This is an optimization exercise on Yosys and OpenROAD, whose aim is small area, not a production implementation. RTL that was checked went through simulation tests only; none was proved equivalent to the original. The series may have gaps, and a smaller design here may also do less where the tests do not look. For runs 5 and 6, only the layout was checked, not whether the RTL still works.

<file path="run.sh">
#!/bin/bash
# synth_recipe.tcl (not shown) runs the flow's synth.tcl, then flattens the netlist and writes it again
# the make line also repeats each setting of config.mk as NAME=value (left out here)
make -C /OpenROAD-flow-scripts/flow DESIGN_CONFIG=/design/flow/config.mk WORK_HOME=/design/flow/orfs CLKGATE_MAP_FILE= SYNTH_SCRIPT=/design/flow/synth_recipe.tcl finish
</file>
<file path="config.mk">
export PLATFORM = sky130hd
export DESIGN_NAME = top
export DESIGN_NICKNAME = top
export VERILOG_FILES = /design/flow/design.v
export SDC_FILE = /design/flow/constraint.sdc
export NUM_CORES = 4
export LEC_CHECK = 0
export CAP_MARGIN = 20
export CORE_MARGIN = 2
export CORE_UTILIZATION = 40
export SLEW_MARGIN = 20
</file>
<file path="constraint.sdc">
create_clock -name core_clock -period 10.0 [get_ports {clk_12mhz_i}]
set_input_delay 2.0000 -clock core_clock [delete_from_list [all_inputs] [get_ports {clk_12mhz_i}]]
set_output_delay 2.0000 -clock core_clock [all_outputs]
set_load 0.01 [all_outputs]
</file>
<file path="design.v">
module dff
  #(parameter [0:0] reset_val_p = 1'b0)
  (input [0:0] clk_i
  ,input [0:0] reset_i  
  ,input [0:0] d_i
  ,input [0:0] en_i
  ,output [0:0] q_o);
   logic [0:0] q_r;
   always_ff @(posedge clk_i) begin
      if(reset_i) begin  
	q_r <= reset_val_p;
      end else if (en_i) begin
	q_r <= d_i;
      end
   end
   assign q_o = q_r;
endmodule
module inv
  (input [0:0] a_i
  ,output [0:0] b_o);
   assign b_o = ~a_i;
endmodule
module mux2
  (input [0:0] a_i
  ,input [0:0] b_i
  ,input [0:0] select_i
  ,output [0:0] c_o);
  logic [0:0] c_l;
  always_comb begin
    c_l = a_i;
    if (select_i) begin
    c_l = b_i;
    end
  end
  assign c_o = c_l;
endmodule
module hex2ssd
  (input [3:0] hex_i
  ,output [6:0] ssd_o
  );
logic [6:0] ssd_l;
always_comb begin
  case (hex_i)
  4'h0 : ssd_l = 7'b1000000;  
  4'h1 : ssd_l = 7'b1111001;  
  4'h2 : ssd_l = 7'b0100100;  
  4'h3 : ssd_l = 7'b0110000;  
  4'h4 : ssd_l = 7'b0011001;  
  4'h5 : ssd_l = 7'b0010010;  
  4'h6 : ssd_l = 7'b0000010;  
  4'h7 : ssd_l = 7'b1111000;  
  4'h8 : ssd_l = 7'b0000000;  
  4'h9 : ssd_l = 7'b0011000;  
  4'hA : ssd_l = 7'b0001000;  
  4'hB : ssd_l = 7'b0000011;  
  4'hC : ssd_l = 7'b1000110;  
  4'hD : ssd_l = 7'b0100001;  
  4'hE : ssd_l = 7'b0000110;  
  4'hF : ssd_l = 7'b0001110;  
  default: ssd_l = 7'b1111111; 
  endcase
end
assign ssd_o = ssd_l;
endmodule
module counter
  #(parameter width_p = 4,
    /*verilator lint_off WIDTHTRUNC*/
    parameter [width_p-1:0] reset_val_p = '0)
    /*verilator lint_on WIDTHTRUNC*/
   (input [0:0] clk_i
   ,input [0:0] reset_i
   ,input [0:0] up_i
   ,input [0:0] down_i
   ,output [width_p-1:0] count_o);
   logic [width_p-1:0] count_l;
  always_ff @(posedge clk_i) begin
    if (reset_i)
      count_l <= reset_val_p;
    else if (up_i && !down_i)
      count_l <= count_l + 1'b1;
    else if (!up_i && down_i)
      count_l <= count_l - 1'b1;
    else
      count_l <= count_l;
  end
  assign count_o = count_l;
endmodule
module counter_sat
  #(parameter width_p = 4,
    /*verilator lint_off WIDTHTRUNC*/
    parameter [width_p-1:0] reset_val_p = '0,
    parameter [width_p-1:0] sat_val_p = '0
    )
    /*verilator lint_on WIDTHTRUNC*/
   (input [0:0] clk_i
   ,input [0:0] reset_i
   ,input [0:0] up_i
   ,input [0:0] down_i
   ,output [width_p-1:0] count_o);
  logic [width_p-1:0] count_l;
  always_ff @(posedge clk_i) begin
    if (reset_i)
      count_l <= reset_val_p;
    else if ((up_i && !down_i) && (count_l != sat_val_p))
      count_l <= count_l + 1'b1;
    else if ((!up_i && down_i) && (count_l != {width_p{1'b0}}))
      count_l <= count_l - 1'b1;
    else
      count_l <= count_l;
  end
  assign count_o = count_l;
endmodule
module debounce
  #(parameter min_delay_p = 4
    )
   (input [0:0] clk_i
   ,input [0:0] reset_i
   ,input [0:0] button_i
   ,output [0:0] button_o);
  wire [$clog2(min_delay_p):0] count_l;
  counter_sat
    #(.width_p($clog2(min_delay_p)+1),
      .reset_val_p(0),
      .sat_val_p(min_delay_p)
    )
  counter_sat_inst (
    .clk_i(clk_i),
    .reset_i(reset_i),
    .up_i(button_i),
    .down_i(~button_i),
    .count_o(count_l)
  );
  assign button_o = (count_l == (($clog2(min_delay_p)+1)'(min_delay_p)));
endmodule
module detect_edge
   (input [0:0] clk_i
   ,input [0:0] reset_i
   ,input [0:0] button_i
   ,output [0:0] button_o
   ,output [0:0] unbutton_o
   );
   logic [0:0] button_l;
   logic [0:0] unbutton_l;
   logic [0:0] prevbutton_l;
   always_ff @(posedge clk_i) begin
      if (reset_i) begin
         prevbutton_l <= 1'b0;
         button_l <= 1'b0;
         unbutton_l <= 1'b0;
      end
      else begin
         button_l <= (button_i && !prevbutton_l);
         unbutton_l <= (!button_i && prevbutton_l);
         prevbutton_l <= button_i;
      end
   end
   assign button_o = button_l;
   assign unbutton_o = unbutton_l;
endmodule
module top
  (input [0:0] clk_12mhz_i
  ,input [0:0] reset_n_async_unsafe_i
  ,input [3:1] button_async_unsafe_i
  ,output [7:0] ssd_o
  ,output [5:1] led_o);
   wire [0:0] reset_n_sync_r;
   wire [0:0] reset_sync_r;
   wire [0:0] reset_r;  
   dff
     #()
   sync_a
     (.clk_i(clk_12mhz_i)
     ,.reset_i(1'b0)
     ,.en_i(1'b1)
     ,.d_i(reset_n_async_unsafe_i)
     ,.q_o(reset_n_sync_r));
   inv
     #()
   inv
     (.a_i(reset_n_sync_r)
     ,.b_o(reset_sync_r));
   dff
     #()
   sync_b
     (.clk_i(clk_12mhz_i)
     ,.reset_i(1'b0)
     ,.en_i(1'b1)
     ,.d_i(reset_sync_r)
     ,.q_o(reset_r));
  wire [21:0] time_count_w;
  counter
    #(.width_p(22))
  counter_time_inst (
    .clk_i(clk_12mhz_i),
    .reset_i(reset_r),
    .up_i(1'b1),
    .down_i(1'b0),
    .count_o(time_count_w)
  );
  wire [0:0] button1_w;
  assign button1_w = button_async_unsafe_i[1];
  wire [0:0] button2_w;
  assign button2_w = button_async_unsafe_i[2];
  wire [0:0] button1_db;
  debounce
    #(.min_delay_p(4))
  debounce_button1_inst (
    .clk_i(clk_12mhz_i),
    .reset_i(reset_r),
    .button_i(button1_w),
    .button_o(button1_db)
  );
  wire [0:0] button2_db;
  debounce
    #(.min_delay_p(4))
  debounce_button2_inst (
    .clk_i(clk_12mhz_i),
    .reset_i(reset_r),
    .button_i(button2_w),
    .button_o(button2_db)
  );
  wire [0:0] button1_edge;
  wire [0:0] button1_unedge;
  detect_edge
    #()
  detect_button1edge_inst (
    .clk_i(clk_12mhz_i),
    .reset_i(reset_r),
    .button_i(button1_db),
    .button_o(button1_edge),
    .unbutton_o(button1_unedge)
  );
  wire [0:0] button2_edge;
  wire [0:0] button2_unedge;
  detect_edge
    #()
  detect_button2edge_inst (
    .clk_i(clk_12mhz_i),
    .reset_i(reset_r),
    .button_i(button2_db),
    .button_o(button2_edge),
    .unbutton_o(button2_unedge)
  );
  wire [7:0] count_w;
  counter
    #(.width_p(8))
  counter_count_inst (
    .clk_i(clk_12mhz_i),
    .reset_i(reset_r),
    .up_i(button1_edge),
    .down_i(button2_edge),
    .count_o(count_w)
  );
  wire [7:0] top8_w;
  assign top8_w = count_w[7:0];
  wire [3:0] tophex_w;
  assign tophex_w = top8_w[7:4];
  wire [3:0] bottomhex_w;
  assign bottomhex_w = top8_w[3:0];
  wire [6:0] topssd_w;
  wire [6:0] bottomssd_w;
  hex2ssd
    #()
  hex2ssd_top_inst (
    .hex_i(tophex_w),
    .ssd_o(topssd_w)
  );
  hex2ssd
    #()
  hex2ssd_bottom_inst (
    .hex_i(bottomhex_w),
    .ssd_o(bottomssd_w)
  );
  wire [13:0] digit_count_w;
  counter
    #(.width_p(14))
  counter_digit_inst (
    .clk_i(clk_12mhz_i),
    .reset_i(reset_r),
    .up_i(1'b1),
    .down_i(1'b0),
    .count_o(digit_count_w)
  );
  wire [0:0] digit_w;
  assign digit_w = digit_count_w[13];
  wire [6:0] ssd_w;
  genvar i;
  generate
    for (i = 0; i < 7; i++) begin : mux
      mux2 
        #()
      mux2_inst (
        .a_i(bottomssd_w[i]),   
        .b_i(topssd_w[i]),      
        .select_i(~digit_w),         
        .c_o(ssd_w[i])         
      );
    end
  endgenerate
  assign ssd_o = {digit_w, ssd_w}; 
  assign led_o = {time_count_w[21], button1_db, digit_count_w[13], button1_unedge, reset_r};
endmodule
</file>
run_1/final_routing.png
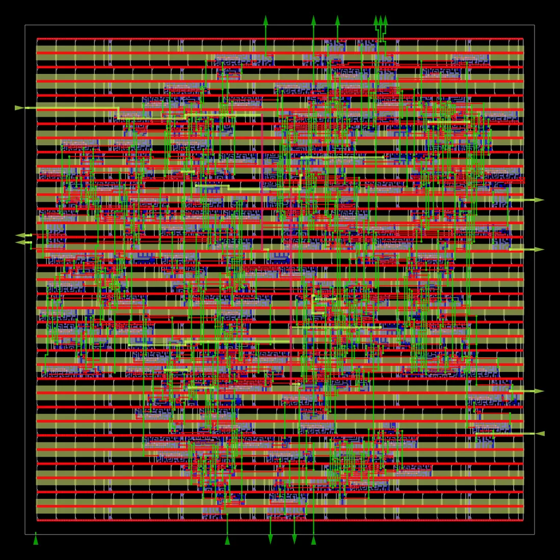
metal2 WL: 2890 um
Met1 Wirelength: 2890 um
top sig layer: met4
total wire length: 6030 um

run_1/registers.png
Other sequential cells in the stronger gray, the rest of the logic in the fainter gray.
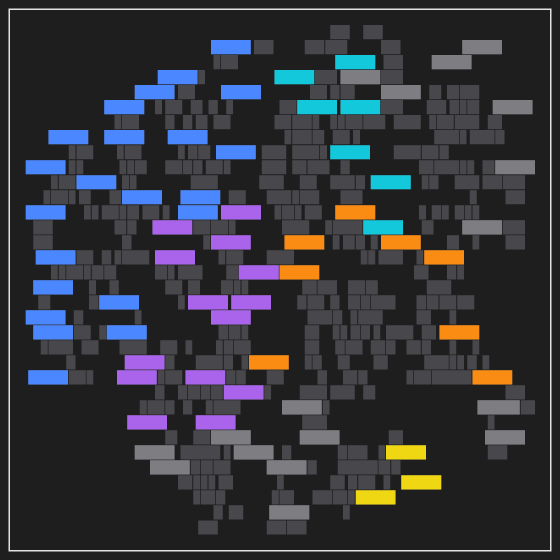
Key: blue = counter_time_inst.count_l [sequential cells 22]; purple = counter_digit_inst.count_l [sequential cells 14]; orange = counter_count_inst.count_l [sequential cells 8]; cyan = hex2ssd_top_inst.ssd_l [sequential cells 7]; yellow = debounce_button1_inst.counter_sat_inst.count_l [sequential cells 3]

run_1/wire_density.png
Scale bar: 20 um. The die is cut into 20 by 20 equal tiles; dark purple is low, yellow is high, scaled to the fullest tile. Values are wire area over tile area, all layers added.
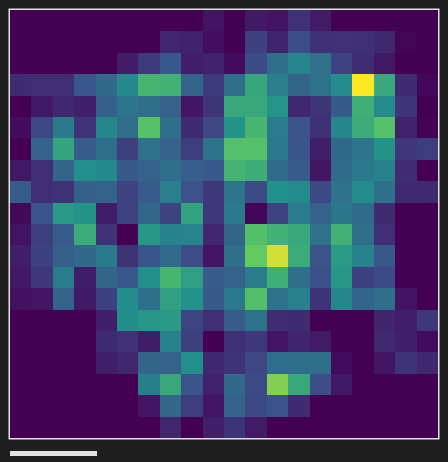
12% of the tiles are over half the peak. The densest ninth of the die: middle. 26% of the tiles are nearly empty.

run_1/pins.png
Pins as bars across the die edge, other pins in gray.
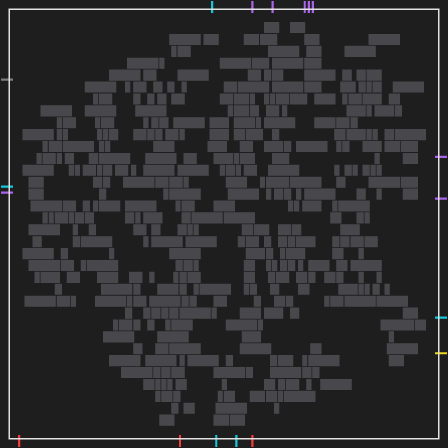
Key: yellow = reset_n_async_unsafe_i [pins 1, direction input, edge right]; red = button_async_unsafe_i [pins 3, direction input, edge bottom]; purple = ssd_o [pins 8, direction output, edge 5 top, 2 right, 1 left]; cyan = led_o [pins 5, direction output, edge 2 bottom, 1 right, 1 left, 1 top]
All pins by edge: 6 top, 5 bottom, 4 right, 3 left.

==> flow_metrics.py, run 1 <==
metrics = {
    "synth": {
        "syn_avg_cell_area_sq_um": 8.92,
        "ys.flop_type": "dfxtp_1",
        "netlist_area_sq_mm": 0.00352,
        "synth_edf_count": 0,
        "synthTopCellsByArea": "dfxtp_1 (40%), ha_1 (7.1%), xor2_1 (5.5%), nor2_1 (5.1%), xnor2_1 (3.0%)",
    },
    "setup_path": {
        "critPathSlowestCell": "dfxtp_1",
        "critPathKind": "reg2out",
        "slowest_delay_ns": 0.65,
        "crit_chain": "mux2_2 -> clkdlybuf4s50_1",
        "worst_r2r_path_depth": 14,
        "path_max_fanout": 10,
        "critPathCaptureType": "output pin",
    },
    "placed_design": {
        "routabilityCongestion": 0.771,
        "dpl.hpwl_um": 4070,
    },
    "sta": {
        "worst_pin_slew_ns": 0.654,
        "fmax_mhz": 259,
        "setup_violations": 0,
        "grt_setup_unrepaired": "false",
        "finalMaxSlewViolations": 0,
        "setup_tns_ns": 0,
    },
    "grt": {
        "grt_max_degree": 66,
    },
    "outcome": {
        "status": "complete, no violations",
    },
    "clocking": {
        "cts.sinks": 71,
        "htreeDepth": 3,
        "cts_resized": 0,
        "numCtsBuffers": 9,
    },
    "die": {
        "coreArea_sq_mm": 0.00864,
    },
    "routing": {
        "drt-pass1-iter-count": 4,
    },
}
## run 1: layer usage
metal | global-route usage | vias up | part of all wire
li1 | - | 1332 | -
met1 | 0.169 | 1169 | 0.48
met2 | 0.229 | 28 | 0.48
met3 | 0.0422 | 7 | 0.031
met4 | 0.0470 | 0 | 0.010
met5 | 0 | - | 0
## run 1: cell usage after synthesis (8+ instances only)
library cell	number
mux2i_1	8
a211oi_1	9
xor2_1	22
dfxtp_1	71
inv_1	20
o21ai_0	12
and3_1	8
nand2_1	27
clkbuf_1	12
buf_4	13
nor2_1	48
xnor2_1	12
a21oi_1	14
mux2_2	8
nand3_1	19
ha_1	20
## run 1: through the flow
step                instance area, sq um  cells  setup WS (ns)  hold slack, ns
floorplan                           3520    395           6.89           0.338
global placement                    3660    492           6.40           0.349
detailed placement                  3660    492           6.31           0.352
CTS                                 3840    508           6.09           0.371
global route                        3840    508           6.05           0.379
finish                              3840    508           6.14           0.364
## run 1: worst paths after layout
path / startpoint / end / slack [ns]
max: counter_digit_inst.count_l[13]$_SDFF_PP0_ / ssd_o[3] / 6.14
min: sync_a.q_r$_DFF_P_ / sync_b.q_r$_DFF_P_ / 0.36
max reg2reg: detect_button2edge_inst.button_l$_SDFF_PP0_ / hex2ssd_top_inst.ssd_l[3]$_DFF_P_ / 6.91
min reg2reg: sync_a.q_r$_DFF_P_ / sync_b.q_r$_DFF_P_ / 0.36
## run 1: flip-flops by register name (all words and copies together), names as in the netlist
name and cells:
counter_time_inst.count_l 22, counter_digit_inst.count_l 14, counter_count_inst.count_l 8, bottomssd_w 7
hex2ssd_top_inst.ssd_l 7, debounce_button1_inst.counter_sat_inst.count_l 3, debounce_button2_inst.counter_sat_inst.count_l 3, detect_button1edge_inst.button_l 1
detect_button1edge_inst.prevbutton_l 1, detect_button1edge_inst.unbutton_l 1, detect_button2edge_inst.button_l 1, detect_button2edge_inst.prevbutton_l 1
sync_a.q_r 1, sync_b.q_r 1
## run 1: worst max-delay path, delay by kind of cell, from the launching register on
family   cells  cell delay [ns]
flops        1             0.65
buf+inv      1             0.47
mux          1             0.40
## run 1: cell usage in the layout, fill, tap and decap left out, types with 4 or more instances in the layout
cell / instances
xnor2_1: 12
ha_1: 20
a211oi_1: 9
clkdlybuf4s50_1: 16
nor2_1: 48
o22ai_1: 4
nand2b_1: 4
dfxtp_1: 70
nand4_1: 5
clkbuf_8: 11
o21ai_0: 12
inv_1: 20
or3_1: 5
o2bb2ai_1: 4
xor2_1: 22
o21ai_1: 4
nand2_1: 27
mux2_2: 8
and3_1: 8
nor2b_1: 6
nand3_1: 19
a21oi_1: 14
mux2i_1: 8
nor3_1: 6
## run 1: area by class of cell
| cell class | instances | area (sq um) | area share |
|---|---|---|---|
| well taps | 108 | 135 | 0.0352 |
| clock inverters | 3 | 17.5 | 0.00456 |
| multi-input cells | 274 | 1860 | 0.483 |
| clock buffers | 13 | 159 | 0.0414 |
| inverters | 22 | 82.6 | 0.0215 |
| flip-flops and latches | 71 | 1420 | 0.370 |
| repair buffers | 17 | 168 | 0.0436 |
## run 1: logic make-up after synthesis
group / count (synthesis) / synth area share
simple gates: 136 / 0.184
flops: 71 / 0.403
compound gates: 64 / 0.118
buf+inv: 50 / 0.0696
xor+xnor: 34 / 0.0845
fa+ha+maj: 23 / 0.0881
mux: 17 / 0.0526
run_1/gate_families.png
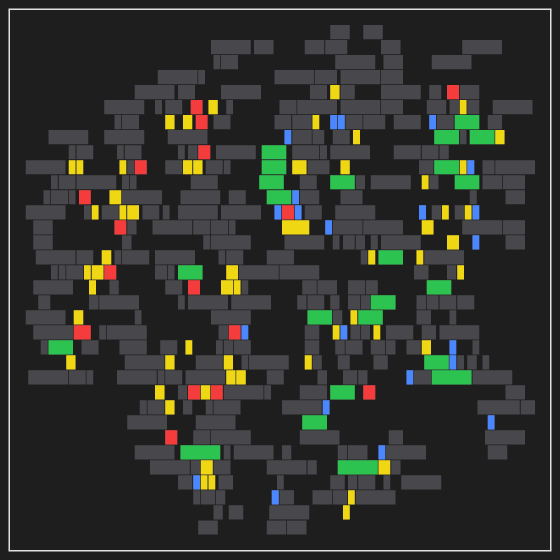

==> run 2: a larger rewrite; changed files in full <==
==> design.v <==
module dff
  #(parameter [0:0] reset_val_p = 1'b0)
  (input [0:0] clk_i
  ,input [0:0] reset_i  
  ,input [0:0] d_i
  ,input [0:0] en_i
  ,output [0:0] q_o);
   logic [0:0] q_r;
   always_ff @(posedge clk_i) begin
      if(reset_i) begin  
	q_r <= reset_val_p;
      end else if (en_i) begin
	q_r <= d_i;
      end
   end
   assign q_o = q_r;
endmodule
module inv
  (input [0:0] a_i
  ,output [0:0] b_o);
   assign b_o = ~a_i;
endmodule
module mux2
  (input [0:0] a_i
  ,input [0:0] b_i
  ,input [0:0] select_i
  ,output [0:0] c_o);
  logic [0:0] c_l;
  always_comb begin
    c_l = a_i;
    if (select_i) begin
    c_l = b_i;
    end
  end
  assign c_o = c_l;
endmodule
module hex2ssd
  (input [3:0] hex_i
  ,output [6:0] ssd_o
  );
logic [6:0] ssd_l;
always_comb begin
  case (hex_i)
  4'h0 : ssd_l = 7'b1000000;  
  4'h1 : ssd_l = 7'b1111001;  
  4'h2 : ssd_l = 7'b0100100;  
  4'h3 : ssd_l = 7'b0110000;  
  4'h4 : ssd_l = 7'b0011001;  
  4'h5 : ssd_l = 7'b0010010;  
  4'h6 : ssd_l = 7'b0000010;  
  4'h7 : ssd_l = 7'b1111000;  
  4'h8 : ssd_l = 7'b0000000;  
  4'h9 : ssd_l = 7'b0011000;  
  4'hA : ssd_l = 7'b0001000;  
  4'hB : ssd_l = 7'b0000011;  
  4'hC : ssd_l = 7'b1000110;  
  4'hD : ssd_l = 7'b0100001;  
  4'hE : ssd_l = 7'b0000110;  
  4'hF : ssd_l = 7'b0001110;  
  default: ssd_l = 7'b1111111; 
  endcase
end
assign ssd_o = ssd_l;
endmodule
module counter
  #(parameter width_p = 4,
    /*verilator lint_off WIDTHTRUNC*/
    parameter [width_p-1:0] reset_val_p = '0)
    /*verilator lint_on WIDTHTRUNC*/
   (input [0:0] clk_i
   ,input [0:0] reset_i
   ,input [0:0] up_i
   ,input [0:0] down_i
   ,output [width_p-1:0] count_o);
   logic [width_p-1:0] count_l;
  always_ff @(posedge clk_i) begin
    if (reset_i)
      count_l <= reset_val_p;
    else if (up_i && !down_i)
      count_l <= count_l + 1'b1;
    else if (!up_i && down_i)
      count_l <= count_l - 1'b1;
    else
      count_l <= count_l;
  end
  assign count_o = count_l;
endmodule
module counter_sat
  #(parameter width_p = 4,
    /*verilator lint_off WIDTHTRUNC*/
    parameter [width_p-1:0] reset_val_p = '0,
    parameter [width_p-1:0] sat_val_p = '0
    )
    /*verilator lint_on WIDTHTRUNC*/
   (input [0:0] clk_i
   ,input [0:0] reset_i
   ,input [0:0] up_i
   ,input [0:0] down_i
   ,output [width_p-1:0] count_o);
  logic [width_p-1:0] count_l;
  always_ff @(posedge clk_i) begin
    if (reset_i)
      count_l <= reset_val_p;
    else if ((up_i && !down_i) && (count_l != sat_val_p))
      count_l <= count_l + 1'b1;
    else if ((!up_i && down_i) && (count_l != {width_p{1'b0}}))
      count_l <= count_l - 1'b1;
    else
      count_l <= count_l;
  end
  assign count_o = count_l;
endmodule
module debounce
  #(parameter min_delay_p = 4
    )
   (input [0:0] clk_i
   ,input [0:0] reset_i
   ,input [0:0] button_i
   ,output [0:0] button_o);
  wire [$clog2(min_delay_p):0] count_l;
  counter_sat
    #(.width_p($clog2(min_delay_p)+1),
      .reset_val_p(0),
      .sat_val_p(min_delay_p)
    )
  counter_sat_inst (
    .clk_i(clk_i),
    .reset_i(reset_i),
    .up_i(button_i),
    .down_i(~button_i),
    .count_o(count_l)
  );
  assign button_o = (count_l == (($clog2(min_delay_p)+1)'(min_delay_p)));
endmodule
module detect_edge
   (input [0:0] clk_i
   ,input [0:0] reset_i
   ,input [0:0] button_i
   ,output [0:0] button_o
   ,output [0:0] unbutton_o
   );
   logic [0:0] button_l;
   logic [0:0] unbutton_l;
   logic [0:0] prevbutton_l;
   always_ff @(posedge clk_i) begin
      if (reset_i) begin
         prevbutton_l <= 1'b0;
         button_l <= 1'b0;
         unbutton_l <= 1'b0;
      end
      else begin
         button_l <= (button_i && !prevbutton_l);
         unbutton_l <= (!button_i && prevbutton_l);
         prevbutton_l <= button_i;
      end
   end
   assign button_o = button_l;
   assign unbutton_o = unbutton_l;
endmodule
module top
  (input [0:0] clk_12mhz_i
  ,input [0:0] reset_n_async_unsafe_i
  ,input [3:1] button_async_unsafe_i
  ,output [7:0] ssd_o
  ,output [5:1] led_o);
   logic [0:0] reset_n_sync_r;
   logic [0:0] reset_r;
   always_ff @(posedge clk_12mhz_i) begin
      reset_n_sync_r <= reset_n_async_unsafe_i;
      reset_r <= ~reset_n_sync_r;
   end
   logic [12:0] tlo_r;
   logic [0:0]  t13_r;
   logic [7:0]  thi_r;    
   wire [0:0] tlo_zero_w = ~|tlo_r[11:0];
   wire [0:0] tlo_fb_w = tlo_r[12] ^ tlo_r[3] ^ tlo_r[2] ^ tlo_r[0] ^ tlo_zero_w;
   wire [0:0] tlo_wrap_w = tlo_r[12] & tlo_zero_w;
   always_ff @(posedge clk_12mhz_i) begin
      if (reset_r) begin
         tlo_r <= '0;
         t13_r <= 1'b0;
         thi_r <= '0;
      end else begin
         tlo_r <= {tlo_r[11:0], tlo_fb_w};
         t13_r <= t13_r ^ tlo_wrap_w;
         thi_r <= thi_r + {7'b0, tlo_wrap_w & t13_r};
      end
   end
   wire [2:0] b1_w;    
   wire [0:0] b2_w;    
   btn1_fsm btn1 (.clk_i(clk_12mhz_i), .reset_i(reset_r), .b_i(button_async_unsafe_i[1]), .o_o(b1_w));
   btn2_fsm btn2 (.clk_i(clk_12mhz_i), .reset_i(reset_r), .b_i(button_async_unsafe_i[2]), .o_o(b2_w));
   wire [0:0] rise1_w = b1_w[0];
   wire [0:0] rise2_w = b2_w[0];
   logic [7:0] count_r;
   always_ff @(posedge clk_12mhz_i) begin
      if (reset_r)
        count_r <= '0;
      else if (rise1_w && !rise2_w)
        count_r <= count_r + 8'd1;
      else if (rise2_w && !rise1_w)
        count_r <= count_r - 8'd1;
   end
   wire [3:0] digit_w = t13_r ? count_r[3:0] : count_r[7:4];
   logic [6:0] seg_l;
   always_comb begin
      case (digit_w)
        4'h0 : seg_l = 7'b1000000;
        4'h1 : seg_l = 7'b1111001;
        4'h2 : seg_l = 7'b0100100;
        4'h3 : seg_l = 7'b0110000;
        4'h4 : seg_l = 7'b0011001;
        4'h5 : seg_l = 7'b0010010;
        4'h6 : seg_l = 7'b0000010;
        4'h7 : seg_l = 7'b1111000;
        4'h8 : seg_l = 7'b0000000;
        4'h9 : seg_l = 7'b0011000;
        4'hA : seg_l = 7'b0001000;
        4'hB : seg_l = 7'b0000011;
        4'hC : seg_l = 7'b1000110;
        4'hD : seg_l = 7'b0100001;
        4'hE : seg_l = 7'b0000110;
        default : seg_l = 7'b0001110;
      endcase
   end
   assign ssd_o = {t13_r, seg_l};
   assign led_o = {thi_r[7], b1_w[2], t13_r, b1_w[1], reset_r};
endmodule
module btn1_fsm(input clk_i, input reset_i, input b_i, output [2:0] o_o);
  logic [3:0] st_r, st_n; logic [2:0] o_l;
  always_comb begin
    case (st_r)
      4'd0: begin st_n = b_i ? 4'd1 : 4'd0; o_l = 3'b000; end
      4'd1: begin st_n = b_i ? 4'd2 : 4'd0; o_l = 3'b000; end
      4'd2: begin st_n = b_i ? 4'd4 : 4'd1; o_l = 3'b000; end
      4'd3: begin st_n = b_i ? 4'd4 : 4'd1; o_l = 3'b010; end
      4'd4: begin st_n = b_i ? 4'd7 : 4'd2; o_l = 3'b000; end
      4'd5: begin st_n = b_i ? 4'd8 : 4'd3; o_l = 3'b000; end
      4'd6: begin st_n = b_i ? 4'd8 : 4'd3; o_l = 3'b001; end
      4'd7: begin st_n = b_i ? 4'd10 : 4'd6; o_l = 3'b100; end
      4'd8: begin st_n = b_i ? 4'd10 : 4'd6; o_l = 3'b110; end
      4'd9: begin st_n = b_i ? 4'd9 : 4'd5; o_l = 3'b100; end
      4'd10: begin st_n = b_i ? 4'd9 : 4'd5; o_l = 3'b101; end
      default: begin st_n = '0; o_l = '0; end
    endcase
  end
  always_ff @(posedge clk_i) st_r <= reset_i ? '0 : st_n;
  assign o_o = o_l;
endmodule
module btn2_fsm(input clk_i, input reset_i, input b_i, output [0:0] o_o);
  logic [2:0] st_r, st_n; logic [0:0] o_l;
  always_comb begin
    case (st_r)
      3'd0: begin st_n = b_i ? 3'd1 : 3'd0; o_l = 1'b0; end
      3'd1: begin st_n = b_i ? 3'd2 : 3'd0; o_l = 1'b0; end
      3'd2: begin st_n = b_i ? 3'd3 : 3'd1; o_l = 1'b0; end
      3'd3: begin st_n = b_i ? 3'd5 : 3'd2; o_l = 1'b0; end
      3'd4: begin st_n = b_i ? 3'd5 : 3'd2; o_l = 1'b1; end
      3'd5: begin st_n = b_i ? 3'd7 : 3'd4; o_l = 1'b0; end
      3'd6: begin st_n = b_i ? 3'd6 : 3'd3; o_l = 1'b0; end
      3'd7: begin st_n = b_i ? 3'd6 : 3'd3; o_l = 1'b1; end
      default: begin st_n = '0; o_l = '0; end
    endcase
  end
  always_ff @(posedge clk_i) st_r <= reset_i ? '0 : st_n;
  assign o_o = o_l;
endmodule
run_2/gate_families.png
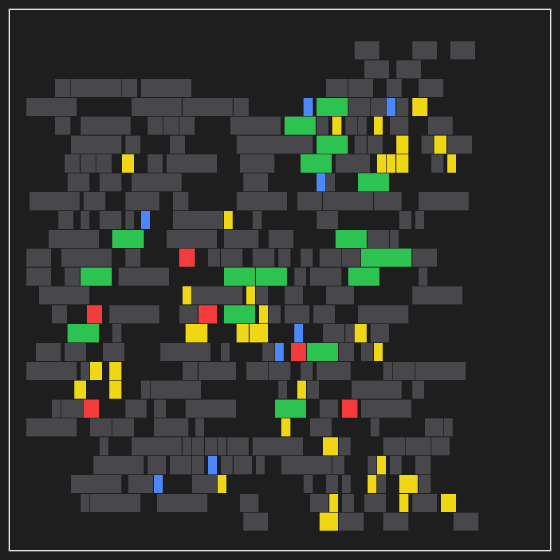
Key: green = adder and majority cells [cells 16, most used ha_1]; yellow = NAND gates [cells 34, most used nand2_1]; red = AND and OR gates [cells 6, most used and3_1]; blue = inverters [cells 8, most used inv_1]

run_2/pins.png
Pins as bars across the die edge, other pins in gray.
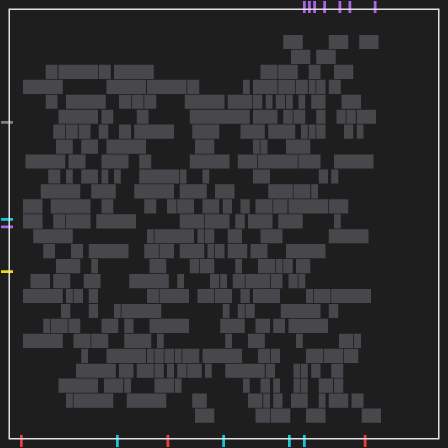
Key: cyan = led_o [pins 5, direction output, edge 4 bottom, 1 left]; yellow = reset_n_async_unsafe_i [pins 1, direction input, edge left]; red = button_async_unsafe_i [pins 3, direction input, edge bottom]; purple = ssd_o [pins 8, direction output, edge 7 top, 1 left]
All pins by edge: 7 bottom, 7 top, 4 left.

==> flow_metrics.py, run 2 <==
metrics = {
    "finish": {
        "multi_input_area_sq_mm": 0.00127,
        "top_regs": "tlo_r: 13 flops, count_r: 8 flops, thi_r: 8 flops",
        "seqCellArea_sq_um": 781,
        "top_register": "tlo_r",
        "layout.cells.non_filler": 329,
        "design_area_sq_mm": 0.00245,
    },
    "grt": {
        "grt_max_degree": 40,
    },
    "worst_hold_path": {
        "hp-start": "reset_n_sync_r$_DFF_P_",
    },
    "synth": {
        "syn_avg_cell_area_sq_um": 8.70,
        "synthTopCellsByArea": "dfxtp_1 (36%), ha_1 (8.6%), nor2b_1 (4.9%), nor2_1 (4.8%), xnor2_1 (4.0%)",
        "ys_top_cells_by_count": "dfxtp_1 (39), nor2_1 (28), nand2_1 (17), nor2b_1 (17)",
        "netlist_area_sq_mm": 0.00218,
        "synth_most_common_cell": "dfxtp_1",
    },
    "outcome": {
        "status": "complete, no violations",
    },
    "setup_path": {
        "worst_r2r_path_depth": 10,
        "path_max_fanout": 8,
        "critPathCaptureType": "output pin",
    },
    "sta": {
        "finalMaxSlewViolations": 0,
        "worst_pin_slew_ns": 0.843,
        "grt_setup_unrepaired": "false",
    },
    "clocking": {
        "htreeDepth": 2,
    },
    "placed_design": {
        "dp.cells": 321,
        "dpl.hpwl_um": 2620,
        "dpl_cell_area_sq_mm": 0.00234,
    },
}
run_2/registers.png
Other sequential cells in the stronger gray, the rest of the logic in the fainter gray.
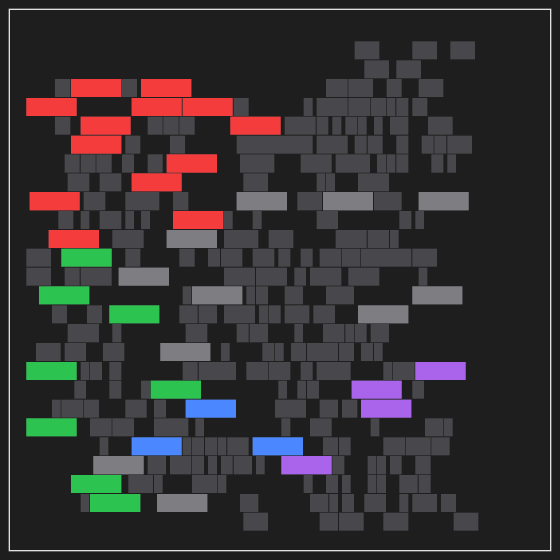
Key: green = thi_r [sequential cells 8]; red = tlo_r [sequential cells 13]; blue = btn2.st_r [sequential cells 3]; purple = btn1.st_r [sequential cells 4]
Another 11 sequential cells are not colored.

run 2: changes by cell type in the layout (fill, tap and decap cells not counted), moves of 5 or more:
cell,previous run,this run
dfxtp_1,70,39
nor2_1,48,28
xor2_1,22,6
inv_1,20,8
nor2b_1,6,17
nand2_1,27,17
a211oi_1,9,0
nand3_1,19,10
clkbuf_8,11,5
mux2_2,8,2
a21oi_1,14,9
and3_1,8,3
ha_1,20,15
nand4_1,5,0
run 2: area by class of cell:
type	instances	share of cell area
inverter	8	0.0123
timing repair buffer	17	0.0685
multi-input combinational	187	0.519
sequential	39	0.319
clock buffer	5	0.0281
clock inverter	3	0.0179
tap	70	0.0358
run 2: metal layers:
metal	vias up	GRT usage	wire, um	share of wire
met4	0	0.0421	45	0.012
met3	6	0.0384	100	0.026
li1	883	-	-	-
met2	15	0.227	1700	0.45
met5	-	0	0	0
met1	805	0.174	1930	0.51
run 2: logic make-up (layout without fill, tap and decap cells):
| family | Yosys count | after routing | share of synthesized area |
|---|---|---|---|
| compound gates | 50 | 50 | 0.152 |
| flops | 39 | 39 | 0.357 |
| mux | 10 | 10 | 0.0510 |
| buf+inv | 25 | 33 | 0.0613 |
| simple gates | 95 | 95 | 0.219 |
| fa+ha+maj | 16 | 16 | 0.0951 |
| xor+xnor | 16 | 16 | 0.0641 |
run 2: worst max-delay path by stage:
| stage | startpoint | to | slack, ns | cells after the start |
|---|---|---|---|---|
| final | t13_r$_SDFF_PP0_ | ssd_o[3] | 5.20 | 5 |
| after CTS | t13_r$_SDFF_PP0_ | ssd_o[3] | 5.19 | 5 |
| after global routing | t13_r$_SDFF_PP0_ | ssd_o[3] | 5.03 | 5 |
| after global placement | t13_r$_SDFF_PP0_ | ssd_o[3] | 5.56 | 5 |
| after floorplan | t13_r$_SDFF_PP0_ | ssd_o[3] | 6.26 | 5 |
| after detailed placement | t13_r$_SDFF_PP0_ | ssd_o[3] | 5.53 | 5 |
run 2: critical path, stage by stage (launching register included):
cell	delay, ns
dfxtp_1	0.60
mux2i_1	0.51
ha_1	0.39
mux2i_1	0.15
a221o_1	0.38
clkdlybuf4s50_1	0.47
run_2/final_routing.png
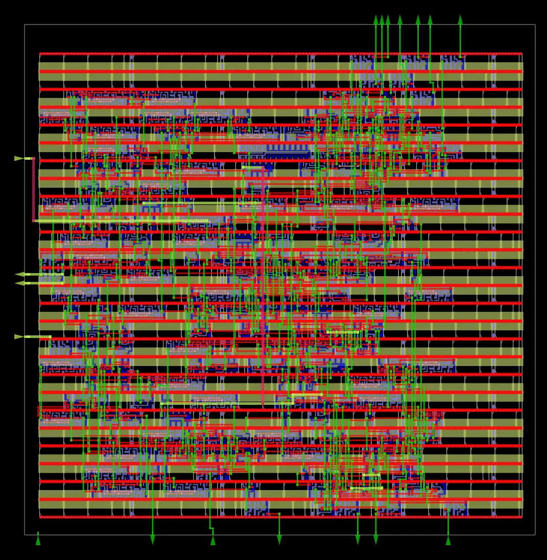

==> run 3: a larger rewrite; changed files in full <==
==> design.v <==
module dff
  #(parameter [0:0] reset_val_p = 1'b0)
  (input [0:0] clk_i
  ,input [0:0] reset_i  
  ,input [0:0] d_i
  ,input [0:0] en_i
  ,output [0:0] q_o);
   logic [0:0] q_r;
   always_ff @(posedge clk_i) begin
      if(reset_i) begin  
	q_r <= reset_val_p;
      end else if (en_i) begin
	q_r <= d_i;
      end
   end
   assign q_o = q_r;
endmodule
module inv
  (input [0:0] a_i
  ,output [0:0] b_o);
   assign b_o = ~a_i;
endmodule
module mux2
  (input [0:0] a_i
  ,input [0:0] b_i
  ,input [0:0] select_i
  ,output [0:0] c_o);
  logic [0:0] c_l;
  always_comb begin
    c_l = a_i;
    if (select_i) begin
    c_l = b_i;
    end
  end
  assign c_o = c_l;
endmodule
module hex2ssd
  (input [3:0] hex_i
  ,output [6:0] ssd_o
  );
logic [6:0] ssd_l;
always_comb begin
  case (hex_i)
  4'h0 : ssd_l = 7'b1000000;  
  4'h1 : ssd_l = 7'b1111001;  
  4'h2 : ssd_l = 7'b0100100;  
  4'h3 : ssd_l = 7'b0110000;  
  4'h4 : ssd_l = 7'b0011001;  
  4'h5 : ssd_l = 7'b0010010;  
  4'h6 : ssd_l = 7'b0000010;  
  4'h7 : ssd_l = 7'b1111000;  
  4'h8 : ssd_l = 7'b0000000;  
  4'h9 : ssd_l = 7'b0011000;  
  4'hA : ssd_l = 7'b0001000;  
  4'hB : ssd_l = 7'b0000011;  
  4'hC : ssd_l = 7'b1000110;  
  4'hD : ssd_l = 7'b0100001;  
  4'hE : ssd_l = 7'b0000110;  
  4'hF : ssd_l = 7'b0001110;  
  default: ssd_l = 7'b1111111; 
  endcase
end
assign ssd_o = ssd_l;
endmodule
module counter
  #(parameter width_p = 4,
    /*verilator lint_off WIDTHTRUNC*/
    parameter [width_p-1:0] reset_val_p = '0)
    /*verilator lint_on WIDTHTRUNC*/
   (input [0:0] clk_i
   ,input [0:0] reset_i
   ,input [0:0] up_i
   ,input [0:0] down_i
   ,output [width_p-1:0] count_o);
   logic [width_p-1:0] count_l;
  always_ff @(posedge clk_i) begin
    if (reset_i)
      count_l <= reset_val_p;
    else if (up_i && !down_i)
      count_l <= count_l + 1'b1;
    else if (!up_i && down_i)
      count_l <= count_l - 1'b1;
    else
      count_l <= count_l;
  end
  assign count_o = count_l;
endmodule
module counter_sat
  #(parameter width_p = 4,
    /*verilator lint_off WIDTHTRUNC*/
    parameter [width_p-1:0] reset_val_p = '0,
    parameter [width_p-1:0] sat_val_p = '0
    )
    /*verilator lint_on WIDTHTRUNC*/
   (input [0:0] clk_i
   ,input [0:0] reset_i
   ,input [0:0] up_i
   ,input [0:0] down_i
   ,output [width_p-1:0] count_o);
  logic [width_p-1:0] count_l;
  always_ff @(posedge clk_i) begin
    if (reset_i)
      count_l <= reset_val_p;
    else if ((up_i && !down_i) && (count_l != sat_val_p))
      count_l <= count_l + 1'b1;
    else if ((!up_i && down_i) && (count_l != {width_p{1'b0}}))
      count_l <= count_l - 1'b1;
    else
      count_l <= count_l;
  end
  assign count_o = count_l;
endmodule
module debounce
  #(parameter min_delay_p = 4
    )
   (input [0:0] clk_i
   ,input [0:0] reset_i
   ,input [0:0] button_i
   ,output [0:0] button_o);
  wire [$clog2(min_delay_p):0] count_l;
  counter_sat
    #(.width_p($clog2(min_delay_p)+1),
      .reset_val_p(0),
      .sat_val_p(min_delay_p)
    )
  counter_sat_inst (
    .clk_i(clk_i),
    .reset_i(reset_i),
    .up_i(button_i),
    .down_i(~button_i),
    .count_o(count_l)
  );
  assign button_o = (count_l == (($clog2(min_delay_p)+1)'(min_delay_p)));
endmodule
module detect_edge
   (input [0:0] clk_i
   ,input [0:0] reset_i
   ,input [0:0] button_i
   ,output [0:0] button_o
   ,output [0:0] unbutton_o
   );
   logic [0:0] button_l;
   logic [0:0] unbutton_l;
   logic [0:0] prevbutton_l;
   always_ff @(posedge clk_i) begin
      if (reset_i) begin
         prevbutton_l <= 1'b0;
         button_l <= 1'b0;
         unbutton_l <= 1'b0;
      end
      else begin
         button_l <= (button_i && !prevbutton_l);
         unbutton_l <= (!button_i && prevbutton_l);
         prevbutton_l <= button_i;
      end
   end
   assign button_o = button_l;
   assign unbutton_o = unbutton_l;
endmodule
module top
  (input [0:0] clk_12mhz_i
  ,input [0:0] reset_n_async_unsafe_i
  ,input [3:1] button_async_unsafe_i
  ,output [7:0] ssd_o
  ,output [5:1] led_o);
   logic [0:0] reset_n_sync_r;
   logic [0:0] reset_r;
   always_ff @(posedge clk_12mhz_i) begin
      reset_n_sync_r <= reset_n_async_unsafe_i;
      reset_r <= ~reset_n_sync_r;
   end
   logic [12:0] tlo_r;
   logic [8:0]  thi_r;    
   wire [0:0] tlo_zero_w = ~|tlo_r[11:0];
   wire [0:0] tlo_fb_w = tlo_r[12] ^ tlo_r[3] ^ tlo_r[2] ^ tlo_r[0] ^ tlo_zero_w;
   logic [9:0] thi_carry_l;
   always_comb begin
      thi_carry_l[0] = tlo_r[12] & tlo_zero_w;
      for (int j = 0; j < 9; j++)
        thi_carry_l[j+1] = thi_carry_l[j] & thi_r[j];
   end
   always_ff @(posedge clk_12mhz_i) begin
      if (reset_r) begin
         tlo_r <= '0;
         thi_r <= '0;
      end else begin
         tlo_r <= {tlo_r[11:0], tlo_fb_w};
         thi_r <= thi_r ^ thi_carry_l[8:0];
      end
   end
   wire [0:0] t13_w = thi_r[0];
   wire [0:0] t21_w = thi_r[8];
   wire [2:0] b1_w;    
   wire [0:0] b2_w;    
   btn1_fsm btn1 (.clk_i(clk_12mhz_i), .reset_i(reset_r), .b_i(button_async_unsafe_i[1]), .o_o(b1_w));
   btn2_fsm btn2 (.clk_i(clk_12mhz_i), .reset_i(reset_r), .b_i(button_async_unsafe_i[2]), .o_o(b2_w));
   wire [0:0] rise1_w = b1_w[0];
   wire [0:0] rise2_w = b2_w[0];
   logic [7:0] count_r;
   logic [8:0] count_carry_l;
   always_comb begin
      count_carry_l[0] = rise1_w ^ rise2_w;
      for (int j = 0; j < 8; j++)
        count_carry_l[j+1] = count_carry_l[j] & (count_r[j] ^ rise2_w);
   end
   always_ff @(posedge clk_12mhz_i) begin
      if (reset_r)
        count_r <= '0;
      else
        count_r <= count_r ^ count_carry_l[7:0];
   end
   wire [3:0] digit_w = t13_w ? count_r[3:0] : count_r[7:4];
   logic [6:0] seg_l;
   always_comb begin
      case (digit_w)
        4'h0 : seg_l = 7'b1000000;
        4'h1 : seg_l = 7'b1111001;
        4'h2 : seg_l = 7'b0100100;
        4'h3 : seg_l = 7'b0110000;
        4'h4 : seg_l = 7'b0011001;
        4'h5 : seg_l = 7'b0010010;
        4'h6 : seg_l = 7'b0000010;
        4'h7 : seg_l = 7'b1111000;
        4'h8 : seg_l = 7'b0000000;
        4'h9 : seg_l = 7'b0011000;
        4'hA : seg_l = 7'b0001000;
        4'hB : seg_l = 7'b0000011;
        4'hC : seg_l = 7'b1000110;
        4'hD : seg_l = 7'b0100001;
        4'hE : seg_l = 7'b0000110;
        default : seg_l = 7'b0001110;
      endcase
   end
   assign ssd_o = {t13_w, seg_l};
   assign led_o = {t21_w, b1_w[2], t13_w, b1_w[1], reset_r};
endmodule
module btn1_fsm(input clk_i, input reset_i, input b_i, output [2:0] o_o);
  logic [3:0] st_r, st_n; logic [2:0] o_l;
  always_comb begin
    case (st_r)
      4'd0: begin st_n = b_i ? 4'd4 : 4'd0; o_l = 3'b000; end
      4'd1: begin st_n = b_i ? 4'd11 : 4'd10; o_l = 3'b000; end
      4'd2: begin st_n = b_i ? 4'd4 : 4'd0; o_l = 3'b010; end  
      4'd3: begin st_n = b_i ? 4'd4 : 4'd0; o_l = 3'b010; end  
      4'd4: begin st_n = b_i ? 4'd8 : 4'd0; o_l = 3'b000; end
      4'd5: begin st_n = b_i ? 4'd11 : 4'd10; o_l = 3'b001; end
      4'd6: begin st_n = b_i ? 4'd4 : 4'd0; o_l = 3'b010; end  
      4'd7: begin st_n = b_i ? 4'd4 : 4'd0; o_l = 3'b010; end  
      4'd8: begin st_n = b_i ? 4'd12 : 4'd4; o_l = 3'b000; end
      4'd9: begin st_n = b_i ? 4'd9 : 4'd1; o_l = 3'b100; end
      4'd10: begin st_n = b_i ? 4'd12 : 4'd4; o_l = 3'b010; end
      4'd11: begin st_n = b_i ? 4'd13 : 4'd5; o_l = 3'b110; end
      4'd12: begin st_n = b_i ? 4'd15 : 4'd8; o_l = 3'b000; end
      4'd13: begin st_n = b_i ? 4'd9 : 4'd1; o_l = 3'b101; end
      4'd14: begin st_n = b_i ? 4'd4 : 4'd0; o_l = 3'b010; end  
      default: begin st_n = b_i ? 4'd13 : 4'd5; o_l = 3'b100; end
    endcase
  end
  always_ff @(posedge clk_i) st_r <= reset_i ? '0 : st_n;
  assign o_o = o_l;
endmodule
module btn2_fsm(input clk_i, input reset_i, input b_i, output [0:0] o_o);
  logic [2:0] st_r, st_n; logic [0:0] o_l;
  always_comb begin
    case (st_r)
      3'd0: begin st_n = b_i ? 3'd1 : 3'd0; o_l = 1'b0; end
      3'd1: begin st_n = b_i ? 3'd3 : 3'd0; o_l = 1'b0; end
      3'd2: begin st_n = b_i ? 3'd5 : 3'd4; o_l = 1'b0; end
      3'd3: begin st_n = b_i ? 3'd7 : 3'd1; o_l = 1'b0; end
      3'd4: begin st_n = b_i ? 3'd2 : 3'd3; o_l = 1'b1; end
      3'd5: begin st_n = b_i ? 3'd6 : 3'd7; o_l = 1'b1; end
      3'd6: begin st_n = b_i ? 3'd6 : 3'd7; o_l = 1'b0; end
      default: begin st_n = b_i ? 3'd2 : 3'd3; o_l = 1'b0; end
    endcase
  end
  always_ff @(posedge clk_i) st_r <= reset_i ? '0 : st_n;
  assign o_o = o_l;
endmodule
run_3/final_routing.png
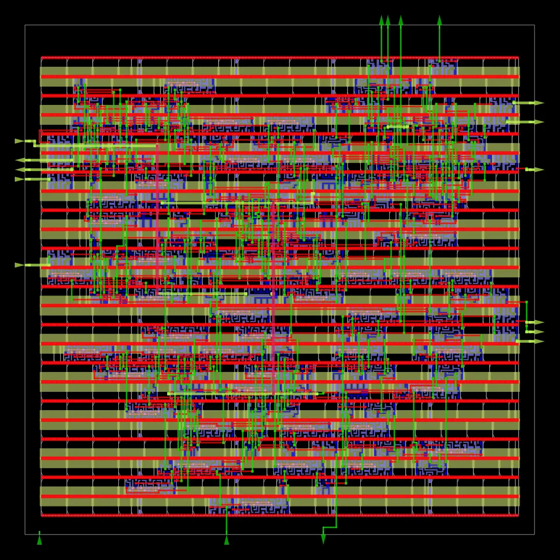
metal2 WL: 1280 um
Met1 Wirelength: 1590 um
met3 WL: 107 um
total wire length: 3030 um

run_3/registers.png
Other sequential cells in the stronger gray, the rest of the logic in the fainter gray.
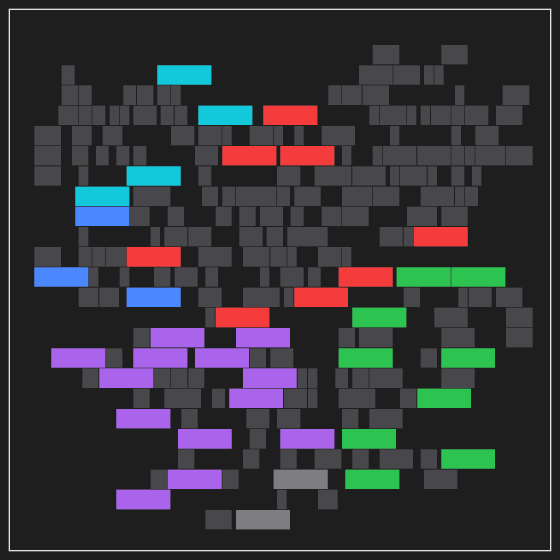
Key: purple = tlo_r [sequential cells 13]; blue = btn2.st_r [sequential cells 3]; green = thi_r [sequential cells 9]; cyan = btn1.st_r [sequential cells 4]; red = count_r [sequential cells 8, where middle]
Another 2 sequential cells are not colored.

==> flow_metrics.py, run 3 <==
metrics = {
    "clocking": {
        "postCtsSetupBuffers": 0,
        "cts_resized": 0,
        "htreeDepth": 2,
        "cts.sinks": 39,
    },
    "sta": {
        "setup_violations": 0,
        "hold_ws_ns": 0.365,
        "grt_setup_unrepaired": "false",
        "fmax_mhz": 213,
        "setup_tns_ns": 0,
    },
    "setup_path": {
        "rr_endpoint": "thi_r[7]$_SDFF_PP0_",
        "r2r_start": "tlo_r[2]$_SDFF_PP0_",
        "endpoint": "ssd_o[2]",
        "critPathCaptureType": "output pin",
        "worst_r2r_path_depth": 12,
        "crit_path_start": "thi_r[0]$_SDFF_PP0_",
        "path_max_fanout": 9,
        "critPathKind": "reg2out",
    },
    "placed_design": {
        "dpl.hpwl_um": 2080,
        "routabilityCongestion": 0.830,
    },
    "synth": {
        "synthTopCellsByArea": "dfxtp_1 (41%), ha_1 (9.3%), xnor2_1 (7.4%), nor2b_1 (7.3%), nor2_1 (4.2%)",
        "synth_most_common_cell": "dfxtp_1",
        "synth_edf_count": 0,
        "syn_avg_cell_area_sq_um": 9.38,
        "synthArstFlopShare": 0,
    },
    "routing": {
        "top_layer_used": "met4",
    },
    "finish": {
        "top_register": "tlo_r",
        "mostFrequentLayoutCells": "dfxtp_1 (39), nor2b_1 (22), nor2_1 (21)",
        "largest_reg_flops": 13,
        "top_regs": "tlo_r: 13 flops, thi_r: 9 flops, count_r: 8 flops",
    },
    "die": {
        "coreArea_sq_mm": 0.00444,
    },
    "outcome": {
        "status": "complete, no violations",
    },
    "grt": {
        "grt_max_degree": 38,
    },
}
run_3/gate_families.png
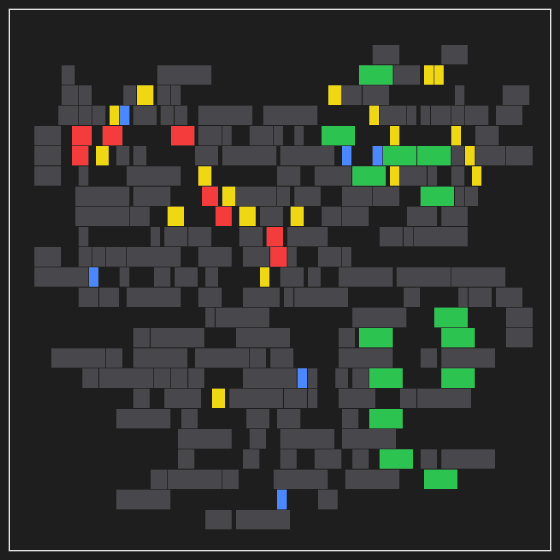
Key: green = adder and majority cells [cells 14, most used ha_1]; yellow = NAND gates [cells 19, most used nand2_1]; red = AND and OR gates [cells 8, most used and2_1]; blue = inverters [cells 6, most used inv_1]

==> run 3: changes by cell type after synthesis, sizes merged, moves of 4 or more <==
cell | previous run | this run
nor2 | 28 | 21
nand2 | 17 | 10
nand3 | 10 | 6
xor2 | 6 | 0
xnor2 | 10 | 16
nor2b | 17 | 22
o21ai | 15 | 7
buf | 10 | 5
==> run 3: critical path, cell delays in order, from the launching register on <==
cell             delay (ns)
dfxtp_1                0.57
mux2i_1                0.55
inv_1                  0.16
ha_1                   0.30
o31ai_1                0.25
clkdlybuf4s50_1        0.57
==> run 3: worst min-delay path by stage <==
| stage | start | endpoint | slack (ns) | depth (start not counted) |
|---|---|---|---|---|
| 3_3_place_gp | reset_n_sync_r$_DFF_P_ | reset_r$_DFF_P_ | 0.34 | 1 |
| 2_1_floorplan | reset_n_sync_r$_DFF_P_ | reset_r$_DFF_P_ | 0.34 | 1 |
| 4_1_cts | reset_n_sync_r$_DFF_P_ | reset_r$_DFF_P_ | 0.37 | 1 |
| 3_5_place_dp | reset_n_sync_r$_DFF_P_ | reset_r$_DFF_P_ | 0.35 | 1 |
| 6_report | reset_n_sync_r$_DFF_P_ | reset_r$_DFF_P_ | 0.37 | 1 |
| 5_1_grt | reset_n_sync_r$_DFF_P_ | reset_r$_DFF_P_ | 0.40 | 1 |
==> run 3: logic make-up (layout without fill, tap and decap cells) <==
group / after synthesis / in the layout / share of synthesized area
buffers and inverters: 16 / 31 / 0.0438
AO/OA/AOI/OAI: 33 / 33 / 0.127
XOR/XNOR: 16 / 16 / 0.0743
flip-flops: 39 / 39 / 0.414
multiplexers: 7 / 7 / 0.0385
adder cells (fa/ha/maj): 14 / 14 / 0.0929
AND/OR/NAND/NOR: 76 / 76 / 0.210
==> run 3: final cells by class <==
class	instances	area, sq um	share of cell area
clock buffer	5	68.8	0.0321
tap	52	65.1	0.0303
timing repair buffer	17	168	0.0781
sequential	39	781	0.364
inverter	6	22.5	0.0105
clock inverter	3	20.0	0.00932
multi-input combinational	146	1020	0.476
==> run 3: per-layer routing <==
layer / track usage / vias to the layer above
li1: - / 715
met1: 0.175 / 613
met4: 0.0556 / 0
met3: 0.0414 / 5
met5: 0 / -
met2: 0.197 / 18
==> run 3: metrics by stage <==
stage / cell area [sq um] / cells / setup WS [ns] / utilization
after floorplan: 1890 / 201 / 6.16 / -
after global placement: 2060 / 260 / 5.62 / 0.463
after detailed placement: 2060 / 260 / 5.59 / 0.463
after CTS: 2150 / 268 / 5.27 / 0.483
after global routing: 2150 / 268 / 5.11 / 0.483
final: 2150 / 268 / 5.31 / 0.483
## Run 4: what changed since run 3
==> flow/run.sh (new file) <==
#!/bin/bash
# Own layout flow: the standard layout (standard.sh), with
#  - synthesis by flow/my_synth.tcl: the standard synthesis script with ABC's mapping
#    script replaced by flow/area.abc and no adder extraction (registers unchanged);
#  - small port buffers and a clock tree without dummy loads.
# Each step's full output goes to a log file of its own in this folder.
set -euo pipefail
here=$(pwd)
bash standard.sh SYNTH_SCRIPT="$here/flow/my_synth.tcl" ADDER_MAP_FILE= synth > "$here/synth.log" 2>&1
bash standard.sh \
  BUFFER_PORTS_ARGS="-buffer_cell sky130_fd_sc_hd__buf_1" \
  CTS_ARGS="-sink_clustering_enable -repair_clock_nets -dont_use_dummy_load -buf_list sky130_fd_sc_hd__clkbuf_4 sky130_fd_sc_hd__clkbuf_8" \
  finish > "$here/layout.log" 2>&1
==> flow/area.abc (new file) <==
strash
&get -n
&syn2
&dch -f
&nf -R 1000
&put
strash
&get -n
&syn2
&dch -f
&nf -R 1000
&put
==> flow/my_synth.tcl (new file) <==
# The standard synthesis (synth_recipe.tcl), with ABC's mapping script replaced by an
# area-oriented one. Registers are mapped by dfflibmap before ABC runs, so they are
# the standard synthesis's, with the same names and cells.
proc synth {args} { yosys synth -nofsm -noshare {*}$args }
set ::my_abc_script [file join [file dirname [file normalize [info script]]] area.abc]
proc abc {args} {
  set i [lsearch -exact $args -script]
  if { $i >= 0 } { lset args [expr { $i + 1 }] $::my_abc_script }
  yosys abc {*}$args
}
source $::env(SCRIPTS_DIR)/synth.tcl
# left out here: clear keep_hierarchy, flatten, clean up, hide names made inside functions, write 1_2_yosys.v
==> standard.sh (new file) <==
#!/bin/bash
# synth_recipe.tcl (not shown) runs the flow's synth.tcl, then flattens the netlist and writes it again
# the make line also repeats each setting of config.mk as NAME=value (left out here)
make -C /OpenROAD-flow-scripts/flow DESIGN_CONFIG=/design/flow/config.mk WORK_HOME=/design/flow/orfs CLKGATE_MAP_FILE= SYNTH_SCRIPT=/design/flow/synth_recipe.tcl "${@:-finish}"
removed: run.sh
==> flow_metrics.py, run 4 <==
metrics = {
    "die": {
        "die_h_um": 68.1,
        "rows": 23,
        "io_pins": 18,
        "chipWidth_um": 68.1,
        "start_util": 0.413,
    },
    "synth": {
        "synth_edf_count": 0,
        "yosysWarnings": 3,
        "synth_fa_ha_area_frac": 0,
        "ys_types": 29,
        "syn_inst": 183,
        "syn-num-nets": 188,
        "synthTopCellsByArea": "dfxtp_1 (48%), xnor2_1 (5.9%), nor2b_1 (5.0%), a21oi_1 (4.9%), nor2_1 (4.8%)",
        "synth_xor_area_frac": 0.0800,
        "synthMuxAreaShare": 0.0389,
        "synth_top_family_by_area": "simple AND/OR/NAND/NOR gates",
        "ys.flop_type": "dfxtp_1",
        "netlist_area_sq_mm": 0.00164,
        "synth_compound_area_frac": 0.118,
        "syn_avg_cell_area_sq_um": 8.97,
        "ys_top_cells_by_count": "dfxtp_1 (39), nor2_1 (21), a21oi_1 (16)",
        "synth_most_common_cell": "dfxtp_1",
        "ys_ff_latch": 39,
        "synth_simple_gate_area_frac": 0.260,
        "synthArstFlopShare": 0,
        "synth_top_area_frac": 0.476,
        "ys_seq_area_frac": 0.476,
        "synth_largest_area_cell": "dfxtp_1",
    },
    "outcome": {
        "haltStage": "clock tree synthesis (4_1_cts)",
        "status": "stopped before the end",
        "error": "[ERROR STA-0564] clock_tree_synthesis positional arguments not supported.",
    },
    "placed_design": {
        "routabilityCongestion": 0.743,
        "numPortBuffers": 16,
        "dpl.hpwl_um": 2100,
    },
}
## run 4: cell types whose count changed after synthesis, moves of 3 or more
cell,before,now
ha_1,14,0
inv_1,6,0
xnor2_1,16,11
nor2b_1,22,13
and2_1,3,0
nor3_1,2,13
and2_0,0,4
clkbuf_1,5,0
a21oi_1,10,16
and3_1,0,9
xor2_1,0,4
mux2_1,0,3
nand3_1,6,2
clkinv_1,0,4
## run 4: through the flow
stage / instances / instance area, sq um / setup slack, ns
floorplan: 183 / 1640 / 6.46
global placement: 246 / 1740 / 6.32
detailed placement: 246 / 1740 / 6.16
## run 4: cell families after synthesis
kind of cell / after synthesis
DFF: 39
muxes: 6
AOI/OAI and AO/OA: 33
buffers and inverters: 8
and+or+nand+nor: 82
xor gates and xnor gates: 15
## run 4: worst max-delay path by stage
stage / start / end / slack [ns] / depth (start not counted)
after global placement: thi_r[0]$_SDFF_PP0_ / ssd_o[0] / 6.32 / 5
after detailed placement: thi_r[0]$_SDFF_PP0_ / ssd_o[0] / 6.16 / 5
after floorplan: thi_r[0]$_SDFF_PP0_ / ssd_o[0] / 6.46 / 4
## Run 5: files that changed since run 4, shown whole
removed: flow/run.sh
removed: flow/area.abc
removed: flow/my_synth.tcl
removed: standard.sh
==> design.v <==
module dff
  #(parameter [0:0] reset_val_p = 1'b0)
  (input [0:0] clk_i
  ,input [0:0] reset_i  
  ,input [0:0] d_i
  ,input [0:0] en_i
  ,output [0:0] q_o);
   logic [0:0] q_r;
   always_ff @(posedge clk_i) begin
      if(reset_i) begin  
	q_r <= reset_val_p;
      end else if (en_i) begin
	q_r <= d_i;
      end
   end
   assign q_o = q_r;
endmodule
module inv
  (input [0:0] a_i
  ,output [0:0] b_o);
   assign b_o = ~a_i;
endmodule
module mux2
  (input [0:0] a_i
  ,input [0:0] b_i
  ,input [0:0] select_i
  ,output [0:0] c_o);
  logic [0:0] c_l;
  always_comb begin
    c_l = a_i;
    if (select_i) begin
    c_l = b_i;
    end
  end
  assign c_o = c_l;
endmodule
module hex2ssd
  (input [3:0] hex_i
  ,output [6:0] ssd_o
  );
logic [6:0] ssd_l;
always_comb begin
  case (hex_i)
  4'h0 : ssd_l = 7'b1000000;  
  4'h1 : ssd_l = 7'b1111001;  
  4'h2 : ssd_l = 7'b0100100;  
  4'h3 : ssd_l = 7'b0110000;  
  4'h4 : ssd_l = 7'b0011001;  
  4'h5 : ssd_l = 7'b0010010;  
  4'h6 : ssd_l = 7'b0000010;  
  4'h7 : ssd_l = 7'b1111000;  
  4'h8 : ssd_l = 7'b0000000;  
  4'h9 : ssd_l = 7'b0011000;  
  4'hA : ssd_l = 7'b0001000;  
  4'hB : ssd_l = 7'b0000011;  
  4'hC : ssd_l = 7'b1000110;  
  4'hD : ssd_l = 7'b0100001;  
  4'hE : ssd_l = 7'b0000110;  
  4'hF : ssd_l = 7'b0001110;  
  default: ssd_l = 7'b1111111; 
  endcase
end
assign ssd_o = ssd_l;
endmodule
module counter
  #(parameter width_p = 4,
    /*verilator lint_off WIDTHTRUNC*/
    parameter [width_p-1:0] reset_val_p = '0)
    /*verilator lint_on WIDTHTRUNC*/
   (input [0:0] clk_i
   ,input [0:0] reset_i
   ,input [0:0] up_i
   ,input [0:0] down_i
   ,output [width_p-1:0] count_o);
   logic [width_p-1:0] count_l;
  always_ff @(posedge clk_i) begin
    if (reset_i)
      count_l <= reset_val_p;
    else if (up_i && !down_i)
      count_l <= count_l + 1'b1;
    else if (!up_i && down_i)
      count_l <= count_l - 1'b1;
    else
      count_l <= count_l;
  end
  assign count_o = count_l;
endmodule
module counter_sat
  #(parameter width_p = 4,
    /*verilator lint_off WIDTHTRUNC*/
    parameter [width_p-1:0] reset_val_p = '0,
    parameter [width_p-1:0] sat_val_p = '0
    )
    /*verilator lint_on WIDTHTRUNC*/
   (input [0:0] clk_i
   ,input [0:0] reset_i
   ,input [0:0] up_i
   ,input [0:0] down_i
   ,output [width_p-1:0] count_o);
  logic [width_p-1:0] count_l;
  always_ff @(posedge clk_i) begin
    if (reset_i)
      count_l <= reset_val_p;
    else if ((up_i && !down_i) && (count_l != sat_val_p))
      count_l <= count_l + 1'b1;
    else if ((!up_i && down_i) && (count_l != {width_p{1'b0}}))
      count_l <= count_l - 1'b1;
    else
      count_l <= count_l;
  end
  assign count_o = count_l;
endmodule
module debounce
  #(parameter min_delay_p = 4
    )
   (input [0:0] clk_i
   ,input [0:0] reset_i
   ,input [0:0] button_i
   ,output [0:0] button_o);
  wire [$clog2(min_delay_p):0] count_l;
  counter_sat
    #(.width_p($clog2(min_delay_p)+1),
      .reset_val_p(0),
      .sat_val_p(min_delay_p)
    )
  counter_sat_inst (
    .clk_i(clk_i),
    .reset_i(reset_i),
    .up_i(button_i),
    .down_i(~button_i),
    .count_o(count_l)
  );
  assign button_o = (count_l == (($clog2(min_delay_p)+1)'(min_delay_p)));
endmodule
module detect_edge
   (input [0:0] clk_i
   ,input [0:0] reset_i
   ,input [0:0] button_i
   ,output [0:0] button_o
   ,output [0:0] unbutton_o
   );
   logic [0:0] button_l;
   logic [0:0] unbutton_l;
   logic [0:0] prevbutton_l;
   always_ff @(posedge clk_i) begin
      if (reset_i) begin
         prevbutton_l <= 1'b0;
         button_l <= 1'b0;
         unbutton_l <= 1'b0;
      end
      else begin
         button_l <= (button_i && !prevbutton_l);
         unbutton_l <= (!button_i && prevbutton_l);
         prevbutton_l <= button_i;
      end
   end
   assign button_o = button_l;
   assign unbutton_o = unbutton_l;
endmodule
module top
  (input [0:0] clk_12mhz_i
  ,input [0:0] reset_n_async_unsafe_i
  ,input [3:1] button_async_unsafe_i
  ,output [7:0] ssd_o
  ,output [5:1] led_o);
   logic [0:0] btn1_st_r_0;
   logic [0:0] btn1_st_r_1;
   logic [0:0] btn1_st_r_2;
   logic [0:0] btn1_st_r_3;
   logic [0:0] btn2_st_r_0;
   logic [0:0] btn2_st_r_1;
   logic [0:0] btn2_st_r_2;
   logic [0:0] count_r_0;
   logic [0:0] count_r_1;
   logic [0:0] count_r_2;
   logic [0:0] count_r_3;
   logic [0:0] count_r_4;
   logic [0:0] count_r_5;
   logic [0:0] count_r_6;
   logic [0:0] count_r_7;
   logic [0:0] reset_n_sync_r;
   logic [0:0] reset_r;
   logic [0:0] thi_r_0;
   logic [0:0] thi_r_1;
   logic [0:0] thi_r_2;
   logic [0:0] thi_r_3;
   logic [0:0] thi_r_4;
   logic [0:0] thi_r_5;
   logic [0:0] thi_r_6;
   logic [0:0] thi_r_7;
   logic [0:0] thi_r_8;
   logic [0:0] tlo_r_0;
   logic [0:0] tlo_r_1;
   logic [0:0] tlo_r_10;
   logic [0:0] tlo_r_11;
   logic [0:0] tlo_r_12;
   logic [0:0] tlo_r_2;
   logic [0:0] tlo_r_3;
   logic [0:0] tlo_r_4;
   logic [0:0] tlo_r_5;
   logic [0:0] tlo_r_6;
   logic [0:0] tlo_r_7;
   logic [0:0] tlo_r_8;
   logic [0:0] tlo_r_9;
   wire [0:0] n20;
   wire [0:0] n21;
   wire [0:0] n23;
   wire [0:0] n25;
   wire [0:0] n27;
   wire [0:0] n29;
   wire [0:0] n31;
   wire [0:0] n32;
   wire [0:0] n34;
   wire [0:0] n36;
   wire [0:0] n38;
   wire [0:0] n40;
   wire [0:0] n42;
   wire [0:0] n44;
   wire [0:0] n46;
   wire [0:0] n48;
   wire [0:0] n50;
   wire [0:0] n52;
   wire [0:0] n54;
   wire [0:0] n56;
   wire [0:0] n58;
   wire [0:0] n59;
   wire [0:0] n61;
   wire [0:0] n62;
   wire [0:0] n64;
   wire [0:0] n65;
   wire [0:0] n67;
   wire [0:0] n68;
   wire [0:0] n69;
   wire [0:0] n72;
   wire [0:0] n73;
   wire [0:0] n74;
   wire [0:0] n75;
   wire [0:0] n76;
   wire [0:0] n77;
   wire [0:0] n78;
   wire [0:0] n79;
   wire [0:0] n80;
   wire [0:0] n81;
   wire [0:0] n82;
   wire [0:0] n85;
   wire [0:0] n86;
   wire [0:0] n87;
   wire [0:0] n88;
   wire [0:0] n89;
   wire [0:0] n90;
   wire [0:0] n91;
   wire [0:0] n92;
   wire [0:0] n93;
   wire [0:0] n94;
   wire [0:0] n95;
   wire [0:0] n96;
   wire [0:0] n97;
   wire [0:0] n98;
   wire [0:0] n99;
   wire [0:0] n100;
   wire [0:0] n101;
   wire [0:0] n102;
   wire [0:0] n103;
   wire [0:0] n104;
   wire [0:0] n105;
   wire [0:0] n106;
   wire [0:0] n107;
   wire [0:0] n108;
   wire [0:0] n109;
   wire [0:0] n110;
   wire [0:0] n111;
   wire [0:0] n112;
   wire [0:0] n113;
   wire [0:0] n114;
   wire [0:0] n115;
   wire [0:0] n116;
   wire [0:0] n117;
   wire [0:0] n119;
   wire [0:0] n120;
   wire [0:0] n121;
   wire [0:0] n122;
   wire [0:0] n123;
   wire [0:0] n124;
   wire [0:0] n125;
   wire [0:0] n127;
   wire [0:0] n128;
   wire [0:0] n130;
   wire [0:0] n131;
   wire [0:0] n132;
   wire [0:0] n133;
   wire [0:0] n134;
   wire [0:0] n135;
   wire [0:0] n136;
   wire [0:0] n137;
   wire [0:0] n138;
   wire [0:0] n139;
   wire [0:0] n140;
   wire [0:0] n141;
   wire [0:0] n142;
   wire [0:0] n144;
   wire [0:0] n146;
   wire [0:0] n148;
   wire [0:0] n150;
   wire [0:0] n152;
   wire [0:0] n154;
   wire [0:0] n156;
   wire [0:0] n157;
   wire [0:0] n158;
   wire [0:0] n159;
   wire [0:0] n160;
   wire [0:0] n161;
   wire [0:0] n162;
   wire [0:0] n163;
   wire [0:0] n164;
   wire [0:0] n165;
   wire [0:0] n166;
   wire [0:0] n167;
   wire [0:0] n168;
   wire [0:0] n169;
   wire [0:0] n170;
   wire [0:0] n171;
   wire [0:0] n172;
   wire [0:0] n173;
   wire [0:0] n174;
   wire [0:0] n175;
   wire [0:0] n176;
   wire [0:0] n177;
   wire [0:0] n178;
   wire [0:0] n179;
   wire [0:0] n180;
   wire [0:0] n181;
   wire [0:0] n182;
   wire [0:0] n183;
   wire [0:0] n184;
   wire [0:0] n185;
   wire [0:0] n186;
   wire [0:0] n187;
   wire [0:0] n188;
   wire [0:0] n189;
   wire [0:0] n190;
   wire [0:0] n191;
   wire [0:0] n192;
   wire [0:0] n193;
   wire [0:0] n194;
   wire [0:0] n195;
   wire [0:0] n196;
   wire [0:0] n197;
   wire [0:0] n198;
   wire [0:0] n199;
   wire [0:0] n200;
   wire [0:0] n201;
   wire [0:0] n202;
   wire [0:0] n203;
   wire [0:0] n204;
   wire [0:0] n205;
   wire [0:0] n206;
   wire [0:0] n207;
   wire [0:0] n208;
   wire [0:0] n209;
   wire [0:0] n210;
   wire [0:0] n211;
   wire [0:0] n212;
   wire [0:0] n213;
   always_ff @(posedge clk_12mhz_i) btn1_st_r_0 <= n179;
   always_ff @(posedge clk_12mhz_i) btn1_st_r_1 <= n178;
   always_ff @(posedge clk_12mhz_i) btn1_st_r_2 <= n176;
   always_ff @(posedge clk_12mhz_i) btn1_st_r_3 <= n196;
   always_ff @(posedge clk_12mhz_i) btn2_st_r_0 <= n188;
   always_ff @(posedge clk_12mhz_i) btn2_st_r_1 <= n182;
   always_ff @(posedge clk_12mhz_i) btn2_st_r_2 <= n206;
   always_ff @(posedge clk_12mhz_i) count_r_0 <= n115;
   always_ff @(posedge clk_12mhz_i) count_r_1 <= n111;
   always_ff @(posedge clk_12mhz_i) count_r_2 <= n107;
   always_ff @(posedge clk_12mhz_i) count_r_3 <= n105;
   always_ff @(posedge clk_12mhz_i) count_r_4 <= n213;
   always_ff @(posedge clk_12mhz_i) count_r_5 <= n210;
   always_ff @(posedge clk_12mhz_i) count_r_6 <= n194;
   always_ff @(posedge clk_12mhz_i) count_r_7 <= n204;
   always_ff @(posedge clk_12mhz_i) reset_n_sync_r <= reset_n_async_unsafe_i[0];
   always_ff @(posedge clk_12mhz_i) reset_r <= n58;
   always_ff @(posedge clk_12mhz_i) thi_r_0 <= n172;
   always_ff @(posedge clk_12mhz_i) thi_r_1 <= n170;
   always_ff @(posedge clk_12mhz_i) thi_r_2 <= n168;
   always_ff @(posedge clk_12mhz_i) thi_r_3 <= n166;
   always_ff @(posedge clk_12mhz_i) thi_r_4 <= n164;
   always_ff @(posedge clk_12mhz_i) thi_r_5 <= n162;
   always_ff @(posedge clk_12mhz_i) thi_r_6 <= n160;
   always_ff @(posedge clk_12mhz_i) thi_r_7 <= n158;
   always_ff @(posedge clk_12mhz_i) thi_r_8 <= n198;
   always_ff @(posedge clk_12mhz_i) tlo_r_0 <= n140;
   always_ff @(posedge clk_12mhz_i) tlo_r_1 <= n128;
   always_ff @(posedge clk_12mhz_i) tlo_r_10 <= n117;
   always_ff @(posedge clk_12mhz_i) tlo_r_11 <= n116;
   always_ff @(posedge clk_12mhz_i) tlo_r_12 <= n199;
   always_ff @(posedge clk_12mhz_i) tlo_r_2 <= n127;
   always_ff @(posedge clk_12mhz_i) tlo_r_3 <= n125;
   always_ff @(posedge clk_12mhz_i) tlo_r_4 <= n124;
   always_ff @(posedge clk_12mhz_i) tlo_r_5 <= n123;
   always_ff @(posedge clk_12mhz_i) tlo_r_6 <= n122;
   always_ff @(posedge clk_12mhz_i) tlo_r_7 <= n121;
   always_ff @(posedge clk_12mhz_i) tlo_r_8 <= n120;
   always_ff @(posedge clk_12mhz_i) tlo_r_9 <= n119;
   g_inv u0 (.A(count_r_2), .Y(n20));
   g_inv u1 (.A(thi_r_0), .Y(n21));
   g_inv u2 (.A(btn1_st_r_1), .Y(n23));
   g_inv u3 (.A(btn1_st_r_2), .Y(n25));
   g_inv u4 (.A(btn2_st_r_0), .Y(n27));
   g_inv u5 (.A(btn2_st_r_1), .Y(n29));
   g_inv u6 (.A(btn2_st_r_2), .Y(n31));
   g_inv u7 (.A(button_async_unsafe_i[2]), .Y(n32));
   g_inv u8 (.A(count_r_4), .Y(n34));
   g_inv u9 (.A(count_r_5), .Y(n36));
   g_inv u10 (.A(tlo_r_0), .Y(n38));
   g_inv u11 (.A(tlo_r_3), .Y(n40));
   g_inv u12 (.A(tlo_r_2), .Y(n42));
   g_inv u13 (.A(tlo_r_5), .Y(n44));
   g_inv u14 (.A(tlo_r_4), .Y(n46));
   g_inv u15 (.A(tlo_r_7), .Y(n48));
   g_inv u16 (.A(tlo_r_6), .Y(n50));
   g_inv u17 (.A(tlo_r_9), .Y(n52));
   g_inv u18 (.A(tlo_r_10), .Y(n54));
   g_inv u19 (.A(tlo_r_12), .Y(n56));
   g_inv u20 (.A(reset_n_sync_r), .Y(n58));
   g_inv u21 (.A(reset_r), .Y(n59));
   g_o22ai u22 (.A1(thi_r_0), .A2(count_r_4), .B1(n21), .B2(count_r_0), .Y(n61));
   g_inv u23 (.A(n61), .Y(n62));
   g_o22ai u24 (.A1(count_r_6), .A2(thi_r_0), .B1(count_r_2), .B2(n21), .Y(n64));
   g_inv u25 (.A(n64), .Y(n65));
   g_o22ai u26 (.A1(thi_r_0), .A2(count_r_5), .B1(n21), .B2(count_r_1), .Y(n67));
   g_inv u27 (.A(n67), .Y(n68));
   g_nor2 u28 (.A(n64), .B(n68), .Y(n69));
   g_o22ai u29 (.A1(thi_r_0), .A2(count_r_7), .B1(n21), .B2(count_r_3), .Y(n72));
   g_nand2 u30 (.A(n69), .B(n72), .Y(n73));
   g_nand3 u31 (.A(n69), .B(n72), .C(n61), .Y(n74));
   g_nor2 u32 (.A(n65), .B(n68), .Y(n75));
   g_o21ai u33 (.A1(n62), .A2(n65), .B1(n74), .Y(n76));
   g_nor2 u34 (.A(n75), .B(n76), .Y(n77));
   g_inv u35 (.A(n77), .Y(n78));
   g_nor2 u36 (.A(n65), .B(n67), .Y(n79));
   g_nor2 u37 (.A(n62), .B(n79), .Y(n80));
   g_or2 u38 (.A(n69), .B(n72), .X(n81));
   g_nand2 u39 (.A(n73), .B(n81), .Y(n82));
   g_nor2 u40 (.A(n80), .B(n82), .Y(ssd_o[5]));
   g_nor2 u41 (.A(n78), .B(ssd_o[5]), .Y(ssd_o[1]));
   g_and2 u42 (.A(btn1_st_r_0), .B(btn1_st_r_3), .X(led_o[4]));
   g_a31oi u43 (.A1(btn1_st_r_0), .A2(btn1_st_r_3), .A3(btn1_st_r_2), .B1(n23), .Y(led_o[2]));
   g_nor2 u44 (.A(n62), .B(n72), .Y(n85));
   g_o22ai u45 (.A1(n69), .A2(n79), .B1(n62), .B2(n72), .Y(n86));
   g_inv u46 (.A(n86), .Y(n87));
   g_o21ai u47 (.A1(n80), .A2(n87), .B1(n74), .Y(ssd_o[3]));
   g_o21ai u48 (.A1(n62), .A2(n65), .B1(n72), .Y(n88));
   g_o22ai u49 (.A1(n77), .A2(n88), .B1(n72), .B2(n86), .Y(ssd_o[0]));
   g_o22a u50 (.A1(n72), .A2(n75), .B1(n62), .B2(n69), .X(ssd_o[4]));
   g_o21ai u51 (.A1(n62), .A2(n67), .B1(n81), .Y(n89));
   g_nor2 u52 (.A(n87), .B(n89), .Y(ssd_o[6]));
   g_o221a u53 (.A1(n68), .A2(n85), .B1(n65), .B2(n72), .C1(n88), .X(ssd_o[2]));
   g_nor2 u54 (.A(btn2_st_r_1), .B(n31), .Y(n90));
   g_inv u55 (.A(n90), .Y(n91));
   g_nand2 u56 (.A(n23), .B(btn1_st_r_0), .Y(n92));
   g_nor2 u57 (.A(n25), .B(n92), .Y(n93));
   g_inv u58 (.A(n93), .Y(n94));
   g_nand2 u59 (.A(count_r_0), .B(n91), .Y(n95));
   g_nand4 u60 (.A(count_r_0), .B(n91), .C(n93), .D(count_r_1), .Y(n96));
   g_or3 u61 (.A(n91), .B(n93), .C(count_r_0), .X(n97));
   g_o21ai u62 (.A1(count_r_1), .A2(n97), .B1(n96), .Y(n98));
   g_nand2 u63 (.A(n20), .B(n98), .Y(n99));
   g_nor2 u64 (.A(n91), .B(n99), .Y(n100));
   g_inv u65 (.A(n100), .Y(n101));
   g_o21ai u66 (.A1(n20), .A2(n96), .B1(n101), .Y(n102));
   g_and2 u67 (.A(count_r_3), .B(n102), .X(n103));
   g_o21ai u68 (.A1(count_r_3), .A2(n102), .B1(n59), .Y(n104));
   g_nor2 u69 (.A(n103), .B(n104), .Y(n105));
   g_o21a u70 (.A1(n20), .A2(n98), .B1(n99), .X(n106));
   g_nor2 u71 (.A(reset_r), .B(n106), .Y(n107));
   g_o21ai u72 (.A1(n94), .A2(n95), .B1(n97), .Y(n108));
   g_nand2 u73 (.A(count_r_1), .B(n108), .Y(n109));
   g_o21ai u74 (.A1(count_r_1), .A2(n108), .B1(n109), .Y(n110));
   g_nor2 u75 (.A(reset_r), .B(n110), .Y(n111));
   g_o21ai u76 (.A1(count_r_0), .A2(n91), .B1(n95), .Y(n112));
   g_nand2 u77 (.A(n93), .B(n112), .Y(n113));
   g_o21ai u78 (.A1(n93), .A2(n112), .B1(n113), .Y(n114));
   g_nor2 u79 (.A(reset_r), .B(n114), .Y(n115));
   g_nor2 u80 (.A(n54), .B(reset_r), .Y(n116));
   g_nor2 u81 (.A(n52), .B(reset_r), .Y(n117));
   g_and2 u82 (.A(tlo_r_8), .B(n59), .X(n119));
   g_nor2 u83 (.A(n48), .B(reset_r), .Y(n120));
   g_nor2 u84 (.A(n50), .B(reset_r), .Y(n121));
   g_nor2 u85 (.A(n44), .B(reset_r), .Y(n122));
   g_nor2 u86 (.A(n46), .B(reset_r), .Y(n123));
   g_nor2 u87 (.A(n40), .B(reset_r), .Y(n124));
   g_nor2 u88 (.A(n42), .B(reset_r), .Y(n125));
   g_and2 u89 (.A(tlo_r_1), .B(n59), .X(n127));
   g_nor2 u90 (.A(n38), .B(reset_r), .Y(n128));
   g_nor2 u91 (.A(tlo_r_8), .B(tlo_r_11), .Y(n130));
   g_nand4 u92 (.A(n44), .B(n46), .C(n48), .D(n50), .Y(n131));
   g_or4 u93 (.A(tlo_r_0), .B(tlo_r_3), .C(tlo_r_1), .D(tlo_r_2), .X(n132));
   g_nor2 u94 (.A(n131), .B(n132), .Y(n133));
   g_nand4 u95 (.A(n52), .B(n54), .C(n130), .D(n133), .Y(n134));
   g_nand3 u96 (.A(n40), .B(n134), .C(n38), .Y(n135));
   g_o21ai u97 (.A1(n38), .A2(n40), .B1(n135), .Y(n136));
   g_o22ai u98 (.A1(tlo_r_2), .A2(tlo_r_12), .B1(n42), .B2(n56), .Y(n137));
   g_nand2 u99 (.A(n136), .B(n137), .Y(n138));
   g_o21ai u100 (.A1(n136), .A2(n137), .B1(n138), .Y(n139));
   g_nor2 u101 (.A(reset_r), .B(n139), .Y(n140));
   g_nor2 u102 (.A(n56), .B(n134), .Y(n141));
   g_and2 u103 (.A(thi_r_0), .B(n141), .X(n142));
   g_and3 u104 (.A(thi_r_0), .B(n141), .C(thi_r_1), .X(n144));
   g_and2 u105 (.A(thi_r_2), .B(n144), .X(n146));
   g_and2 u106 (.A(thi_r_3), .B(n146), .X(n148));
   g_and2 u107 (.A(thi_r_4), .B(n148), .X(n150));
   g_and2 u108 (.A(thi_r_5), .B(n150), .X(n152));
   g_and3 u109 (.A(thi_r_5), .B(n150), .C(thi_r_6), .X(n154));
   g_and2 u110 (.A(thi_r_7), .B(n154), .X(n156));
   g_o21ai u111 (.A1(thi_r_7), .A2(n154), .B1(n59), .Y(n157));
   g_nor2 u112 (.A(n156), .B(n157), .Y(n158));
   g_o21ai u113 (.A1(thi_r_6), .A2(n152), .B1(n59), .Y(n159));
   g_nor2 u114 (.A(n154), .B(n159), .Y(n160));
   g_o21ai u115 (.A1(thi_r_5), .A2(n150), .B1(n59), .Y(n161));
   g_nor2 u116 (.A(n152), .B(n161), .Y(n162));
   g_o21ai u117 (.A1(thi_r_4), .A2(n148), .B1(n59), .Y(n163));
   g_nor2 u118 (.A(n150), .B(n163), .Y(n164));
   g_o21ai u119 (.A1(thi_r_3), .A2(n146), .B1(n59), .Y(n165));
   g_nor2 u120 (.A(n148), .B(n165), .Y(n166));
   g_o21ai u121 (.A1(thi_r_2), .A2(n144), .B1(n59), .Y(n167));
   g_nor2 u122 (.A(n146), .B(n167), .Y(n168));
   g_o21ai u123 (.A1(thi_r_1), .A2(n142), .B1(n59), .Y(n169));
   g_nor2 u124 (.A(n144), .B(n169), .Y(n170));
   g_o21ai u125 (.A1(thi_r_0), .A2(n141), .B1(n59), .Y(n171));
   g_nor2 u126 (.A(n142), .B(n171), .Y(n172));
   g_o21ai u127 (.A1(btn1_st_r_0), .A2(n25), .B1(btn1_st_r_3), .Y(n173));
   g_nand2 u128 (.A(button_async_unsafe_i[1]), .B(n59), .Y(n174));
   g_o21ai u129 (.A1(reset_r), .A2(n173), .B1(n174), .Y(n175));
   g_o311a u130 (.A1(btn1_st_r_1), .A2(n25), .A3(btn1_st_r_3), .B1(n175), .C1(n92), .X(n176));
   g_o2111a u131 (.A1(btn1_st_r_0), .A2(btn1_st_r_3), .B1(n23), .C1(n59), .D1(n173), .X(n177));
   g_o21a u132 (.A1(btn1_st_r_0), .A2(button_async_unsafe_i[1]), .B1(n177), .X(n178));
   g_o21a u133 (.A1(led_o[4]), .A2(n177), .B1(n175), .X(n179));
   g_nor2 u134 (.A(n27), .B(n32), .Y(n180));
   g_nor2 u135 (.A(btn2_st_r_2), .B(n180), .Y(n181));
   g_nor2 u136 (.A(reset_r), .B(n181), .Y(n182));
   g_nor2 u137 (.A(btn2_st_r_2), .B(n32), .Y(n183));
   g_nor2 u138 (.A(n27), .B(n29), .Y(n184));
   g_nor2 u139 (.A(btn2_st_r_2), .B(n184), .Y(n185));
   g_nor2 u140 (.A(button_async_unsafe_i[2]), .B(n185), .Y(n186));
   g_nor2 u141 (.A(n183), .B(n186), .Y(n187));
   g_nor2 u142 (.A(reset_r), .B(n187), .Y(n188));
   g_nand2 u143 (.A(n34), .B(n100), .Y(n189));
   g_nor2 u144 (.A(count_r_3), .B(n189), .Y(n190));
   g_and3 u145 (.A(count_r_4), .B(n101), .C(n103), .X(n191));
   g_o22ai u146 (.A1(n36), .A2(n191), .B1(count_r_5), .B2(n190), .Y(n192));
   g_xor2 u147 (.A(count_r_6), .B(n192), .X(n193));
   g_nor2 u148 (.A(reset_r), .B(n193), .Y(n194));
   g_o21ai u149 (.A1(btn1_st_r_1), .A2(n25), .B1(n173), .Y(n195));
   g_a31o u150 (.A1(button_async_unsafe_i[1]), .A2(n59), .A3(n195), .B1(n177), .X(n196));
   g_o21ai u151 (.A1(thi_r_8), .A2(n156), .B1(n59), .Y(n197));
   g_a31oi u152 (.A1(thi_r_8), .A2(n154), .A3(thi_r_7), .B1(n197), .Y(n198));
   g_and2 u153 (.A(tlo_r_11), .B(n59), .X(n199));
   g_nor2 u154 (.A(count_r_6), .B(n90), .Y(n200));
   g_a311oi u155 (.A1(n29), .A2(btn2_st_r_2), .A3(count_r_6), .B1(n200), .C1(n192), .Y(n201));
   g_nand2 u156 (.A(count_r_7), .B(n201), .Y(n202));
   g_o21ai u157 (.A1(count_r_7), .A2(n201), .B1(n202), .Y(n203));
   g_nor2 u158 (.A(reset_r), .B(n203), .Y(n204));
   g_o21ai u159 (.A1(n27), .A2(n31), .B1(n29), .Y(n205));
   g_o311a u160 (.A1(n27), .A2(n29), .A3(n183), .B1(n205), .C1(n59), .X(n206));
   g_nor2 u161 (.A(n190), .B(n191), .Y(n207));
   g_nand2 u162 (.A(n36), .B(n207), .Y(n208));
   g_o21ai u163 (.A1(n36), .A2(n207), .B1(n208), .Y(n209));
   g_nor2 u164 (.A(reset_r), .B(n209), .Y(n210));
   g_o21ai u165 (.A1(n34), .A2(n100), .B1(n189), .Y(n211));
   g_o21ai u166 (.A1(n103), .A2(n211), .B1(n59), .Y(n212));
   g_a31oi u167 (.A1(count_r_3), .A2(n102), .A3(n211), .B1(n212), .Y(n213));
   assign ssd_o[7] = thi_r_0;
   assign led_o[1] = reset_r;
   assign led_o[3] = thi_r_0;
   assign led_o[5] = thi_r_8;
endmodule
module g_a311oi (input [0:0] A1, input [0:0] A2, input [0:0] A3, input [0:0] B1, input [0:0] C1, output [0:0] Y);
   assign Y = (~A1&~B1&~C1) | (~A2&~B1&~C1) | (~A3&~B1&~C1);
endmodule
module g_a31o (input [0:0] A1, input [0:0] A2, input [0:0] A3, input [0:0] B1, output [0:0] X);
   assign X = (A1&A2&A3) | (B1);
endmodule
module g_a31oi (input [0:0] A1, input [0:0] A2, input [0:0] A3, input [0:0] B1, output [0:0] Y);
   assign Y = (~A1&~B1) | (~A2&~B1) | (~A3&~B1);
endmodule
module g_and2 (input [0:0] A, input [0:0] B, output [0:0] X);
   assign X = (A&B);
endmodule
module g_and3 (input [0:0] A, input [0:0] B, input [0:0] C, output [0:0] X);
   assign X = (A&B&C);
endmodule
module g_inv (input [0:0] A, output [0:0] Y);
   assign Y = (~A);
endmodule
module g_nand2 (input [0:0] A, input [0:0] B, output [0:0] Y);
   assign Y = (~A) | (~B);
endmodule
module g_nand3 (input [0:0] A, input [0:0] B, input [0:0] C, output [0:0] Y);
   assign Y = (~A) | (~B) | (~C);
endmodule
module g_nand4 (input [0:0] A, input [0:0] B, input [0:0] C, input [0:0] D, output [0:0] Y);
   assign Y = (~A) | (~B) | (~C) | (~D);
endmodule
module g_nor2 (input [0:0] A, input [0:0] B, output [0:0] Y);
   assign Y = (~A&~B);
endmodule
module g_o2111a (input [0:0] A1, input [0:0] A2, input [0:0] B1, input [0:0] C1, input [0:0] D1, output [0:0] X);
   assign X = (A1&B1&C1&D1) | (A2&B1&C1&D1);
endmodule
module g_o21a (input [0:0] A1, input [0:0] A2, input [0:0] B1, output [0:0] X);
   assign X = (A1&B1) | (A2&B1);
endmodule
module g_o21ai (input [0:0] A1, input [0:0] A2, input [0:0] B1, output [0:0] Y);
   assign Y = (~A1&~A2) | (~B1);
endmodule
module g_o221a (input [0:0] A1, input [0:0] A2, input [0:0] B1, input [0:0] B2, input [0:0] C1, output [0:0] X);
   assign X = (A1&B1&C1) | (A2&B1&C1) | (A1&B2&C1) | (A2&B2&C1);
endmodule
module g_o22a (input [0:0] A1, input [0:0] A2, input [0:0] B1, input [0:0] B2, output [0:0] X);
   assign X = (A1&B1) | (A2&B1) | (A1&B2) | (A2&B2);
endmodule
module g_o22ai (input [0:0] A1, input [0:0] A2, input [0:0] B1, input [0:0] B2, output [0:0] Y);
   assign Y = (~B1&~B2) | (~A1&~A2);
endmodule
module g_o311a (input [0:0] A1, input [0:0] A2, input [0:0] A3, input [0:0] B1, input [0:0] C1, output [0:0] X);
   assign X = (A1&B1&C1) | (A2&B1&C1) | (A3&B1&C1);
endmodule
module g_or2 (input [0:0] A, input [0:0] B, output [0:0] X);
   assign X = (A) | (B);
endmodule
module g_or3 (input [0:0] A, input [0:0] B, input [0:0] C, output [0:0] X);
   assign X = (A) | (B) | (C);
endmodule
module g_or4 (input [0:0] A, input [0:0] B, input [0:0] C, input [0:0] D, output [0:0] X);
   assign X = (A) | (B) | (C) | (D);
endmodule
module g_xor2 (input [0:0] A, input [0:0] B, output [0:0] X);
   assign X = (A&~B) | (~A&B);
endmodule
==> run.sh <==
#!/bin/bash
# synth_recipe.tcl (not shown) runs the flow's synth.tcl, then flattens the netlist and writes it again
# the make line also repeats each setting of config.mk as NAME=value (left out here)
make -C /OpenROAD-flow-scripts/flow DESIGN_CONFIG=/design/flow/config.mk WORK_HOME=/design/flow/orfs CLKGATE_MAP_FILE= SYNTH_SCRIPT=/design/flow/synth_recipe.tcl finish
==> config.mk <==
export PLATFORM = sky130hd
export DESIGN_NAME = top
export DESIGN_NICKNAME = top
export VERILOG_FILES = /design/flow/design.v
export SDC_FILE = /design/flow/constraint.sdc
export NUM_CORES = 4
export LEC_CHECK = 0
export CAP_MARGIN = 20
export CORE_MARGIN = 2
export CORE_UTILIZATION = 40
export CTS_BUF_LIST = sky130_fd_sc_hd__clkbuf_4
export CTS_CLUSTER_DIAMETER = 200
export CTS_CLUSTER_SIZE = 50
export SLEW_MARGIN = 20
export SYNTH_HIERARCHICAL = 1
export SYNTH_MINIMUM_KEEP_SIZE = 0
run_5/final_routing.png
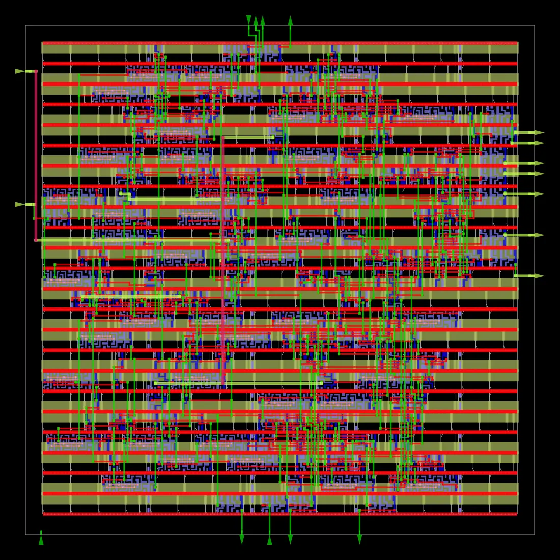
via count: 1326
Met1 Wirelength: 1380 um
metal2 WL: 1210 um
met3 WL: 104 um

run_5/cell_classes.png
Scale bar: 20 um.
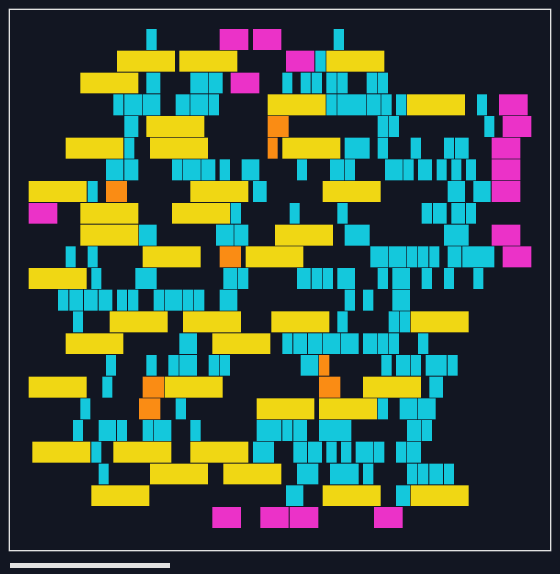
Key: yellow = flip-flops [cells 39, share of their area 43%]; orange = clock drivers and dummy loads [cells 8, share of their area 2.9%]; magenta = other buffers and delay cells [cells 16, share of their area 8.9%]; cyan = all other logic [cells 168, share of their area 45%]

run_5/wire_density.png
Scale bar: 20 um. The die is cut into 14 by 14 equal tiles; dark purple is low, yellow is high, scaled to the fullest tile. Values are wire area over tile area, all layers added.
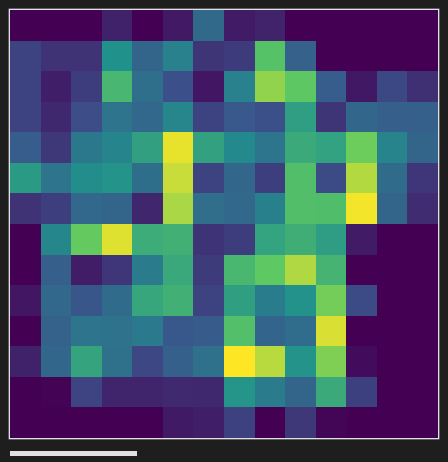
The fullest tile reaches 0.31. The densest ninth of the die: middle. The mean over all tiles is 0.096. 21% of the tiles are nearly empty. 24% of the tiles are over half the peak.

==> flow_metrics.py, run 5 <==
metrics = {
    "sta": {
        "grt_setup_unrepaired": "false",
        "setup_violations": 0,
        "worst_pin_slew_ns": 0.760,
        "fmax_mhz": 215,
    },
    "synth": {
        "synth_largest_area_cell": "dfxtp_1",
        "ys_ff_latch": 39,
        "syn_inst": 211,
        "synth_top_area_frac": 0.482,
        "ys_top_cells_by_count": "nor2_1 (52), dfxtp_1 (39), inv_1 (30), o21ai_1 (30), nand2_1 (12)",
        "synthTopCellsByArea": "dfxtp_1 (48%), nor2_1 (12%), o21ai_1 (9.3%), inv_1 (7.0%), and2_1 (4.3%)",
        "synth_edf_count": 0,
    },
    "placed_design": {
        "dp.cells": 273,
        "routabilityCongestion": 0.751,
    },
    "clocking": {
        "numCtsBuffers": 5,
        "htreeDepth": 2,
    },
    "setup_path": {
        "r2r_start": "btn2_st_r_2$_DFF_P_",
        "critPathKind": "reg2out",
        "critPathSlowestCell": "clkdlybuf4s50_1",
        "rrSetupSlack_ns": 7.05,
        "crit_path_start": "thi_r_0$_DFF_P_",
        "worst_r2r_path_depth": 16,
        "rr_endpoint": "count_r_7$_DFF_P_",
    },
    "die": {
        "chipWidth_um": 67.6,
        "start_util": 0.411,
    },
    "outcome": {
        "status": "complete, no violations",
    },
    "finish": {
        "mostFrequentLayoutCell": "nor2_1",
        "mostFrequentLayoutCells": "nor2_1 (52), dfxtp_1 (39), inv_1 (30), o21ai_1 (30), clkdlybuf4s50_1 (16)",
    },
    "routing": {
        "wl_um": 2750,
    },
    "grt": {
        "grt_max_degree": 22,
    },
}
## run 5: worst min path at each step
stage	start	end	slack, ns	cells past startpoint
6_report	reset_n_sync_r$_DFF_P_	reset_r$_DFF_P_	0.37	1
5_1_grt	reset_n_sync_r$_DFF_P_	reset_r$_DFF_P_	0.37	1
4_1_cts	reset_n_sync_r$_DFF_P_	reset_r$_DFF_P_	0.37	1
3_5_place_dp	reset_n_sync_r$_DFF_P_	reset_r$_DFF_P_	0.34	1
3_3_place_gp	reset_n_sync_r$_DFF_P_	reset_r$_DFF_P_	0.34	1
2_1_floorplan	reset_n_sync_r$_DFF_P_	reset_r$_DFF_P_	0.34	1
## run 5: per-module statistics from Yosys, one instance, submodules excluded, a selection
module	times used	cells inside
g_or4	1	1
g_o21ai	30	1
g_nor2	52	1
g_o221a	1	1
g_nand2	12	1
g_a31oi	3	1
g_nand4	3	1
g_xor2	1	1
g_and3	3	1
## run 5: area by class of cell
class	instances	area [sq um]	share of cell area
timing repair buffer	16	160	0.0859
tap	50	62.6	0.0336
clock buffer	6	45.0	0.0242
sequential	39	781	0.419
multi-input combinational	138	696	0.373
inverter	30	113	0.0604
clock inverter	2	7.51	0.00403
## run 5: critical path: cells and delay by family (launching register included)
kind            cells  cell delay [ns]
flops               1             0.52
simple gates        3             0.51
buf+inv             3             0.80
compound gates      3             0.49
## run 5: through the flow
step | hold WS, ns | utilization
global route | 0.374 | 0.473
floorplan | 0.338 | -
finish | 0.365 | 0.473
CTS | 0.369 | 0.473
detailed placement | 0.343 | 0.460
global placement | 0.339 | 0.460
## run 5: cell families (layout without fill, tap and decap cells)
| kind of cell | Yosys count | in the layout | share of synthesized area |
|---|---|---|---|
| AND/OR/NAND/NOR | 86 | 86 | 0.233 |
| AO/OA/AOI/OAI | 51 | 51 | 0.192 |
| flip-flops | 39 | 39 | 0.482 |
| buffers and inverters | 34 | 54 | 0.0881 |
| XOR/XNOR | 1 | 1 | 0.00541 |
## run 5: routing by layer
layer	part of all wire	track usage	routed length [um]
met5	0	0	0
met4	0.020	0.0612	55
met3	0.038	0.0450	104
met2	0.44	0.233	1210
met1	0.50	0.165	1380
run_5/pins.png
Pins as bars across the die edge, other pins in gray.
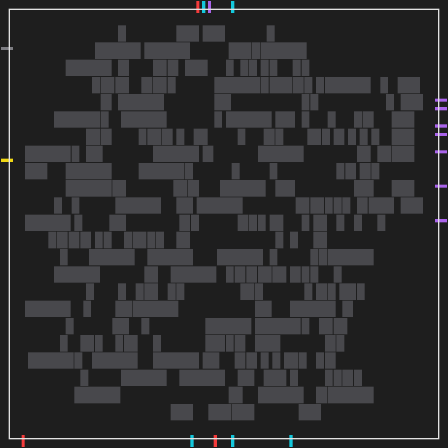

## Run 6: what changed since run 5
--- a/config.mk
+++ b/config.mk
@@ -8,9 +8,6 @@
 export CAP_MARGIN = 20
 export CORE_MARGIN = 2
 export CORE_UTILIZATION = 40
-export CTS_BUF_LIST = sky130_fd_sc_hd__clkbuf_4
-export CTS_CLUSTER_DIAMETER = 200
-export CTS_CLUSTER_SIZE = 50
 export SLEW_MARGIN = 20
 export SYNTH_HIERARCHICAL = 1
 export SYNTH_MINIMUM_KEEP_SIZE = 0
run_6/pins.png
Pins as bars across the die edge, other pins in gray.
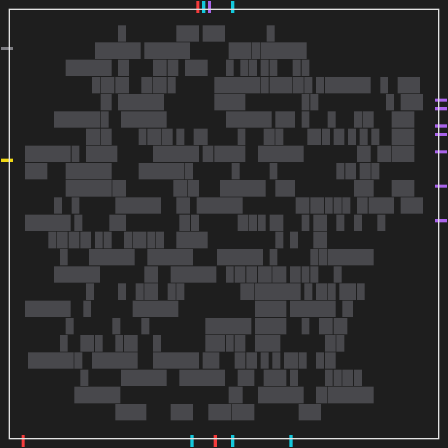
Key: cyan = led_o [pins 5, direction output, edge 3 bottom, 2 top]; purple = ssd_o [pins 8, direction output, edge 7 right, 1 top]; yellow = reset_n_async_unsafe_i [pins 1, direction input, edge left]; red = button_async_unsafe_i [pins 3, direction input, edge 2 bottom, 1 top]
All pins by edge: 7 right, 5 bottom, 4 top, 2 left.

run_6/gate_families.png
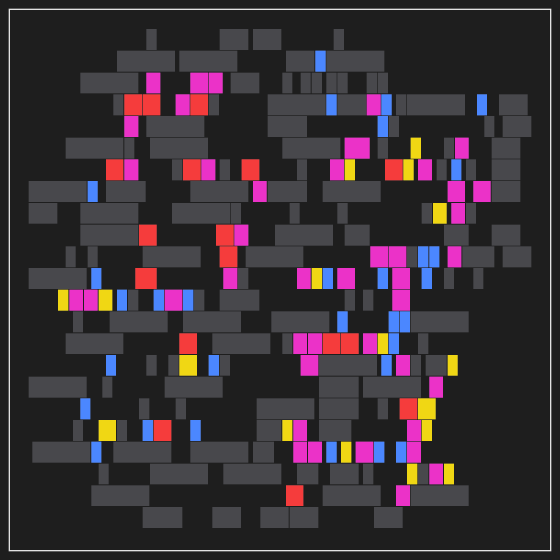
Key: blue = inverters [cells 30, most used inv_1, where all over the die]; yellow = NAND gates [cells 17, most used nand2_1]; magenta = inverting AOI/OAI gates [cells 42, most used o21ai_1]; red = AND and OR gates [cells 17, most used and2_1]

run_6/final_routing.png
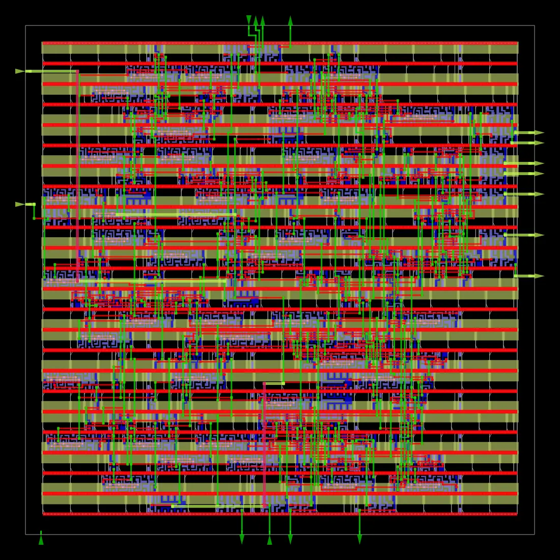
Met1 Wirelength: 1470 um
via count: 1317
wire per inst: 9.99 um
met3 WL: 77 um
metal2 WL: 1220 um

==> flow_metrics.py, run 6 <==
metrics = {
    "outcome": {
        "status": "complete, no violations",
    },
    "sta": {
        "setup_ws_ns": 5.43,
        "setup_violations": 0,
    },
    "placed_design": {
        "dpl_cell_area_sq_mm": 0.00181,
        "pre_cts_slack_ns": 5.74,
        "routabilityCongestion": 0.751,
    },
    "setup_path": {
        "path_max_fanout": 10,
        "slowest_delay_ns": 0.55,
        "rrSetupSlack_ns": 7.04,
    },
    "synth": {
        "yosysWarnings": 7,
        "synthTopCellsByArea": "dfxtp_1 (48%), nor2_1 (12%), o21ai_1 (9.3%), inv_1 (7.0%), and2_1 (4.3%)",
        "synth_most_common_cell": "nor2_1",
        "ys_types": 23,
    },
    "clocking": {
        "numCtsBuffers": 5,
        "postCtsSetupBuffers": 0,
        "cts_resized": 0,
    },
    "finish": {
        "fin_util": 0.485,
        "mostFrequentLayoutCells": "nor2_1 (52), dfxtp_1 (39), inv_1 (30), o21ai_1 (30), clkdlybuf4s50_1 (16)",
    },
    "grt": {
        "grt_max_degree": 22,
    },
    "routing": {
        "wl_um": 2810,
        "drt-pass1-iter-count": 4,
    },
    "die": {
        "die_h_um": 67.6,
        "coreArea_sq_mm": 0.00394,
        "chipWidth_um": 67.6,
    },
}
## run 6: cell count changes in the layout (fill, tap and decap cells not counted), sizes merged
cell    before  now
clkbuf       6    8
clkinv       2    0
## run 6: cells by family (layout without fill, tap and decap cells)
kind of cell | Yosys count | in the layout | share of synthesized area
compound gates | 51 | 51 | 0.192
xor+xnor | 1 | 1 | 0.00541
simple gates | 86 | 86 | 0.233
buf+inv | 34 | 54 | 0.0881
flops | 39 | 39 | 0.482
## run 6: worst paths after layout
kind | depth (start not counted) | startpoint | end
max reg2reg | 16 | btn2_st_r_2$_DFF_P_ | count_r_7$_DFF_P_
min reg2reg | 1 | reset_n_sync_r$_DFF_P_ | reset_r$_DFF_P_
max | 9 | thi_r_0$_DFF_P_ | ssd_o[0]
min | 1 | reset_n_sync_r$_DFF_P_ | reset_r$_DFF_P_
## run 6: metal layers
metal	GRT usage	part of all wire
met1	0.168	0.52
met2	0.230	0.43
met3	0.0450	0.027
met4	0.0842	0.016
met5	0	0
## run 6: area by class of cell
class,instances,area (sq um)
fillers,397,2030
flip-flops and latches,39,781
multi-input cells,138,696
repair buffers,16,160
inverters,30,113
clock buffers,8,100
well taps,50,62.6
## run 6: worst register-to-register path: cells and delay by family (launching register included)
kind | cells | cell delay [ns]
compound gates | 5 | 0.81
buf+inv | 3 | 0.28
flops | 1 | 0.40
simple gates | 8 | 1.35
## run 6: Yosys stat by module (local to each module, per instance), excerpt
module | copies in the design | cell area (sq um)
g_a31o | 1 | 8.76
g_and3 | 3 | 6.26
g_inv | 30 | 3.75
g_nand3 | 2 | 5.00
g_o2111a | 1 | 11.3
g_o21a | 3 | 7.51
g_o21ai | 30 | 5.00
g_or2 | 1 | 6.26
g_or4 | 1 | 7.51
g_xor2 | 1 | 8.76
## run 6: metrics by stage
step	instances
floorplan	211
global placement	273
detailed placement	273
CTS	281
global route	281
finish	281
run_6/wire_density.png
Scale bar: 20 um. The die is cut into 14 by 14 equal tiles; dark purple is low, yellow is high, scaled to the fullest tile. Values are wire area over tile area, all layers added.
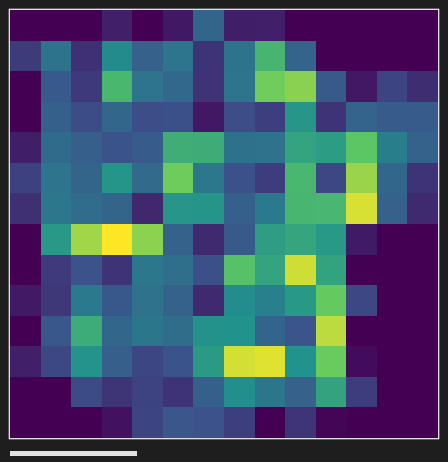

## Run 7: large edit since run 6, in outline
design.v: 638 -> 638 lines; modules unchanged: 8
  top: edited, 416 -> 416 lines
  cell_a311oi: new, 3 lines
  cell_a31o: new, 3 lines
  cell_a31oi: new, 3 lines
  cell_and2: new, 3 lines
  cell_and3: new, 3 lines
  cell_inv: new, 3 lines
  cell_nand2: new, 3 lines
  cell_nand3: new, 3 lines
  cell_nand4: new, 3 lines
  cell_nor2: new, 3 lines
  cell_o2111a: new, 3 lines
  cell_o21a: new, 3 lines
  cell_o21ai: new, 3 lines
  cell_o221a: new, 3 lines
  cell_o22a: new, 3 lines
  cell_o22ai: new, 3 lines
  cell_o311a: new, 3 lines
  cell_or2: new, 3 lines
  cell_or3: new, 3 lines
  cell_or4: new, 3 lines
  cell_xor2: new, 3 lines
  removed: g_a311oi, g_a31o, g_a31oi, g_and2, g_and3, g_inv, g_nand2, g_nand3, g_nand4, g_nor2, g_o2111a, g_o21a, g_o21ai, g_o221a, g_o22a, g_o22ai, g_o311a, g_or2, g_or3, g_or4, g_xor2
==> module cell_nand4 as of run 7 <==
module cell_nand4 (input [0:0] A, input [0:0] B, input [0:0] C, input [0:0] D, output [0:0] Y);
   assign Y = (~A) | (~B) | (~C) | (~D);
endmodule
==> module cell_nand2 as of run 7 <==
module cell_nand2 (input [0:0] A, input [0:0] B, output [0:0] Y);
   assign Y = (~A) | (~B);
endmodule
==> module cell_nor2 as of run 7 <==
module cell_nor2 (input [0:0] A, input [0:0] B, output [0:0] Y);
   assign Y = (~A&~B);
endmodule
==> module cell_and2 as of run 7 <==
module cell_and2 (input [0:0] A, input [0:0] B, output [0:0] X);
   assign X = (A&B);
endmodule
==> module cell_a31oi as of run 7 <==
module cell_a31oi (input [0:0] A1, input [0:0] A2, input [0:0] A3, input [0:0] B1, output [0:0] Y);
   assign Y = (~A1&~B1) | (~A2&~B1) | (~A3&~B1);
endmodule
==> module cell_nand3 as of run 7 <==
module cell_nand3 (input [0:0] A, input [0:0] B, input [0:0] C, output [0:0] Y);
   assign Y = (~A) | (~B) | (~C);
endmodule
==> module cell_or3 as of run 7 <==
module cell_or3 (input [0:0] A, input [0:0] B, input [0:0] C, output [0:0] X);
   assign X = (A) | (B) | (C);
endmodule
==> module cell_o22a as of run 7 <==
module cell_o22a (input [0:0] A1, input [0:0] A2, input [0:0] B1, input [0:0] B2, output [0:0] X);
   assign X = (A1&B1) | (A2&B1) | (A1&B2) | (A2&B2);
endmodule
==> module cell_o311a as of run 7 <==
module cell_o311a (input [0:0] A1, input [0:0] A2, input [0:0] A3, input [0:0] B1, input [0:0] C1, output [0:0] X);
   assign X = (A1&B1&C1) | (A2&B1&C1) | (A3&B1&C1);
endmodule
==> module cell_o221a as of run 7 <==
module cell_o221a (input [0:0] A1, input [0:0] A2, input [0:0] B1, input [0:0] B2, input [0:0] C1, output [0:0] X);
   assign X = (A1&B1&C1) | (A2&B1&C1) | (A1&B2&C1) | (A2&B2&C1);
endmodule
==> module cell_a311oi as of run 7 <==
module cell_a311oi (input [0:0] A1, input [0:0] A2, input [0:0] A3, input [0:0] B1, input [0:0] C1, output [0:0] Y);
   assign Y = (~A1&~B1&~C1) | (~A2&~B1&~C1) | (~A3&~B1&~C1);
endmodule
==> module cell_o21ai as of run 7 <==
module cell_o21ai (input [0:0] A1, input [0:0] A2, input [0:0] B1, output [0:0] Y);
   assign Y = (~A1&~A2) | (~B1);
endmodule
==> module cell_o22ai as of run 7 <==
module cell_o22ai (input [0:0] A1, input [0:0] A2, input [0:0] B1, input [0:0] B2, output [0:0] Y);
   assign Y = (~B1&~B2) | (~A1&~A2);
endmodule
==> module cell_or2 as of run 7 <==
module cell_or2 (input [0:0] A, input [0:0] B, output [0:0] X);
   assign X = (A) | (B);
endmodule
==> module cell_and3 as of run 7 <==
module cell_and3 (input [0:0] A, input [0:0] B, input [0:0] C, output [0:0] X);
   assign X = (A&B&C);
endmodule
==> module cell_a31o as of run 7 <==
module cell_a31o (input [0:0] A1, input [0:0] A2, input [0:0] A3, input [0:0] B1, output [0:0] X);
   assign X = (A1&A2&A3) | (B1);
endmodule
==> module cell_o2111a as of run 7 <==
module cell_o2111a (input [0:0] A1, input [0:0] A2, input [0:0] B1, input [0:0] C1, input [0:0] D1, output [0:0] X);
   assign X = (A1&B1&C1&D1) | (A2&B1&C1&D1);
endmodule
==> module cell_xor2 as of run 7 <==
module cell_xor2 (input [0:0] A, input [0:0] B, output [0:0] X);
   assign X = (A&~B) | (~A&B);
endmodule
==> module cell_o21a as of run 7 <==
module cell_o21a (input [0:0] A1, input [0:0] A2, input [0:0] B1, output [0:0] X);
   assign X = (A1&B1) | (A2&B1);
endmodule
==> module cell_or4 as of run 7 <==
module cell_or4 (input [0:0] A, input [0:0] B, input [0:0] C, input [0:0] D, output [0:0] X);
   assign X = (A) | (B) | (C) | (D);
endmodule
==> module cell_inv as of run 7 <==
module cell_inv (input [0:0] A, output [0:0] Y);
   assign Y = (~A);
endmodule
--- a/config.mk
+++ b/config.mk
@@ -9,4 +9,7 @@
 export CORE_MARGIN = 2
 export CORE_UTILIZATION = 40
+export CTS_BUF_LIST = sky130_fd_sc_hd__clkbuf_16
+export CTS_CLUSTER_DIAMETER = 200
+export CTS_CLUSTER_SIZE = 50
 export SLEW_MARGIN = 20
 export SYNTH_HIERARCHICAL = 1
run_7/wire_density.png
Scale bar: 20 um. The die is cut into 14 by 14 equal tiles; dark purple is low, yellow is high, scaled to the fullest tile. Values are wire area over tile area, all layers added.
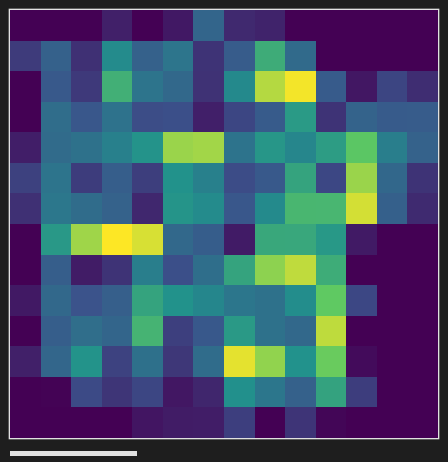
The mean over all tiles is 0.096. 21% of the tiles are over half the peak. 22% of the tiles are nearly empty. The densest ninth of the die: middle. The fullest tile reaches 0.33.

run_7/cell_classes.png
Scale bar: 20 um.
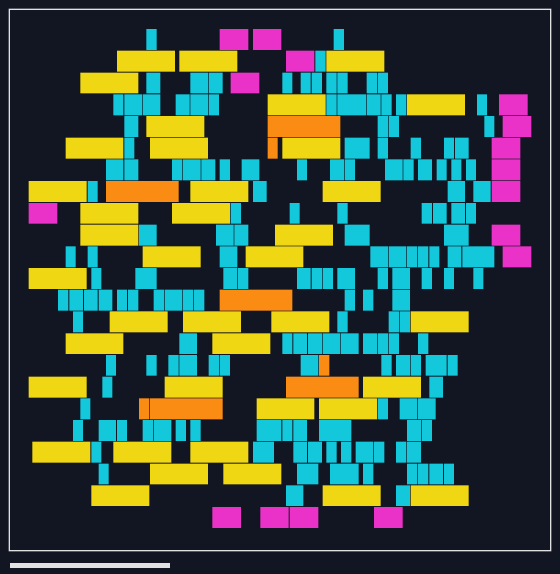
Key: yellow = flip-flops [cells 39, share of their area 41%]; magenta = other buffers and delay cells [cells 16, share of their area 8.5%]; cyan = all other logic [cells 168, share of their area 43%]; orange = clock drivers and dummy loads [cells 8, share of their area 7.2%]

run_7/final_routing.png
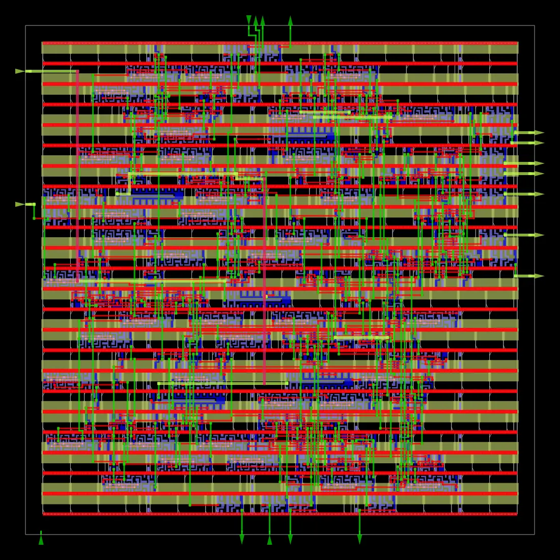
met3 WL: 111 um
metal2 WL: 1190 um
Tot GR Track Use: 0.142

==> flow_metrics.py, run 7 <==
metrics = {
    "die": {
        "die_h_um": 67.6,
        "io_pins": 18,
        "start_util": 0.411,
        "coreArea_sq_mm": 0.00394,
        "rows": 23,
    },
    "synth": {
        "synth_top_area_frac": 0.482,
        "ys_seq_area_frac": 0.482,
        "synth_largest_area_cell": "dfxtp_1",
        "synthArstFlopShare": 0,
        "ys_top_cells_by_count": "nor2_1 (52), dfxtp_1 (39), inv_1 (30), o21ai_1 (30), nand2_1 (12)",
        "syn_inst": 211,
        "syn-num-nets": 216,
        "syn_avg_cell_area_sq_um": 7.67,
        "ys_ff_latch": 39,
        "ys_types": 23,
        "synthTopCellsByArea": "dfxtp_1 (48%), nor2_1 (12%), o21ai_1 (9.3%), inv_1 (7.0%), and2_1 (4.3%)",
    },
    "clocking": {
        "postCtsSetupBuffers": 0,
        "cts_resized": 0,
        "numCtsBuffers": 5,
        "cts.sinks": 39,
        "htreeDepth": 2,
    },
    "routing": {
        "wire_per_inst_um": 9.83,
    },
    "finish": {
        "fillers": 397,
        "multi_input_area_sq_um": 696,
        "seqCellArea_sq_um": 781,
    },
    "setup_path": {
        "critPathSlowestCell": "clkdlybuf4s50_1",
        "crit_chain": "inv_1 -> o22ai_1 -> inv_1 -> nor2_1 -> nand3_1 -> o21ai_1 -> nor2_1 -> o22ai_1 -> clkdlybuf4s50_1",
        "rrSetupSlack_ns": 7.06,
        "rr_endpoint": "count_r_7$_DFF_P_",
        "worst_r2r_path_depth": 16,
        "critPathKind": "reg2out",
        "critPathCaptureType": "output pin",
    },
    "placed_design": {
        "numPortBuffers": 16,
        "routabilityCongestion": 0.751,
        "dpl.hpwl_um": 1950,
    },
    "sta": {
        "setup_tns_ns": 0,
        "finalMaxSlewViolations": 0,
        "setup_ws_ns": 5.44,
        "grt_setup_unrepaired": "false",
        "fmax_mhz": 219,
    },
    "worst_hold_path": {
        "hold_path_depth": 1,
        "min_to": "reset_r$_DFF_P_",
        "hp-start": "reset_n_sync_r$_DFF_P_",
    },
    "outcome": {
        "status": "complete, no violations",
    },
    "grt": {
        "grt_max_degree": 22,
    },
}
[run 7: logic make-up (layout without fill, tap and decap cells)]
family	Yosys count	in the layout	synth area share
compound gates	51	51	0.192
xor+xnor	1	1	0.00541
buf+inv	34	54	0.0881
flops	39	39	0.482
simple gates	86	86	0.233
[run 7: worst max path at each step]
stage,startpoint,end,slack [ns],depth (start not counted)
2_1_floorplan,thi_r_0$_DFF_P_,ssd_o[1],6.44,8
3_3_place_gp,thi_r_0$_DFF_P_,ssd_o[0],5.74,9
3_5_place_dp,thi_r_0$_DFF_P_,ssd_o[0],5.74,9
4_1_cts,thi_r_0$_DFF_P_,ssd_o[0],5.43,9
5_1_grt,thi_r_0$_DFF_P_,ssd_o[0],5.10,9
6_report,thi_r_0$_DFF_P_,ssd_o[0],5.44,9
[run 7: final cells by class]
cell class / count / area share
flip-flops and latches: 39 / 0.401
multi-input cells: 138 / 0.357
repair buffers: 16 / 0.0822
clock buffers: 5 / 0.0642
inverters: 30 / 0.0578
well taps: 50 / 0.0321
clock inverters: 3 / 0.00578
[run 7: worst max-delay path: cells and delay by family (launching register included)]
| kind | cells | cell delay [ns] |
|---|---|---|
| flip-flops | 1 | 0.49 |
| AND/OR/NAND/NOR | 3 | 0.51 |
| buffers and inverters | 3 | 0.80 |
| AO/OA/AOI/OAI | 3 | 0.49 |
[run 7: per-module statistics from Yosys (local to each module, per instance), excerpt]
| module | cell area (sq um) | times used | cells inside | flip-flops and latches |
|---|---|---|---|---|
| cell_o2111a | 11.3 | 1 | 1 | 0 |
| cell_xor2 | 8.76 | 1 | 1 | 0 |
| cell_or2 | 6.26 | 1 | 1 | 0 |
| cell_nand3 | 5.00 | 2 | 1 | 0 |
| cell_and2 | 6.26 | 11 | 1 | 0 |
| cell_o21a | 7.51 | 3 | 1 | 0 |
| cell_or3 | 6.26 | 1 | 1 | 0 |
| cell_o311a | 10.0 | 2 | 1 | 0 |
[run 7: per-stage QoR]
step	util	cell area [sq um]	instances
2_1_floorplan	-	1620	211
3_3_place_gp	0.460	1810	273
3_5_place_dp	0.460	1810	273
4_1_cts	0.494	1950	281
5_1_grt	0.494	1950	281
6_report	0.494	1950	281
[run 7: per-layer routing]
metal	vias up	part of all wire	GRT usage
li1	735	-	-
met1	561	0.51	0.168
met2	21	0.43	0.232
met3	5	0.040	0.0450
met4	0	0.020	0.0689
met5	-	0	0
